This design comes from an exercise in tuning for small area and a short achievable clock period on the open sky130 flow, not from production work. RTL that was checked went through simulation tests only; none was proved equivalent to the original. Not every run is shown, and edits may drop behaviour that the tests do not exercise. The RTL of runs 4 and 5 was laid out without a check of its function.

**flow/design.v**
```verilog
module SRAM_nand2(input a, input b, output y);
    assign y = ~(a & b);
endmodule
module SRAM_nor2(input a, input b, output y);
    assign y = ~(a | b);
endmodule
module SRAM_nand4(input a, input b, input c, input d, output y);
    assign y = ~(a & b & c & d);
endmodule
module SRAM_inv(input a, output y);
    assign y = ~a;
endmodule
module SRAM_leaf(input sa, input ma, input sb, input mb, output t);
    assign t = ~((sa | ma) & (sb | mb));
endmodule
module SRAM_color(input [127:0] t, output r);
    wire [63:0] u;
    wire [15:0] v;
    wire [7:0]  w;
    wire [1:0]  x;
    genvar k;
    generate
        for (k = 0; k < 64; k = k + 1) begin : l1
            SRAM_nor2 g(.a(t[2*k]), .b(t[2*k+1]), .y(u[k]));
        end
        for (k = 0; k < 16; k = k + 1) begin : l2
            SRAM_nand4 g(.a(u[4*k]), .b(u[4*k+1]), .c(u[4*k+2]), .d(u[4*k+3]), .y(v[k]));
        end
        for (k = 0; k < 8; k = k + 1) begin : l3
            SRAM_nor2 g(.a(v[2*k]), .b(v[2*k+1]), .y(w[k]));
        end
        for (k = 0; k < 2; k = k + 1) begin : l4
            SRAM_nand4 g(.a(w[4*k]), .b(w[4*k+1]), .c(w[4*k+2]), .d(w[4*k+3]), .y(x[k]));
        end
    endgenerate
    SRAM_nor2 l5(.a(x[0]), .b(x[1]), .y(r));
endmodule
module SRAM(
    input  [15:0]   hi,
    input  [15:0]   lo,
    input           wv,
    input  [2047:0] mem,      
    output [255:0]  wen,
    output [7:0]    rd
);
    wire [15:0]  hin, lown;
    wire [255:0] rseln;
    genvar i, b;
    generate
        for (i = 0; i < 16; i = i + 1) begin : pre
            SRAM_inv   hn(.a(hi[i]), .y(hin[i]));
            SRAM_nand2 ln(.a(lo[i]), .b(wv), .y(lown[i]));
        end
        for (i = 0; i < 256; i = i + 1) begin : row
            localparam integer P = (i + 255) % 256;    
            SRAM_nand2 rs(.a(hi[P / 16]), .b(lo[P % 16]), .y(rseln[i]));
            SRAM_nor2  we(.a(hin[i / 16]), .b(lown[i % 16]), .y(wen[i]));
        end
        for (b = 0; b < 8; b = b + 1) begin : col
            wire [127:0] t;
            for (i = 0; i < 128; i = i + 1) begin : pair
                SRAM_leaf lf(.sa(rseln[2*i]),   .ma(mem[16*i + b]),
                             .sb(rseln[2*i+1]), .mb(mem[16*i + 8 + b]),
                             .t(t[i]));
            end
            SRAM_color co(.t(t), .r(rd[b]));
        end
    endgenerate
endmodule
module Stack(
    input clk,
    input Reset,
    input StackRead,
    input StackWrite,
    input [7:0] Datain,
    output reg [7:0] Dataout
);
    reg  [15:0]   hi;
    reg  [15:0]   lo;
    reg  [7:0]    top;
    reg           wv;
    reg  [2047:0] mem;
    wire [255:0]  wen;
    wire [7:0]    rd;
    SRAM sram_instance(
        .hi(hi),
        .lo(lo),
        .wv(wv),
        .mem(mem),
        .wen(wen),
        .rd(rd)
    );
    genvar i;
    generate
        for (i = 0; i < 256; i = i + 1) begin : row
            always @(posedge clk)
                if (wen[i]) mem[8*i +: 8] <= top;
        end
    endgenerate
    always @(posedge clk or posedge Reset) begin
        if (Reset) begin
            hi <= 16'h0001;           
            lo <= 16'h0001;
            wv <= 1'b0;
            Dataout <= 8'h00;
        end
        else begin
            wv <= StackWrite;
            if (StackWrite) begin                     
                lo <= {lo[0], lo[15:1]};
                if (lo[0]) hi <= {hi[0], hi[15:1]};
            end
            else if (StackRead) begin                 
                lo <= {lo[14:0], lo[15]};
                if (lo[15]) hi <= {hi[14:0], hi[15]};
                Dataout <= top;
            end
        end
    end
    always @(posedge clk) begin
        if (StackWrite)
            top <= Datain;
        else if (StackRead)
            top <= rd;
    end
endmodule
```
**flow/run.sh**
```bash
#!/bin/bash
# synth_recipe.tcl (not shown) runs the flow's synth.tcl, then flattens the netlist and writes it again
# the make line also repeats each setting of config.mk as NAME=value (left out here)
make -C /OpenROAD-flow-scripts/flow DESIGN_CONFIG=/design/flow/config.mk WORK_HOME=/design/flow/orfs CLKGATE_MAP_FILE= SYNTH_SCRIPT=/design/flow/synth_recipe.tcl finish
```
**flow/config.mk**
```make
export PLATFORM = sky130hd
export DESIGN_NAME = Stack
export DESIGN_NICKNAME = Stack
export VERILOG_FILES = /design/flow/design.v
export SDC_FILE = /design/flow/constraint.sdc
export NUM_CORES = 4
export LEC_CHECK = 0
export CAP_MARGIN = 30
export CORE_MARGIN = 2
export CORE_UTILIZATION = 60
export CTS_BUF_LIST = sky130_fd_sc_hd__clkbuf_16 sky130_fd_sc_hd__clkbuf_8
export CTS_CLUSTER_DIAMETER = 60
export CTS_CLUSTER_SIZE = 30
export PLACE_DENSITY = 0.7
export SETUP_SLACK_MARGIN = 4.4
export SLEW_MARGIN = 20
export SYNTH_HIERARCHICAL = 1
export SYNTH_MINIMUM_KEEP_SIZE = 0
export TNS_END_PERCENT = 10
```
**flow/constraint.sdc**
```tcl
create_clock -name core_clock -period 7.0 [get_ports {clk}]
set_input_delay 1.4000 -clock core_clock [delete_from_list [all_inputs] [get_ports {clk}]]
set_output_delay 1.4000 -clock core_clock [all_outputs]
set_load 0.01 [all_outputs]
```
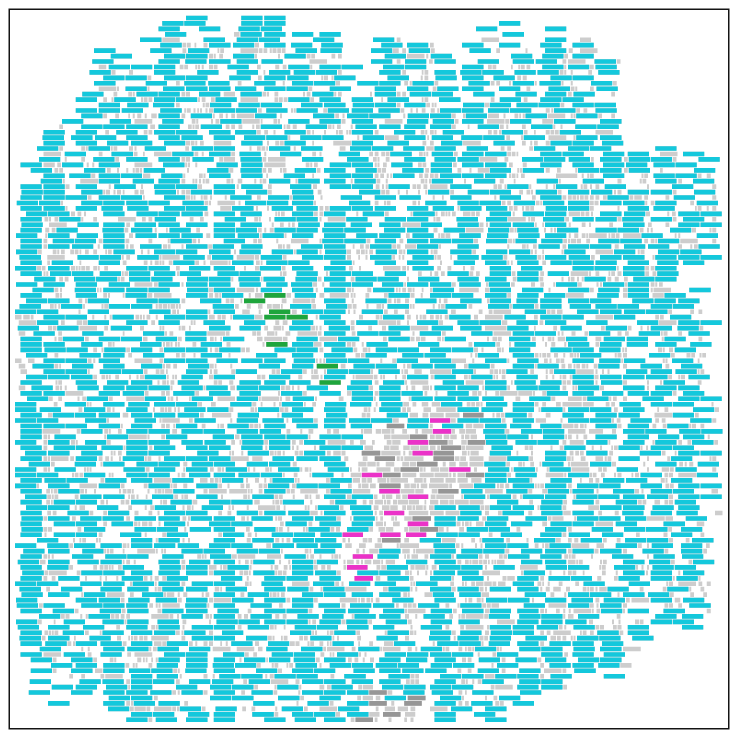
(run_1/flops_by_reg.png)
Drawn at 2 px/µm. Other sequential cells in the stronger grey, the rest of the logic in the fainter grey.
| netlist name | colour | flops |
|---|---|---|
| `lo` | magenta | 16 |
| `mem` | cyan | 2048 |
| `top` | green | 8 |
not coloured: 25

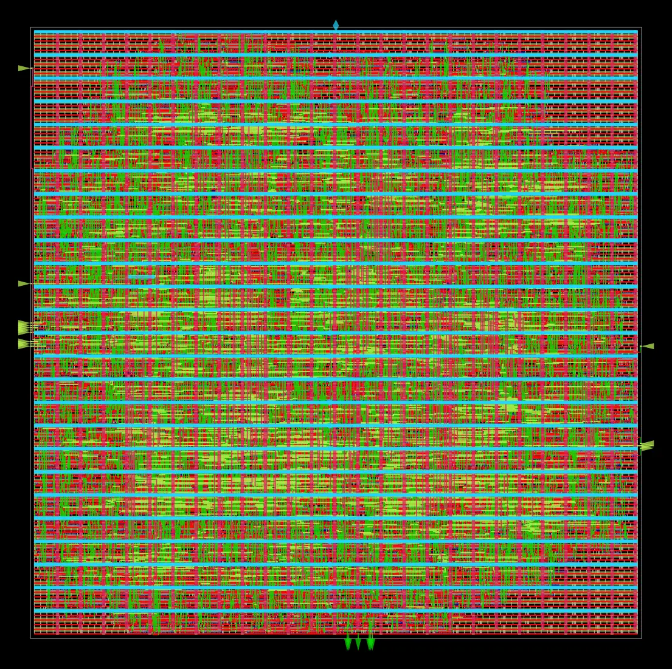
(run_1/layout.png)
number of cell rows: 130
total routed wirelength: 202000 µm

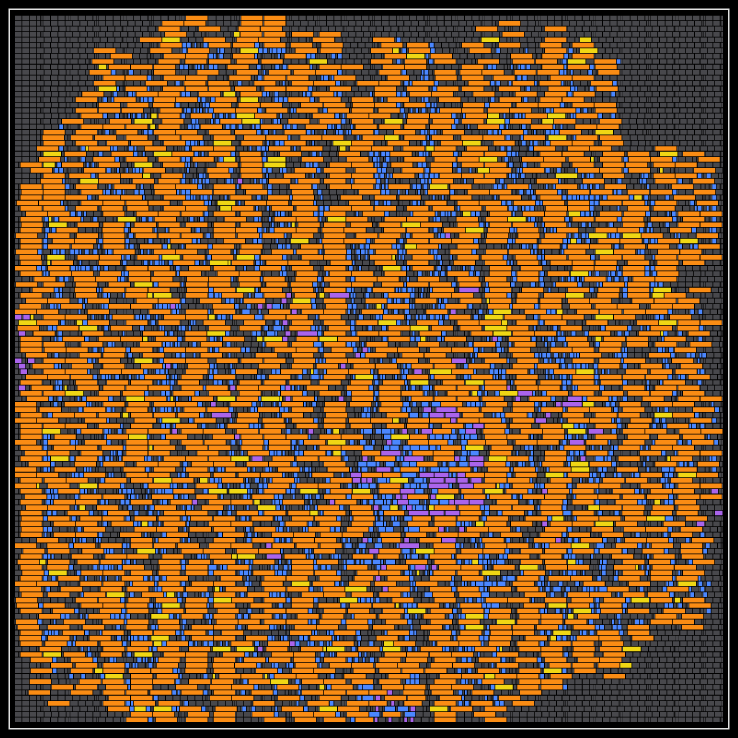
(run_1/placement_by_type.png)
Drawn at 2 px/µm. Fill, decap, tap and diode cells in grey.
| class | colour | cells | share of their area |
|---|---|---|---|
| other buffers and delay cells | purple | 127 | 1.9% |
| flops | orange | 2097 | 77% |
| combinational and other logic | blue | 2428 | 16% |
| clock drivers and dummy loads | yellow | 238 | 5.5% |
post-layout util: 0.672
final non-filler cell area: 84200 µm²
core area: 125000 µm²
flip-flop and latch share of the layout cell area: 0.747

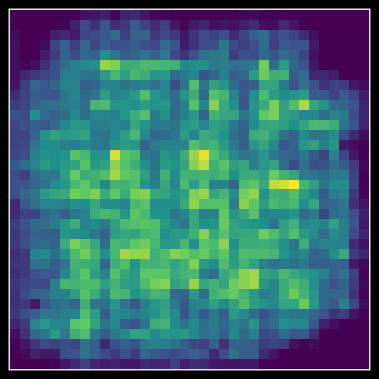
(run_1/metal_density.png)
Drawn at 1 px/µm. 36 x 36 tiles, from dark purple (low) to yellow (high), scaled to the fullest tile. Values are wire area over tile area, all layers added.
densest ninth of the die: centre
nearly empty tiles: 9.5%
tiles over half the peak: 34%
mean over tiles: 0.27
fullest tile: 0.70
detailed-route via count: 45100
per-cell routed wire length: 30.9 µm

==> summary.log, run 1 <==
qor: outcome.run_status complete, no violations
qor: logic_synthesis.most_numerous_cell_in_the_yosys_netlist sky130_fd_sc_hd__edfxtp_1
qor: logic_synthesis.ys_top_cells_by_area sky130_fd_sc_hd__edfxtp_1 82%, sky130_fd_sc_hd__o22ai_1 8.5%, sky130_fd_sc_hd__nor2_1 4.2%
qor: die.die_area 129000 µm²
qor: timing.setup-tns-final 0 ns
qor: logic_synthesis.post_synth_inst_count 4546
qor: timing.slew_viol_final 0
qor: global_route.grt_pass1_vias 42400
qor: timing.finalHoldWorstSlack 0.506 ns
qor: critical_path.crit_slowest_cell sky130_fd_sc_hd__dfrtp_2
qor: timing.grt_setup_unrepaired yes
qor: timing.final_min_period_over_clock_period 0.401
qor: timing.layout_min_cycle_time 2.80 ns
qor: critical_path.worstPathCellList buf_6
qor: logic_synthesis.async_reset_ff_frac 0.0196
qor: die.initial_utilization 0.604
qor: logic_synthesis.synth_fp_nets 4558
qor: layout.diodes 0
qor: layout.areaGrowthSynthToFinish 11.4%
qor: logic_synthesis.synth.avg_cell_area 16.6 µm²
qor: timing.worst_slack 4.20 ns
qor: layout.layoutNonFillerInstCount 6540
qor: detailed_routing.drt_iter0_markers 7807
qor: clock_tree.clkSlewWorstSetupHoldPaths 0.08 ns
qor: global_route.largest_net_degree_at_the_start_of_global_routing 93
qor: critical_path.max_stage_delay 0.48 ns
qor: die.boundaryPins 20
qor: timing.max_freq 357 MHz
qor: placed_design.post-dp-hpwl 121000 µm
qor: layout.layout.nets 4797
qor: timing.slew_headroom 0.315
qor: detailed_routing.drt_pass1_iterations 6
qor: placed_design.cell_count_post_placement 6253
qor: logic_synthesis.seq_area_frac_synth 0.830
qor: critical_path.critical_path_arrival 1.40 ns
qor: timing.worstMarginPinSlew 1.03 ns
qor: timing.finalHoldViolCount 0
qor: detailed_routing.drt_drc_violations_left 0
qor: timing.finalSetupViolCount 0
qor: logic_synthesis.yosys-top-cells-count 2056 x sky130_fd_sc_hd__edfxtp_1, 1024 x sky130_fd_sc_hd__o22ai_1, 840 x sky130_fd_sc_hd__nor2_1
qor: placed_design.placement.io_buffers 19
qor: global_route.grt_util_all_layers 0.308
qor: timing.worst_clock_skew 0.0405 ns
qor: placed_design.gpl.final_weighted_congestion 0.902
qor: global_route.global_route_wire_length_before_repair 288000 µm
qor: logic_synthesis.number_of_enable_type_register_cells_in_the_synthesized_netlist 2056
qor: layout.layout-drive-gt1-share 0.118
qor: critical_path.crit_type flip-flop to primary output
qor: critical_path.cp-start-kind flip-flop
qor: critical_path.critical_path.max_fanout 2
qor: detailed_routing.detail-route-antenna-nets 0
qor: logic_synthesis.postSynth.topFlopCell sky130_fd_sc_hd__edfxtp_1
qor: min_path.hp-class flip-flop to flip-flop
qor: logic_synthesis.synth.largest_area_cell sky130_fd_sc_hd__edfxtp_1
qor: job.cap_viol_max_count 0
qor: logic_synthesis.yosysTopAreaCellShare 0.817
qor: critical_path.worst-endpoint-required 5.60 ns
qor: clock_tree.cts_tree yes
qor: layout.most-common-layout-cells 2056 x sky130_fd_sc_hd__edfxtp_1, 1024 x sky130_fd_sc_hd__o22ai_1, 771 x sky130_fd_sc_hd__nor2_1
qor: die.die_boundary_width 359 µm
qor: logic_synthesis.synth.ff_latch_count 2097
qor: global_route.grt_ovf 0
qor: clock_tree.clock_tree.buffer_depth 3
qor: layout.mostFrequentLayoutCell sky130_fd_sc_hd__edfxtp_1
qor: clock_tree.h-tree-depth 4
qor: logic_synthesis.synth.yosys.warnings 7
qor: global_route.antenna_violations_before_repair 4
qor: critical_path.path_delay_family flip-flops
qor: critical_path.buffers_and_inverters_on_the_worst_path 1
qor: placed_design.place_ws 3.80 ns
qor: placed_design.detailed_place.area 78400 µm²
qor: logic_synthesis.synth.cell_area 75600 µm²
qor: critical_path.endpoint_kind primary output
qor: detailed_routing.post_drt_via_cell_ratio 6.90
qor: logic_synthesis.synth_cell_type_count 25
qor: clock_tree.cts_root_buf sky130_fd_sc_hd__clkbuf_16
qor: die.die_y 359 µm
qor: clock_tree.cts-buffers-inserted 131
qor: clock_tree.cts_sinks 2097
qor: clock_tree.worstSkewPairLatency 0.78 ns
[run 1: per-module statistics from Yosys (local to each module, per instance), excerpt]
module | times used | flops+latches
SRAM_nand4 | 144 | 0
Stack | 1 | 2097
SRAM_nand2 | 272 | 0
SRAM_leaf | 1024 | 0
SRAM_nor2 | 840 | 0
SRAM_inv | 16 | 0
[run 1: flip-flops by register name, summed over array words and instances (netlist names)]
name and cells:
Dataout 8, hi 16, lo 16, mem 2048, top 8, wv 1
[run 1: repair_timing]
action / 4_1_cts / 5_1_grt
resized for setup: 144 / 122
pin swaps: 6 / 23
endpoints found under the hold margin: 0 / 0
hold buffers: 0 / 0
setup endpoints to repair: 1708 / 400
buffers inserted: 17 / 27
[run 1: path summary, 6_finish.rpt]
path / startpoint / endpoint / slack [ns] / cells after the start
max: Dataout[0]$_DFFE_PP0P_ / Dataout[0] / 4.20 / 1
min: Dataout[2]$_DFFE_PP0P_ / Dataout[2]$_DFFE_PP0P_ / 0.51 / 1
max reg2reg: wv$_DFF_PP0_ / mem[158]$_DFFE_PP_ / 4.23 / 2
min reg2reg: Dataout[2]$_DFFE_PP0P_ / Dataout[2]$_DFFE_PP0P_ / 0.51 / 1
max in group asynchronous: Reset / lo[11]$_DFFE_PP0P_ / 5.25 / 3
min in group asynchronous: Reset / hi[10]$_DFFE_PP0P_ / 1.22 / 2
[run 1: layout make-up]
cell class                      instances  area (µm²)
Inverter                               17        63.8
Clock inverter                         98        1000
Fill cell                            8249       41000
Tap cell                             1650        2060
Timing Repair Buffer                  127        1550
Sequential cell                      2097       62900
Clock buffer                          140        3480
Multi-Input combinational cell       2411       13200
[run 1: metal layers]
metal	vias to the layer above	global-route usage	share of wire
met2	2969	0.473	0.46
met3	469	0.0668	0.12
li1	18900	-	-
met1	22800	0.431	0.37
met5	-	0	0.000064
met4	2	0.141	0.049
[run 1: logic make-up (layout without fill, tap and decap cells)]
logic type	count (synthesis)	in the layout	share of synthesized area
AO/OA/AOI/OAI	1072	1072	0.0892
buffers and inverters	38	382	0.00280
flip-flops	2097	2097	0.830
multiplexers	32	32	0.00490
AND/OR/NAND/NOR	1307	1307	0.0728
==> run_1/cell_density.png <==
Drawn at 1 px/µm. 36 x 36 tiles, from dark purple (low) to yellow (high), 0 to 100% covered.
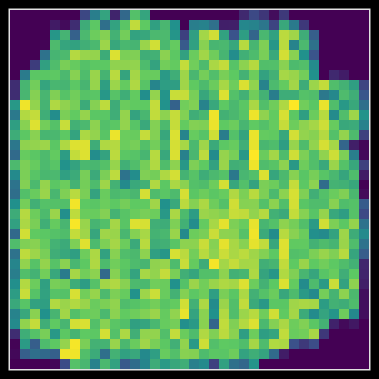

==> run 2: changes to the inputs <==
--- a/flow/config.mk
+++ b/flow/config.mk
@@ -10,5 +10,2 @@
 export CORE_UTILIZATION = 60
-export CTS_BUF_LIST = sky130_fd_sc_hd__clkbuf_16 sky130_fd_sc_hd__clkbuf_8
-export CTS_CLUSTER_DIAMETER = 60
-export CTS_CLUSTER_SIZE = 30
 export PLACE_DENSITY = 0.7
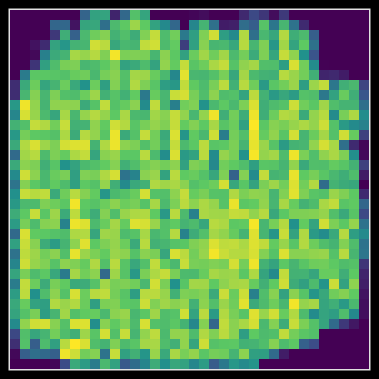
(run_2/cell_density.png)
Drawn at 1 px/µm. 36 x 36 tiles, from dark purple (low) to yellow (high), 0 to 100% covered.
mean over tiles: 65%
fullest tile: 100%
tiles over 75% full: 44%
nearly empty tiles: 8.0%
effective utilization at floorplan: 0.604
post-layout util: 0.685

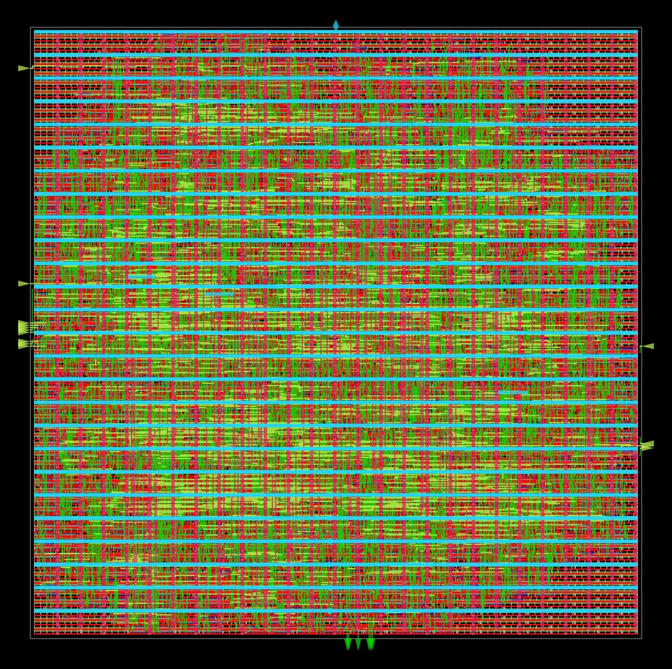
(run_2/layout.png)
die boundary height: 359 µm
Boundary Pins: 20

==> run 2 against run 1 <==
Net effect:
- largest cell class unchanged
- core utilization increased by 1.3 points
- worst hold slack worse by 0.0050 ns
- flip-flop and latch count stayed put
- synthesized area is the same
- register-to-register slack got worse by 0.02 ns
==> summary.log, run 2 <==
qor: timing.worstMarginPinSlew 0.986 ns [-0.0409 ns]
qor: layout.final_layout_fill_cell_count 8068 [-2.2%]
qor: logic_synthesis.postSynth.topFlopCell sky130_fd_sc_hd__edfxtp_1
qor: logic_synthesis.synth.avg_cell_area 16.6 µm² [unchanged]
qor: logic_synthesis.ys_top_cells_by_area sky130_fd_sc_hd__edfxtp_1 82%, sky130_fd_sc_hd__o22ai_1 8.5%, sky130_fd_sc_hd__nor2_1 4.2%
qor: timing.slew_headroom 0.340 [+0.0249]
qor: detailed_routing.via_count 45500 [+0.76%]
qor: global_route.grt_util_all_layers 0.312 [+0.00344]
qor: detailed_routing.drt_pass1_iterations 6 [unchanged]
qor: clock_tree.cts_sinks 2097 [unchanged]
qor: placed_design.cell_count_post_placement 6253 [unchanged]
qor: timing.finalHoldViolCount 0 [unchanged]
qor: layout.areaGrowthSynthToFinish 13.5%
qor: detailed_routing.drt_iter0_markers 6956 [-11%]
qor: clock_tree.cts-buffers-inserted 195 [+49%]
qor: global_route.grt_pass1_vias 43400 [+2.3%]
qor: logic_synthesis.yosys-top-cells-count 2056 x sky130_fd_sc_hd__edfxtp_1, 1024 x sky130_fd_sc_hd__o22ai_1, 840 x sky130_fd_sc_hd__nor2_1
qor: clock_tree.worstSkewPairLatency 0.83 ns [+0.05 ns]
qor: logic_synthesis.seq_area_frac_synth 0.830 [unchanged]
qor: clock_tree.clkSlewWorstSetupHoldPaths 0.06 ns [-0.02 ns]
qor: min_path.hp-class flip-flop to flip-flop
qor: critical_path.endpoint_kind primary output
qor: clock_tree.cts_tree yes
qor: logic_synthesis.synth.yosys.warnings 7 [unchanged]
qor: detailed_routing.post_drt_via_cell_ratio 6.83 [-1.1%]
qor: placed_design.gpl.final_weighted_congestion 0.902 [unchanged]
qor: critical_path.worstPathCellList buf_6
qor: global_route.grt_ovf 0 [unchanged]
qor: timing.finalHoldWorstSlack 0.501 ns [-0.00504 ns]
qor: detailed_routing.detail-route-antenna-nets 0 [unchanged]
qor: clock_tree.clock_tree.buffer_depth 3 [unchanged]
qor: logic_synthesis.async_reset_ff_frac 0.0196 [unchanged]
qor: placed_design.placement.io_buffers 19 [unchanged]
qor: layout.layout-drive-gt1-share 0.124 [+0.00661]
qor: critical_path.crit_type flip-flop to primary output
qor: clock_tree.h-tree-depth 4 [unchanged]
qor: critical_path.critical_path.max_fanout 2 [unchanged]
qor: detailed_routing.wirelength 205000 µm [+1.3%]
qor: layout.layout.nets 4855 [+1.2%]
qor: logic_synthesis.yosysTopAreaCellShare 0.817 [unchanged]
qor: layout.most-common-layout-cells 2056 x sky130_fd_sc_hd__edfxtp_1, 1024 x sky130_fd_sc_hd__o22ai_1, 778 x sky130_fd_sc_hd__nor2_1
qor: die.placementRows 130 [unchanged]
qor: die.die_area 129000 µm² [unchanged]
qor: placed_design.detailed_place.area 78400 µm² [unchanged]
qor: critical_path.path_delay_family flip-flops
qor: logic_synthesis.synth_cell_type_count 25 [unchanged]
qor: clock_tree.post_cts_hold_buffer_count 0 [unchanged]
qor: detailed_routing.route.detailed.wl_per_inst 30.7 µm [-0.54%]
qor: timing.worst_clock_skew 0.0273 ns [-0.0132 ns]
qor: logic_synthesis.synth_fp_nets 4558 [unchanged]
qor: critical_path.buffers_and_inverters_on_the_worst_path 1 [unchanged]
qor: logic_synthesis.synth.ff_latch_count 2097 [unchanged]
qor: placed_design.post-dp-hpwl 121000 µm [unchanged]
qor: job.cap_viol_max_count 0 [unchanged]
qor: timing.grt_setup_unrepaired yes
qor: timing.finalSetupViolCount 0 [unchanged]
qor: timing.slew_viol_final 0 [unchanged]
qor: global_route.antenna_violations_before_repair 5 [+1]
qor: timing.max_freq 350 MHz [-1.8%]
qor: timing.layout_min_cycle_time 2.86 ns [+0.0520 ns]
qor: clock_tree.cts_root_buf sky130_fd_sc_hd__clkbuf_16
qor: critical_path.critical_path_arrival 1.46 ns [+0.06 ns]
qor: die.die_boundary_width 359 µm [unchanged]
qor: layout.mostFrequentLayoutCell sky130_fd_sc_hd__edfxtp_1
qor: critical_path.max_stage_delay 0.48 ns [about the same]
qor: die.design.core.area 125000 µm² [unchanged]
qor: outcome.run_status complete, no violations
qor: global_route.largest_net_degree_at_the_start_of_global_routing 93 [unchanged]
qor: critical_path.crit_slowest_cell sky130_fd_sc_hd__dfrtp_2
qor: layout.layoutNonFillerInstCount 6661 [+1.9%]
qor: logic_synthesis.most_numerous_cell_in_the_yosys_netlist sky130_fd_sc_hd__edfxtp_1
qor: timing.setup-tns-final 0 ns [unchanged]
qor: critical_path.cp-start-kind flip-flop
qor: logic_synthesis.synth.cell_area 75600 µm² [unchanged]
qor: layout.largest_registers mem: 2048 flops, hi: 16 flops, lo: 16 flops
qor: critical_path.worst-endpoint-required 5.60 ns [about the same]
qor: layout.largest_register mem
qor: logic_synthesis.post_synth_inst_count 4546 [unchanged]
qor: global_route.global_route_wire_length_before_repair 291000 µm [+1.2%]
qor: logic_synthesis.synth.largest_area_cell sky130_fd_sc_hd__edfxtp_1
qor: logic_synthesis.number_of_enable_type_register_cells_in_the_synthesized_netlist 2056 [unchanged]
qor: timing.final_min_period_over_clock_period 0.408 [+0.00742]
qor: detailed_routing.drt_drc_violations_left 0 [unchanged]
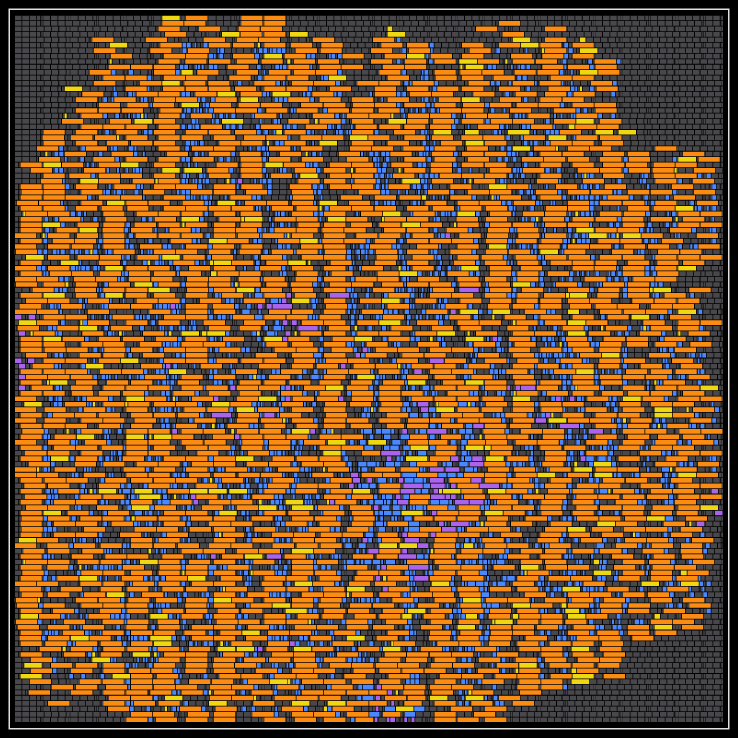
(run_2/placement_by_type.png)
Drawn at 2 px/µm. Fill, decap, tap and diode cells in grey.
flip-flop and latch share of the layout cell area: 0.733
final non-filler cell area: 85800 µm²

==> run 2: worst paths after layout <==
kind	start	end	slack [ns]	cells after the start
max	Dataout[5]$_DFFE_PP0P_	Dataout[5]	4.14	1
min	Dataout[2]$_DFFE_PP0P_	Dataout[2]$_DFFE_PP0P_	0.50	1
max reg2reg	wv$_DFF_PP0_	mem[1114]$_DFFE_PP_	4.21	3
min reg2reg	Dataout[2]$_DFFE_PP0P_	Dataout[2]$_DFFE_PP0P_	0.50	1
max in group asynchronous	Reset	lo[11]$_DFFE_PP0P_	5.33	3
min in group asynchronous	Reset	hi[8]$_DFFE_PP0P_	1.14	2
==> run 2: logic make-up after synthesis <==
logic type,share of synthesized area
and+or+nand+nor,0.0728
buffers and inverters,0.00280
AOI/OAI and AO/OA,0.0892
muxes,0.00490
DFF,0.830
==> run 2: repair_timing <==
action / in CTS / in global routing
pin swaps: 3 / 17
setup buffers: 17 / 20
endpoints found under the setup margin: 1763 / 480
resized for setup: 135 / 130
cloned: 0 / 0
==> run 2: area by class of cell <==
class                   instances  area [µm²]  area share
multi-input cells            2411       13200       0.153
repair buffers                121        1460      0.0170
clock inverters               120        1010      0.0117
clock buffers                 242        5180      0.0604
inverters                      17        63.8    0.000744
well taps                    1650        2060      0.0241
flip-flops and latches       2097       62900       0.733
diodes                          3        7.51   0.0000875
==> run 2: per-module statistics from Yosys (local to each module, per instance), a selection <==
| module | flops+latches | times used |
|---|---|---|
| SRAM_inv | 0 | 16 |
| SRAM_leaf | 0 | 1024 |
| SRAM_nand2 | 0 | 272 |
| SRAM_nand4 | 0 | 144 |
| SRAM_nor2 | 0 | 840 |
| Stack | 2097 | 1 |
==> run 2: per-stage QoR <==
stage,setup WS (ns),utilization
floorplan,2.94,-
global placement,3.79,0.624
detailed placement,3.80,0.626
CTS,4.11,0.679
global route,4.10,0.685
finish,4.14,0.685
==> run 2: metal layers <==
layer,routed length (µm),track usage
met5,44,0
met4,9970,0.151
met3,24500,0.0758
met2,94700,0.476
met1,75300,0.428
==> run_2/metal_density.png <==
Drawn at 1 px/µm. 36 x 36 tiles, from dark purple (low) to yellow (high), scaled to the fullest tile. Values are wire area over tile area, all layers added.
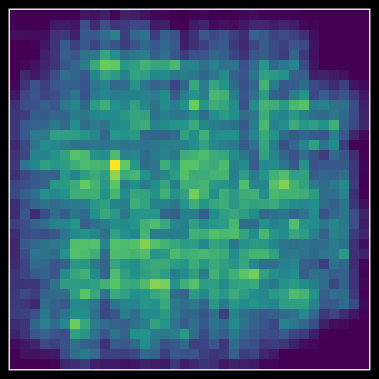

==> run 3: changes to the inputs <==
--- a/flow/config.mk
+++ b/flow/config.mk
@@ -10,4 +10,7 @@
 export CORE_UTILIZATION = 60
+export CTS_BUF_LIST = sky130_fd_sc_hd__clkbuf_16 sky130_fd_sc_hd__clkbuf_8
+export CTS_CLUSTER_DIAMETER = 60
+export CTS_CLUSTER_SIZE = 30
 export PLACE_DENSITY = 0.7
-export SETUP_SLACK_MARGIN = 4.4
+export SETUP_SLACK_MARGIN = 4.7
 export SLEW_MARGIN = 20
@@ -15,2 +18,2 @@
 export SYNTH_MINIMUM_KEEP_SIZE = 0
-export TNS_END_PERCENT = 10
+export TNS_END_PERCENT = 100
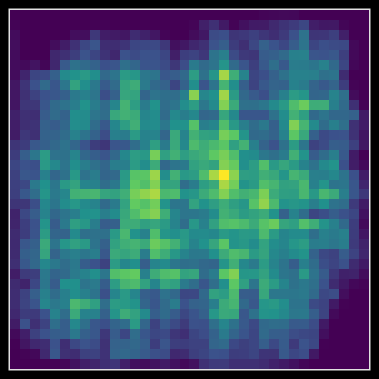
(run_3/metal_density.png)
Drawn at 1 px/µm. 36 x 36 tiles, from dark purple (low) to yellow (high), scaled to the fullest tile. Values are wire area over tile area, all layers added.
per-cell routed wire length: 32.1 µm
total routed wirelength: 214000 µm
overall global routing resource usage: 0.318

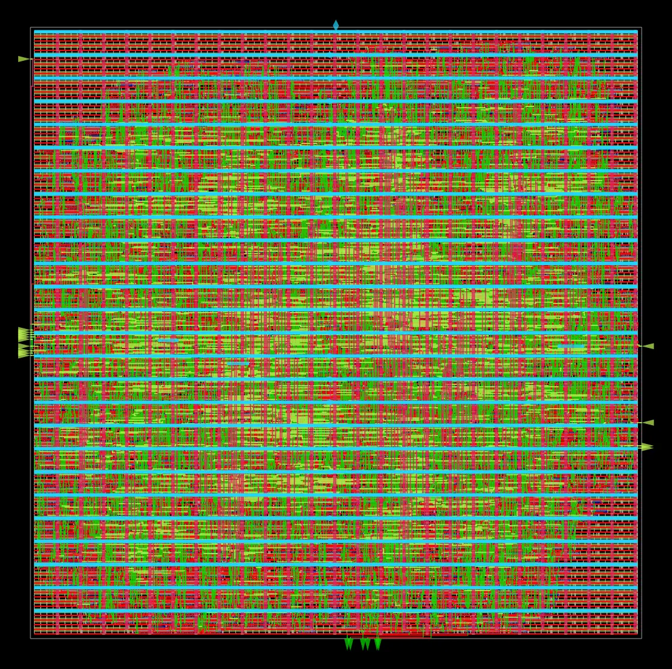
(run_3/layout.png)
die boundary width: 359 µm
die area: 129000 µm²

==> run 3 against run 2 <==
Net effect:
- first-iteration DRC count up 0.53%
- synthesized cell count unchanged
- cell area grew 3.2%
- via count rose by 1.3%
- count of clock-buffer cells in the layout is 100 lower
- setup slack better by 0.071 ns
- critical endpoint is now Dataout[2]
==> summary.log, run 3 <==
qor: outcome.run_status complete, no violations
qor: timing.worst_slack 4.22 ns [+0.0714 ns]
qor: job.cap_viol_max_count 0 [unchanged]
qor: layout.most-common-layout-cells 2056 x sky130_fd_sc_hd__edfxtp_1, 977 x sky130_fd_sc_hd__o22ai_1, 649 x sky130_fd_sc_hd__nor2_1
qor: global_route.grt_pass1_vias 42900 [-1.2%]
qor: critical_path.buffers_and_inverters_on_the_worst_path 1 [unchanged]
qor: critical_path.endpoint_kind primary output
qor: timing.worstMarginPinSlew 1.11 ns [+0.119 ns]
qor: critical_path.worstPathCellList buf_2
qor: critical_path.rrSetupSlack 4.30 ns [+0.09 ns]
qor: logic_synthesis.async_reset_ff_frac 0.0196 [unchanged]
qor: detailed_routing.drt_drc_violations_left 0 [unchanged]
qor: layout.largest_register mem
qor: logic_synthesis.synth.ff_latch_count 2097 [unchanged]
qor: min_path.worstHoldEndpoint Dataout[5]$_DFFE_PP0P_
qor: clock_tree.cts_root_buf sky130_fd_sc_hd__clkbuf_16
qor: die.design.core.area 125000 µm² [unchanged]
qor: critical_path.crit_type flip-flop to primary output
qor: layout.areaGrowthSynthToFinish 17.2%
qor: detailed_routing.drt_pass1_iterations 8 [+2]
qor: min_path.hp-class flip-flop to flip-flop
qor: placed_design.post-dp-hpwl 118000 µm [-2.4%]
qor: critical_path.worst-endpoint-required 5.60 ns [about the same]
qor: logic_synthesis.yosysTopAreaCellShare 0.817 [unchanged]
qor: logic_synthesis.synth_fp_nets 4558 [unchanged]
qor: die.initial_utilization 0.604 [unchanged]
qor: detailed_routing.post_drt_via_cell_ratio 6.93 [+1.4%]
qor: logic_synthesis.most_numerous_cell_in_the_yosys_netlist sky130_fd_sc_hd__edfxtp_1
qor: clock_tree.h-tree-depth 4 [unchanged]
qor: timing.finalHoldWorstSlack 0.544 ns [+0.0436 ns]
qor: min_path.min-delay-start Dataout[5]$_DFFE_PP0P_
qor: global_route.antenna_violations_before_repair 5 [unchanged]
qor: timing.setup-tns-final 0 ns [unchanged]
qor: placed_design.gpl.final_weighted_congestion 0.936 [+3.8%]
qor: clock_tree.cts_sinks 2097 [unchanged]
qor: logic_synthesis.yosys-top-cells-count 2056 x sky130_fd_sc_hd__edfxtp_1, 1024 x sky130_fd_sc_hd__o22ai_1, 840 x sky130_fd_sc_hd__nor2_1
qor: timing.grt_setup_unrepaired yes
qor: logic_synthesis.postSynth.topFlopCell sky130_fd_sc_hd__edfxtp_1
qor: global_route.global_route_wire_length_before_repair 296000 µm [+1.5%]
qor: logic_synthesis.synth.avg_cell_area 16.6 µm² [unchanged]
qor: critical_path.worstReg2RegEnd top[0]$_DFFE_PP_
qor: clock_tree.worstSkewPairLatency 0.78 ns [-0.05 ns]
qor: global_route.largest_net_degree_at_the_start_of_global_routing 218 [+130%]
qor: critical_path.path_delay_family flip-flops
qor: clock_tree.cts-buffers-inserted 134 [-31%]
qor: timing.max_freq 359 MHz [+2.6%]
qor: timing.layout_min_cycle_time 2.78 ns [-0.0714 ns]
qor: logic_synthesis.synth_cell_type_count 25 [unchanged]
qor: logic_synthesis.post_synth_inst_count 4546 [unchanged]
qor: placed_design.place_ws 3.77 ns [-0.0375 ns]
qor: critical_path.critical_path.max_fanout 2 [unchanged]
qor: logic_synthesis.seq_area_frac_synth 0.830 [unchanged]
qor: timing.slew_viol_final 0 [unchanged]
qor: critical_path.max_stage_delay 0.45 ns [-0.03 ns]
qor: die.placementRows 130 [unchanged]
qor: detailed_routing.via_count 46100 [+1.3%]
qor: critical_path.critical_path.reg2reg.startpoint lo[8]$_DFFE_PP0P_
qor: critical_path.critical_path_arrival 1.38 ns [-0.08 ns]
qor: layout.layout-drive-gt1-share 0.202 [+0.0774]
qor: placed_design.placement.io_buffers 19 [unchanged]
qor: critical_path.crit_slowest_cell sky130_fd_sc_hd__dfrtp_2
qor: layout.mostFrequentLayoutCell sky130_fd_sc_hd__edfxtp_1
qor: logic_synthesis.synth.yosys.warnings 7 [unchanged]
qor: die.boundaryPins 20 [unchanged]
qor: layout.final_layout_fill_cell_count 7598 [-5.8%]
qor: critical_path.cp-start-kind flip-flop
qor: timing.finalHoldViolCount 0 [unchanged]
qor: detailed_routing.drt_iter0_markers 6993 [+0.53%]
qor: logic_synthesis.number_of_enable_type_register_cells_in_the_synthesized_netlist 2056 [unchanged]
qor: timing.slew_headroom 0.263 [-0.0769]
qor: logic_synthesis.synth.largest_area_cell sky130_fd_sc_hd__edfxtp_1
qor: clock_tree.cts_tree yes
qor: clock_tree.clock_tree.buffer_depth 3 [unchanged]
qor: timing.finalSetupViolCount 0 [unchanged]
qor: logic_synthesis.synth.cell_area 75600 µm² [unchanged]
qor: clock_tree.clkSlewWorstSetupHoldPaths 0.09 ns [+0.03 ns]
qor: clock_tree.post_cts_hold_buffer_count 0 [unchanged]
qor: logic_synthesis.ys_top_cells_by_area sky130_fd_sc_hd__edfxtp_1 82%, sky130_fd_sc_hd__o22ai_1 8.5%, sky130_fd_sc_hd__nor2_1 4.2%
qor: timing.worst_clock_skew 0.0411 ns [+0.0137 ns]
qor: layout.layout.nets 4908 [+1.1%]
qor: layout.largest_registers mem: 2048 flops, hi: 16 flops, lo: 16 flops
qor: layout.largest_reg_flops 2048
qor: min_path.min_path_cells 1 [unchanged]
qor: critical_path.worstRegToRegCells 10 [+7]
qor: global_route.grt_ovf 0 [unchanged]
qor: timing.final_min_period_over_clock_period 0.398 [-0.0102]
qor: detailed_routing.detail-route-antenna-nets 0 [unchanged]
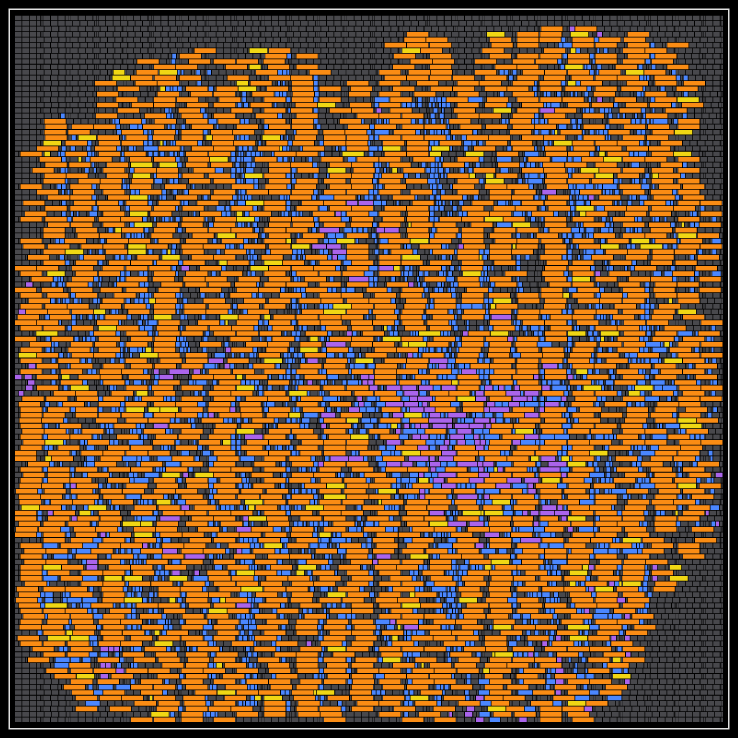
(run_3/placement_by_type.png)
Drawn at 2 px/µm. Fill, decap, tap and diode cells in grey.
final non-filler cell area: 88600 µm²
post-layout util: 0.707
flip-flop and latch share of the layout cell area: 0.710

run 3: how the worst max path moves through the flow:
stage | start | end | slack, ns | cells past startpoint
6_report | Dataout[2]$_DFFE_PP0P_ | Dataout[2] | 4.22 | 1
5_1_grt | Dataout[4]$_DFFE_PP0P_ | Dataout[4] | 4.18 | 1
4_1_cts | Dataout[2]$_DFFE_PP0P_ | Dataout[2] | 4.18 | 1
3_5_place_dp | lo[3]$_DFFE_PP0P_ | mem[792]$_DFFE_PP_ | 3.77 | 2
3_3_place_gp | hi[6]$_DFFE_PP0P_ | top[3]$_DFFE_PP_ | 3.72 | 8
2_1_floorplan | top[0]$_DFFE_PP_ | mem[0]$_DFFE_PP_ | 2.94 | 0
run 3: stage by stage:
| step | std cells | area (µm²) | util |
|---|---|---|---|
| after floorplan | 4546 | 75600 | - |
| after global placement | 6232 | 78100 | 0.624 |
| after detailed placement | 6246 | 78400 | 0.626 |
| after CTS | 6561 | 85700 | 0.685 |
| after global routing | 6651 | 88600 | 0.707 |
| final | 6654 | 88600 | 0.707 |
run 3: final cells by class:
cell class	count	area, µm²	area share
clock buffer	142	3540	0.0400
multi-input combinational	2411	15700	0.177
sequential	2097	62900	0.710
timing repair buffer	235	3150	0.0356
antenna	3	7.51	0.0000847
clock inverter	99	1180	0.0133
inverter	17	67.6	0.000763
tap	1650	2060	0.0233
run 3: timing repair:
| action | in CTS | in global routing |
|---|---|---|
| setup buffers | 72 | 79 |
| pin swaps | 64 | 133 |
| gates resized for setup | 528 | 391 |
| cloned | 2 | 8 |
| setup endpoints to repair | 2297 | 602 |
run 3: logic make-up (layout without fill, tap and decap cells):
group           count (synthesis)  in the layout  share of synthesized area
buf+inv                        38            493                    0.00280
mux                            32             32                    0.00490
simple gates                 1307           1307                     0.0728
compound gates               1072           1072                     0.0892
flops                        2097           2097                      0.830
other cells                     0              3                          0
run 3: layer usage:
metal / part of all wire / track usage / routed length [µm] / up-vias
met3: 0.13 / 0.0689 / 26900 / 596
met4: 0.060 / 0.149 / 12800 / 6
li1: - / - / - / 19200
met1: 0.35 / 0.439 / 75600 / 23000
met5: 0.00016 / 0 / 34 / -
met2: 0.46 / 0.492 / 98200 / 3358
==> run_3/flops_by_reg.png <==
Drawn at 2 px/µm. Other sequential cells in the stronger grey, the rest of the logic in the fainter grey.
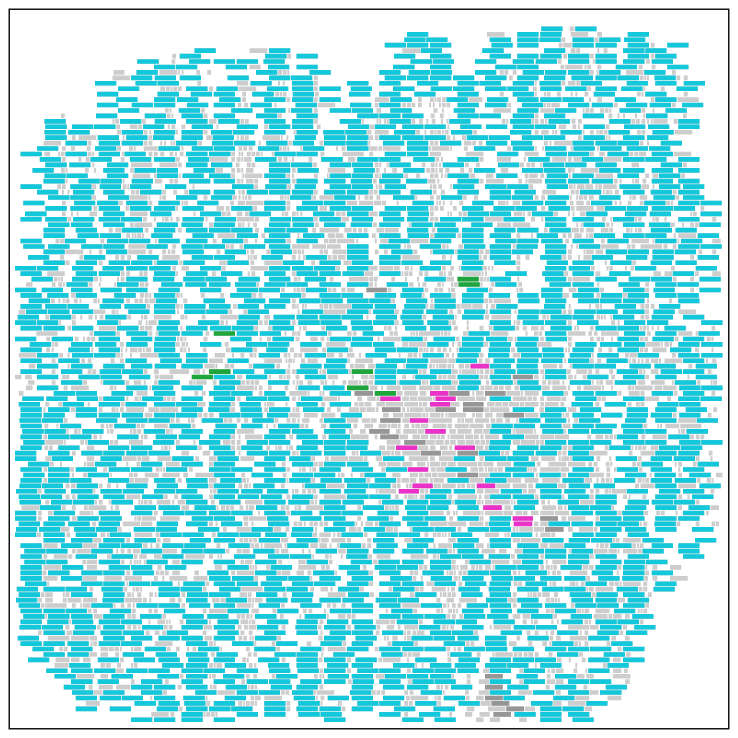

==> run 4: changes to the inputs <==
==> flow/design.v (replaced) <==
module SRAM_predec(
    input  [7:0]  tp,
    input         wv,
    output [15:0] hi,
    output [15:0] hin,
    output [15:0] lo,
    output [15:0] lown
);
    genvar k;
    generate
        for (k = 0; k < 16; k = k + 1) begin : g
            assign hi[k]   = (tp[7:4] == k);
            assign hin[k]  = ~(tp[7:4] == k);
            assign lo[k]   = (tp[3:0] == k);
            assign lown[k] = ~(wv & (tp[3:0] == k));
        end
    endgenerate
endmodule
module SRAM_rsel(input a, input b, output yn);
    assign yn = ~(a & b);
endmodule
module SRAM_wen(input an, input bn, output y);
    assign y = ~(an | bn);
endmodule
module SRAM_leaf(input sa, input ma, input sb, input mb, output t);
    assign t = ~((sa | ma) & (sb | mb));
endmodule
module SRAM_color(input [127:0] t, output rn);
    assign rn = |t;
endmodule
module SRAM(
    input  [7:0]    tp,
    input           wv,
    input  [2047:0] mem,      
    output [255:0]  wen,      
    output [7:0]    rdn       
);
    wire [15:0] hi, hin, lo, lown;
    wire [255:0] rseln;
    SRAM_predec pd(.tp(tp), .wv(wv), .hi(hi), .hin(hin), .lo(lo), .lown(lown));
    genvar i, b;
    generate
        for (i = 0; i < 256; i = i + 1) begin : row
            localparam integer P = (i + 255) % 256;    
            SRAM_rsel rs(.a(hi[P / 16]), .b(lo[P % 16]), .yn(rseln[i]));
            SRAM_wen  we(.an(hin[i / 16]), .bn(lown[i % 16]), .y(wen[i]));
        end
        for (b = 0; b < 8; b = b + 1) begin : col
            wire [127:0] t;
            for (i = 0; i < 128; i = i + 1) begin : pair
                SRAM_leaf lf(.sa(rseln[2*i]),   .ma(mem[16*i + b]),
                             .sb(rseln[2*i+1]), .mb(mem[16*i + 8 + b]),
                             .t(t[i]));
            end
            SRAM_color co(.t(t), .rn(rdn[b]));
        end
    endgenerate
endmodule
module Stack(
    input clk,
    input Reset,
    input StackRead,
    input StackWrite,
    input [7:0] Datain,
    output reg [7:0] Dataout
);
    reg  [7:0]    tp;
    reg  [7:0]    top;
    reg           wv;
    reg  [2047:0] mem;
    wire [255:0]  wen;
    wire [7:0]    rdn;
    SRAM sram_instance(
        .tp(tp),
        .wv(wv),
        .mem(mem),
        .wen(wen),
        .rdn(rdn)
    );
    genvar i;
    generate
        for (i = 0; i < 256; i = i + 1) begin : row
            always @(posedge clk)
                if (wen[i]) mem[8*i +: 8] <= top;
        end
    endgenerate
    always @(posedge clk or posedge Reset) begin
        if (Reset) begin
            tp <= 8'h00;
            wv <= 1'b0;
            Dataout <= 8'h00;
        end
        else begin
            wv <= StackWrite;
            if (StackWrite)
                tp <= tp - 8'd1;
            else if (StackRead) begin
                tp <= tp + 8'd1;
                Dataout <= top;
            end
        end
    end
    always @(posedge clk) begin
        if (StackWrite)
            top <= Datain;
        else if (StackRead)
            top <= ~rdn;
    end
endmodule
--- a/flow/config.mk
+++ b/flow/config.mk
@@ -10,7 +10,4 @@
 export CORE_UTILIZATION = 60
-export CTS_BUF_LIST = sky130_fd_sc_hd__clkbuf_16 sky130_fd_sc_hd__clkbuf_8
-export CTS_CLUSTER_DIAMETER = 60
-export CTS_CLUSTER_SIZE = 30
+export CTS_BUF_LIST = sky130_fd_sc_hd__clkbuf_4 sky130_fd_sc_hd__clkbuf_8
 export PLACE_DENSITY = 0.7
-export SETUP_SLACK_MARGIN = 4.7
 export SLEW_MARGIN = 20
@@ -18,2 +15 @@
 export SYNTH_MINIMUM_KEEP_SIZE = 0
-export TNS_END_PERCENT = 100
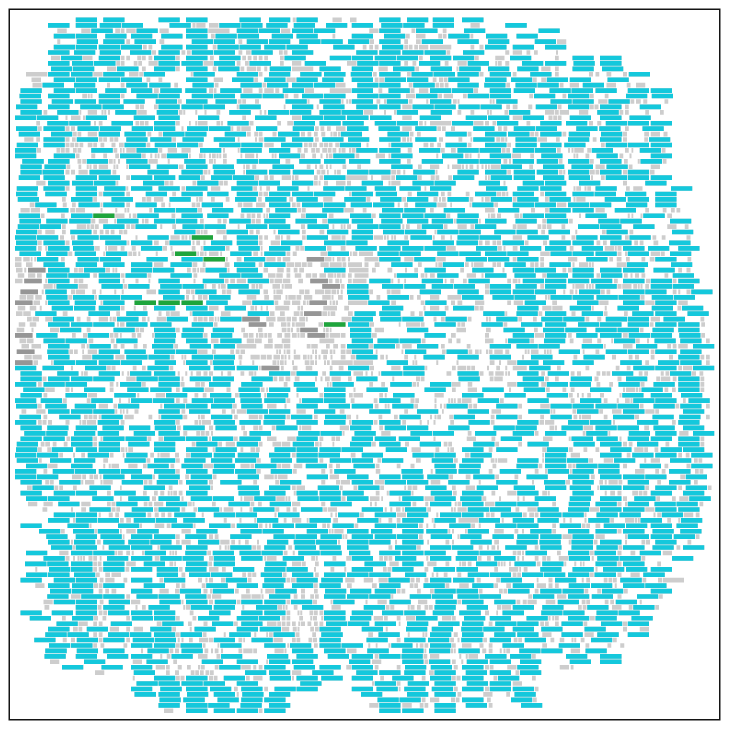
(run_4/flops_by_reg.png)
Drawn at 2 px/µm. Other sequential cells in the stronger grey, the rest of the logic in the fainter grey.
| netlist name | colour | flops |
|---|---|---|
| `top` | green | 8 |
| `mem` | cyan | 2048 |
not coloured: 17
post-layout util: 0.682
flip-flop and latch share of the layout cell area: 0.748
area of all sequential standard cells: 62200 µm²

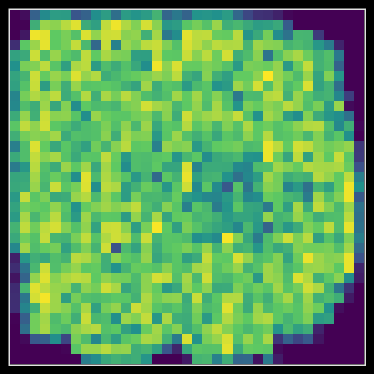
(run_4/cell_density.png)
Drawn at 1 px/µm. 35 x 35 tiles, from dark purple (low) to yellow (high), 0 to 100% covered.
tiles over 75% full: 40%
fullest tile: 100%
nearly empty tiles: 7.2%
mean over tiles: 65%

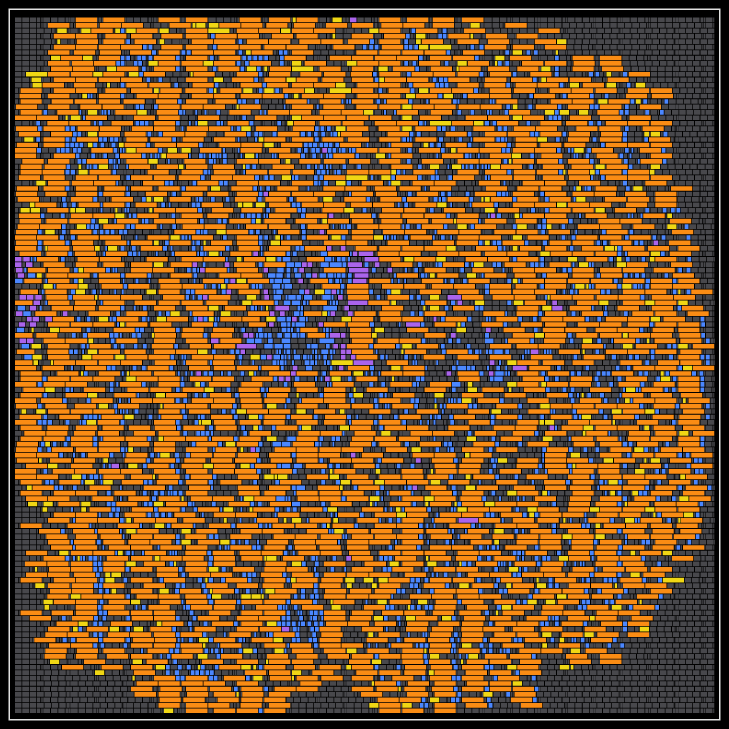
(run_4/placement_by_type.png)
Drawn at 2 px/µm. Fill, decap, tap and diode cells in grey.
| class | colour | cells | share of their area |
|---|---|---|---|
| other buffers and delay cells | purple | 111 | 1.4% |
| clock drivers and dummy loads | yellow | 549 | 7.5% |
| combinational and other logic | blue | 2041 | 14% |
| flops | orange | 2073 | 77% |

==> run 4 against run 3 <==
Net effect:
- core utilization decreased by 2.6 points
- fmax decreased by 40%
- die area decreased by 2.5%
- first-iteration DRC count increased by 7.1%
- sequential share of layout area increased by 3.9 points
- highest routed layer unchanged
- clock skew increased by 0.020 ns
- synthesized area decreased by 2.5%
- register-to-register slack got worse by 2.0 ns
- worst hold slack got worse by 0.036 ns
- flip-flop and latch count decreased by 24
==> summary.log, run 4 <==
qor: layout.layoutNonFillerInstCount 6405 [-3.7%]
qor: critical_path.buffers_and_inverters_on_the_worst_path 1 [unchanged]
qor: logic_synthesis.postSynth.topFlopCell sky130_fd_sc_hd__edfxtp_1
qor: detailed_routing.detail-route-antenna-nets 0 [unchanged]
qor: clock_tree.h-tree-depth 5 [+1]
qor: global_route.global_route_wire_length_before_repair 293000 µm [-0.75%]
qor: timing.finalHoldViolCount 0 [unchanged]
qor: clock_tree.worstSkewPairLatency 1.03 ns [+0.25 ns]
qor: timing.final_min_period_over_clock_period 0.666 [+0.268]
qor: critical_path.endpoint_kind flip-flop
qor: global_route.grt_util_all_layers 0.328 [+0.00973]
qor: critical_path.critical_path.max_fanout 18 [+16]
qor: logic_synthesis.post_synth_inst_count 4126 [-9.2%]
qor: timing.slew_viol_final 0 [unchanged]
qor: global_route.grt_ovf 0 [unchanged]
qor: die.initial_utilization 0.605 [+0.00106]
qor: logic_synthesis.largest_family_of_logic_cells_by_synthesized_area compound AO/OA/AOI/OAI gates
qor: die.die_boundary_width 354 µm [-1.3%]
qor: logic_synthesis.yosys-top-cells-count 2056 x sky130_fd_sc_hd__edfxtp_1, 1024 x sky130_fd_sc_hd__o22ai_1, 300 x sky130_fd_sc_hd__nand2_1
qor: timing.worst_slack 2.34 ns [-1.87 ns]
qor: detailed_routing.wirelength 206000 µm [-3.4%]
qor: logic_synthesis.synth_cell_type_count 37 [+48%]
qor: critical_path.path_delay_family simple AND/OR/NAND/NOR gates
qor: detailed_routing.drt_pass1_iterations 6 [-2]
qor: placed_design.detailed_place.area 76900 µm² [-1.9%]
qor: critical_path.worst-endpoint-required 7.86 ns [+2.26 ns]
qor: clock_tree.clock_tree.buffer_depth 4 [+1]
qor: timing.setup-tns-final 0 ns [unchanged]
qor: logic_synthesis.async_reset_ff_frac 0.00820 [-0.0114]
qor: placed_design.gpl.final_weighted_congestion 0.949 [+1.4%]
qor: clock_tree.clkSlewWorstSetupHoldPaths 0.06 ns [-0.03 ns]
qor: clock_tree.cts_tree yes
qor: critical_path.crit_slowest_cell sky130_fd_sc_hd__nor4_2
qor: timing.slew_headroom 0.244 [-0.0190]
qor: logic_synthesis.synth_compound_area_frac 0.0892 [about the same]
qor: timing.layout_min_cycle_time 4.66 ns [+1.87 ns]
qor: global_route.grt_pass1_vias 42600 [-0.60%]
qor: logic_synthesis.post_synth_xor_area_fraction 0.000594 [+0.000594]
qor: die.die_area 126000 µm² [-2.5%]
qor: layout.layout.nets 4573 [-6.8%]
qor: placed_design.cell_count_post_placement 5846 [-6.4%]
qor: critical_path.worstPathCellList nand2b_1 > nor2_4 > buf_4 > nand2_1 > o22ai_1 > nor4_1 > nand4_1 > nor4_2 > nand2_1 > o21ai_0
qor: logic_synthesis.synth.ff_latch_count 2073 [-1.1%]
qor: detailed_routing.post_drt_via_cell_ratio 6.95 [+0.29%]
qor: die.boundaryPins 20 [unchanged]
qor: critical_path.cp-start-kind flip-flop
qor: outcome.run_status complete, no violations
qor: clock_tree.post_cts_hold_buffer_count 0 [unchanged]
qor: detailed_routing.via_count 44500 [-3.5%]
qor: layout.areaGrowthSynthToFinish 12.7%
qor: critical_path.crit_type flip-flop to flip-flop
qor: layout.finish.instance_area 83100 µm² [-6.2%]
qor: global_route.largest_net_degree_at_the_start_of_global_routing 221 [+1.4%]
qor: detailed_routing.drt_drc_violations_left 0 [unchanged]
qor: logic_synthesis.synth.yosys.warnings 7 [unchanged]
qor: die.placementRows 128 [-1.5%]
==> run 4: cell types whose count changed after synthesis, moves of 13 or more <==
cell                      previous run  this run
sky130_fd_sc_hd__mux2i_1            16         1
sky130_fd_sc_hd__nor3_1              0        13
sky130_fd_sc_hd__nor4_1              0       265
sky130_fd_sc_hd__dfrtp_1            39        17
sky130_fd_sc_hd__and3b_1            16         2
sky130_fd_sc_hd__nand4_1           144        65
sky130_fd_sc_hd__a21oi_1            16         3
sky130_fd_sc_hd__nor2_1            840       279
==> run 4: worst register-to-register path, cell delays in order (launching register included) <==
cell and delay [ns]:
sky130_fd_sc_hd__dfrtp_1 0.84, sky130_fd_sc_hd__nand2b_1 0.44, sky130_fd_sc_hd__nor2_4 0.19, sky130_fd_sc_hd__buf_4 0.28, sky130_fd_sc_hd__nand2_1 0.43, sky130_fd_sc_hd__o22ai_1 0.20
sky130_fd_sc_hd__nor4_1 0.56, sky130_fd_sc_hd__nand4_1 0.40, sky130_fd_sc_hd__nor4_2 0.88, sky130_fd_sc_hd__nand2_1 0.11, sky130_fd_sc_hd__o21ai_0 0.18
==> run 4: final timing paths <==
check | startpoint | endpoint | slack [ns] | cells after the start
hold reg to reg | Dataout[5]$_DFFE_PP0P_ | Dataout[5]$_DFFE_PP0P_ | 0.51 | 1
max in group asynchronous | Reset | tp[4]$_DFFE_PP0P_ | 5.56 | 2
setup reg to reg | tp[0]$_DFFE_PP0P_ | top[3]$_DFFE_PP_ | 2.34 | 10
min in group asynchronous | Reset | Dataout[3]$_DFFE_PP0P_ | 0.85 | 2
setup / recovery | tp[0]$_DFFE_PP0P_ | top[3]$_DFFE_PP_ | 2.34 | 10
hold / removal | Dataout[5]$_DFFE_PP0P_ | Dataout[5]$_DFFE_PP0P_ | 0.51 | 1
==> run 4: metal layers <==
| metal | global-route usage | share of wire |
|---|---|---|
| met1 | 0.457 | 0.37 |
| met2 | 0.496 | 0.46 |
| met3 | 0.0811 | 0.12 |
| met4 | 0.152 | 0.047 |
| met5 | 0 | 0.000063 |
==> run 4: cell type report <==
cell class,instances,area (µm²),area share
Inverter,7,26.3,0.000316
Timing Repair Buffer,111,1120,0.0135
Tap cell,1625,2030,0.0245
Clock buffer,430,5310,0.0639
Sequential cell,2073,62200,0.748
Clock inverter,119,754,0.00908
Multi-Input combinational cell,2034,11700,0.140
Antenna cell,6,15.0,0.000181
==> run_4/metal_density.png <==
Drawn at 1 px/µm. 35 x 35 tiles, from dark purple (low) to yellow (high), scaled to the fullest tile. Values are wire area over tile area, all layers added.
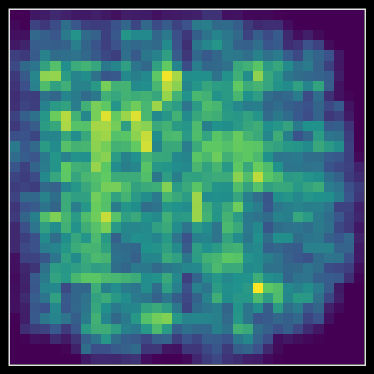

==> run 5: changes to the inputs <==
==> flow/design.v (replaced) <==
module SRAM(
    input clk,
    input Reset,
    input [7:0] Address,
    input SRAMRead,
    input SRAMWrite,
    input [7:0] Datain,
    output reg [7:0] Dataout
);
    reg [7:0] datamem [0:255];
    always @(posedge clk or posedge Reset) begin
        if (Reset) begin
            Dataout <= 8'b0;
        end
        else if (SRAMRead) begin
            Dataout <= datamem[Address];
        end
        else if (SRAMWrite) begin
            datamem[Address] <= Datain;
        end
    end
endmodule
module Stack(
    input clk,
    input Reset,
    input StackRead,
    input StackWrite,
    input [7:0] Datain,
    output [7:0] Dataout
);
    wire [7:0] sram_out;
    reg [7:0] sp;   
    SRAM sram_instance(
        .clk(clk),
        .Reset(Reset),
        .Address(StackRead ? sp + 8'd1 : sp),   
        .SRAMRead(StackRead),
        .SRAMWrite(StackWrite),
        .Datain(Datain),
        .Dataout(sram_out)
    );
    assign Dataout = sram_out;
    always @(posedge clk or posedge Reset) begin
        if (Reset) begin
            sp <= 8'hFF;   
        end
        else if (StackWrite) begin
            sp <= sp - 1;   
        end
        else if (StackRead) begin
            sp <= sp + 1;   
        end
    end
endmodule
==> flow/config.mk (replaced) <==
export PLATFORM = sky130hd
export DESIGN_NAME = Stack
export DESIGN_NICKNAME = Stack
export VERILOG_FILES = /design/flow/design.v
export SDC_FILE = /design/flow/constraint.sdc
export NUM_CORES = 4
export LEC_CHECK = 0
export CAP_MARGIN = 30
export CORE_MARGIN = 2
export CORE_UTILIZATION = 35
export PLACE_DENSITY = 0.5
export SLEW_MARGIN = 20
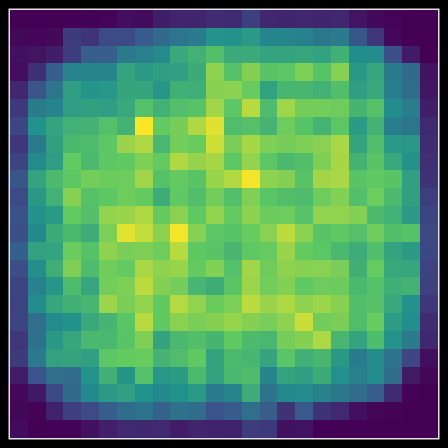
(run_5/metal_density.png)
24 x 24 tiles, from dark purple (low) to yellow (high), scaled to the fullest tile. Values are wire area over tile area, all layers added.
tiles over half the peak: 65%
fullest tile: 0.84
densest ninth of the die: centre
mean over tiles: 0.45
nearly empty tiles: 5.6%

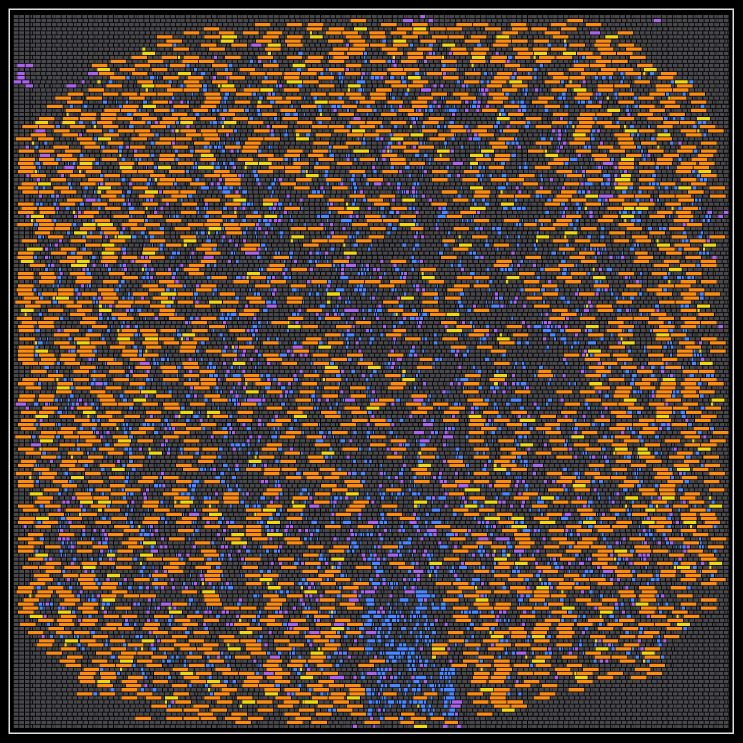
(run_5/placement_by_type.png)
Drawn at 1.5 px/µm. Fill, decap, tap and diode cells in grey.
| class | colour | cells | share of their area |
|---|---|---|---|
| combinational and other logic | blue | 2561 | 19% |
| other buffers and delay cells | purple | 876 | 7.9% |
| clock drivers and dummy loads | yellow | 405 | 7.5% |
| flops | orange | 2064 | 66% |
post-layout util: 0.431
number of cell rows: 175
core area: 227000 µm²
flip-flop and latch share of the layout cell area: 0.632
final non-filler cell area: 97900 µm²

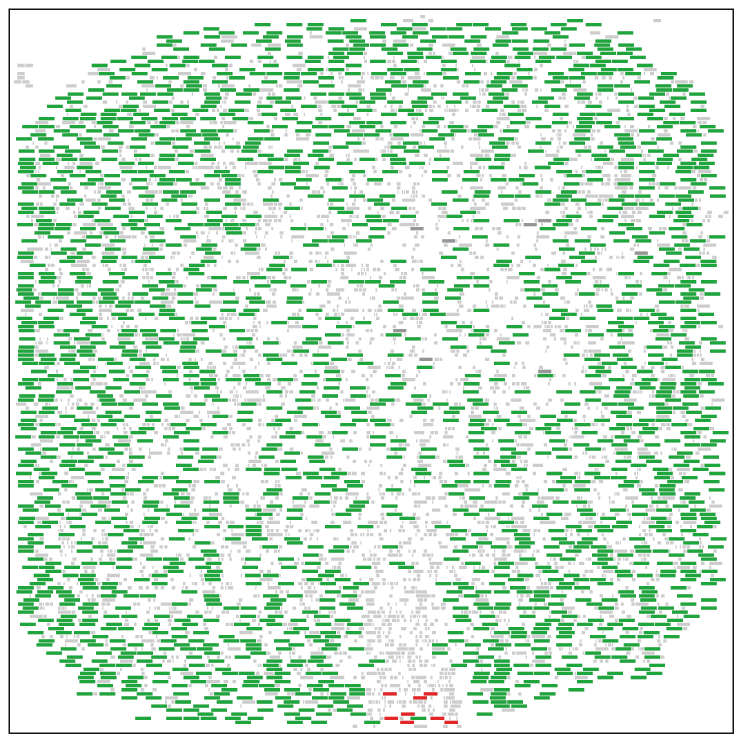
(run_5/flops_by_reg.png)
Drawn at 1.5 px/µm. Other sequential cells in the stronger grey, the rest of the logic in the fainter grey.
area of all sequential standard cells: 61900 µm²

==> run 5 against run 4 <==
Net effect:
- highest routed layer unchanged
- largest cell class unchanged
- non-clock buffer count is 765 higher
- core utilization is 25 points lower
- global-route usage increased by 15 points
- cell area up 18%
- die area rose by 85%
- via count rose by 49%
==> summary.log, run 5 <==
qor: logic_synthesis.yosys-top-cells-count 2048 x sky130_fd_sc_hd__edfxtp_1, 405 x sky130_fd_sc_hd__a22oi_1, 397 x sky130_fd_sc_hd__nor2_1
qor: clock_tree.cts_root_buf sky130_fd_sc_hd__clkbuf_16
qor: logic_synthesis.synth.largest_area_cell sky130_fd_sc_hd__edfxtp_1
qor: critical_path.worstRegToRegCells 18 [+8]
qor: clock_tree.cts_sinks 2064
qor: die.initial_utilization 0.352 [-0.253]
qor: detailed_routing.detailroute.wirelength.met3 78800 µm [+220%]
qor: die.die_boundary_width 482 µm [+36%]
qor: detailed_routing.wl_met1 198000 µm [+160%]
qor: global_route.globalRouteMet1Util 0.592 [+0.135]
qor: critical_path.path_delay_family simple AND/OR/NAND/NOR gates
qor: clock_tree.cts-buffers-inserted 223
qor: timing.worstMarginPinSlew 1.23 ns
qor: logic_synthesis.async_reset_ff_frac 0.00775 [-0.000449]
qor: critical_path.rrSetupSlack 0.32 ns [-2.02 ns]
qor: critical_path.worst-endpoint-required 7.77 ns [-0.09 ns]
qor: detailed_routing.drt_drc_violations_left 0 [unchanged]
qor: clock_tree.clock_tree.buffer_depth 3 [-1]
qor: die.die_y 482 µm
qor: layout.layout.nets 5740 [+26%]
qor: logic_synthesis.post_synth_inst_count 4969 [+20%]
qor: global_route.global_route.usage.met3 0.175 [+0.0943]
qor: detailed_routing.maxUsedRoutingLayer met5
qor: min_path.hp-class flip-flop to flip-flop
qor: global_route.grt-busiest-layer met2
qor: critical_path.crit_top_cell sky130_fd_sc_hd__buf_4
qor: min_path.min_path_cells 1 [unchanged]
qor: critical_path.critical_path.max_fanout 27 [+9]
qor: detailed_routing.wirelength 568000 µm [+180%]
qor: placed_design.placement.io_buffers 19
qor: critical_path.worstPathCellList ha_1 > buf_4 > nand3b_1 > nor3_1 > or3_2 > buf_4 > nand2_1 > buf_4 > nor2_1 > a211oi_1 > buf_4 > nand4_1 > buf_4 > nor4_1 > buf_4 > and4_1 > buf_4 > a31oi_1
qor: timing.slew_headroom 0.180 [-0.0644]
qor: logic_synthesis.number_of_enable_type_register_cells_in_the_synthesized_netlist 2048
qor: global_route.antenna_violations_before_repair 87
qor: critical_path.max_stage_delay 0.89 ns
qor: layout.areaGrowthSynthToFinish 22.5%
qor: logic_synthesis.synth_cell_type_count 97 [+160%]
qor: min_path.worstHoldEndpoint sp[7]$_DFFE_PP1P_
qor: clock_tree.cts_tree yes
qor: die.die_area 232000 µm² [+85%]
qor: global_route.grt_pass1_vias 57600 [+35%]
qor: clock_tree.h-tree-depth 4 [-1]
qor: logic_synthesis.most_numerous_cell_in_the_yosys_netlist sky130_fd_sc_hd__edfxtp_1
qor: global_route.use_met2 0.665 [+0.170]
qor: layout.largest_registers sram_instance.datamem: 2048 flops, sp: 8 flops, sram_instance.Dataout: 8 flops
qor: timing.grt_setup_unrepaired no
qor: timing.finalSetupViolCount 0
qor: global_route.grt_ovf 0 [unchanged]
qor: layout.mostFrequentLayoutCell sky130_fd_sc_hd__edfxtp_1
qor: critical_path.cp-start-kind flip-flop
qor: detailed_routing.drt_pass1_iterations 8 [+2]
qor: critical_path.endpoint_kind flip-flop
qor: logic_synthesis.synth_fp_nets 4983
qor: clock_tree.post_cts.repair.setup_buffers 0
qor: critical_path.critical_path.reg2reg.startpoint sp[0]$_DFFE_PP1P_
qor: logic_synthesis.synth.yosys.warnings 3 [-4]
qor: critical_path.crit_type flip-flop to flip-flop
qor: detailed_routing.post_drt_via_cell_ratio 7.38 [+6.2%]
qor: detailed_routing.drt_iter0_markers 16400
qor: logic_synthesis.postSynth.topFlopCell sky130_fd_sc_hd__edfxtp_1
qor: detailed_routing.via_count 66200 [+49%]
qor: global_route.grt_util_all_layers 0.480 [+0.152]
qor: critical_path.worstReg2RegEnd sram_instance.Dataout[0]$_DFFE_PP0P_
qor: clock_tree.clkSlewWorstSetupHoldPaths 0.06 ns [about the same]
qor: outcome.run_status complete, no violations
qor: layout.most-common-layout-cells 2048 x sky130_fd_sc_hd__edfxtp_1, 783 x sky130_fd_sc_hd__buf_4, 405 x sky130_fd_sc_hd__a22oi_1
qor: logic_synthesis.synth.cell_area 79900 µm²
qor: layout.layout-drive-gt1-share 0.237
qor: timing.max_freq 150 MHz
qor: min_path.min-delay-start sp[7]$_DFFE_PP1P_
qor: clock_tree.worstSkewPairLatency 0.95 ns [-0.08 ns]
qor: placed_design.post-dp-hpwl 405000 µm
qor: timing.worst_clock_skew 0.0377 ns
qor: detailed_routing.dr_wl_met2 230000 µm [+140%]
qor: logic_synthesis.synth.ff_latch_count 2064 [-0.43%]
qor: clock_tree.cts_resized 0
qor: timing.layout_min_cycle_time 6.68 ns [+2.02 ns]
qor: placed_design.place_ws 0.176 ns
qor: die.boundaryPins 20 [unchanged]
qor: global_route.global_route_wire_length_before_repair 696000 µm [+140%]
qor: global_route.largest_net_degree_at_the_start_of_global_routing 134 [-39%]
qor: critical_path.buffers_and_inverters_on_the_worst_path 7 [+6]
qor: critical_path.critical_path_arrival 7.45 ns
qor: placed_design.gpl.final_weighted_congestion 1.11 [+17%]
qor: clock_tree.post_cts_hold_buffer_count 0 [unchanged]
qor: timing.finalHoldViolCount 0 [unchanged]
qor: critical_path.crit_slowest_cell sky130_fd_sc_hd__dfstp_2
qor: layout.largest_reg_flops 2048
qor: logic_synthesis.synth.avg_cell_area 16.1 µm²
qor: timing.slew_viol_final 0 [unchanged]
qor: detailed_routing.route.detailed.wl_per_inst 63.3 µm
qor: detailed_routing.detail-route-antenna-nets 0 [unchanged]
qor: timing.worst_slack 0.320 ns [-2.02 ns]
qor: logic_synthesis.ys_top_cells_by_area sky130_fd_sc_hd__edfxtp_1 77%, sky130_fd_sc_hd__a22oi_1 3.8%, sky130_fd_sc_hd__nor2_1 1.9%
qor: layout.largest_register sram_instance.datamem
qor: job.cap_viol_max_count 0
qor: timing.finalHoldWorstSlack 0.587 ns
qor: timing.final_min_period_over_clock_period 0.954 [+0.289]
qor: logic_synthesis.seq_area_frac_synth 0.775
qor: logic_synthesis.yosysTopAreaCellShare 0.770
==> run 5: changes by cell type after synthesis, sizes merged, moves of 63 or more <==
cell | before | now
nor2 | 279 | 398
o22ai | 1024 | 79
a22oi | 0 | 408
clkbuf | 4 | 154
nor4 | 274 | 51
a32oi | 0 | 162
buf | 8 | 190
nor3 | 13 | 147
a22o | 0 | 134
o21ai | 13 | 76
nand2 | 300 | 195
a21oi | 3 | 113
a222oi | 0 | 69
nand3 | 10 | 195
==> run 5: cells by family after synthesis <==
| group | after synthesis | share of synthesized area |
|---|---|---|
| AOI/OAI and AO/OA | 1341 | 0.131 |
| xor gates and xnor gates | 11 | 0.00121 |
| adders and majority gates | 2 | 0.000313 |
| buffers and inverters | 351 | 0.0195 |
| DFF | 2064 | 0.775 |
| muxes | 11 | 0.00161 |
| and+or+nand+nor | 1189 | 0.0716 |
==> run 5: how the worst max path moves through the flow <==
stage,cells after the start,slack [ns],from,end
final,18,0.32,sp[0]$_DFFE_PP1P_,sram_instance.Dataout[0]$_DFFE_PP0P_
after global routing,14,0.39,sp[0]$_DFFE_PP1P_,sram_instance.Dataout[0]$_DFFE_PP0P_
after CTS,18,0.59,sp[0]$_DFFE_PP1P_,sram_instance.Dataout[0]$_DFFE_PP0P_
after detailed placement,18,0.18,StackRead,sram_instance.Dataout[0]$_DFFE_PP0P_
after global placement,17,-0.37,StackRead,sram_instance.Dataout[1]$_DFFE_PP0P_
after floorplan,11,2.49,StackRead,sram_instance.datamem[114][0]$_DFFE_PP_
==> run 5: cell type report <==
| type | instances | area, µm² |
|---|---|---|
| Antenna cell | 64 | 160 |
| Clock buffer | 276 | 5800 |
| Clock inverter | 129 | 1240 |
| Fill cell | 20400 | 129000 |
| Inverter | 7 | 26.3 |
| Multi-Input combinational cell | 2554 | 17500 |
| Sequential cell | 2064 | 61900 |
| Tap cell | 3009 | 3760 |
| Timing Repair Buffer | 876 | 7440 |
==> run 5: through the flow <==
| step | TNS, ns | area (µm²) | std cells | util |
|---|---|---|---|---|
| after floorplan | 0 | 79900 | 4969 | - |
| after global placement | -0.940 | 90000 | 8461 | 0.396 |
| after detailed placement | 0 | 90600 | 8498 | 0.399 |
| after CTS | 0 | 97600 | 8903 | 0.430 |
| after global routing | 0 | 97800 | 8930 | 0.431 |
| final | 0 | 97900 | 8979 | 0.431 |

## what the ideal ports hide
No port has a modelled driver above. Below, the same layouts with a new extraction and two added sets of constraints. Step 1: set_driving_cell puts a clkbuf_16 on clk and a buf_2 on each other input, an assumption about the parent block. Step 2 also shifts input and output timing later by t, the mid clock arrival at the registers, as if the neighbouring blocks saw the same clock. a / b / c = no drivers / after step 1 / after step 2; a / b = the first two.
run | t, ns | setup slack, ns | hold slack, ns | clock arrival spread, ns | worst data-port slew with drivers (ns)
run 1 | 0.843 | 4.196 / 4.122 / 3.740 | 0.506 / 0.506 / 0.506 | 0.060 / 0.059 | 0.12
run 2 | 0.891 | 4.144 / 4.066 / 3.739 | 0.501 / 0.501 / 0.501 | 0.033 / 0.033 | 0.12
run 3 | 0.835 | 4.215 / 4.144 / 3.918 | 0.544 / 0.544 / 0.544 | 0.046 / 0.046 | 0.10
run 4 | 1.081 | 2.341 / 2.341 / 2.341 | 0.508 / 0.508 / 0.508 | 0.069 / 0.069 | 0.04
run 5 | 1.037 | 0.320 / 0.320 / -0.180 | 0.587 / 0.587 / 0.587 | 0.046 / 0.046 | 0.05
With both steps, setup timing fails in run 5, where it was met with ideal ports. The setup slack of run 5, which loses most, moves by 0.000 ns with the drivers and by -0.500 ns with both steps.
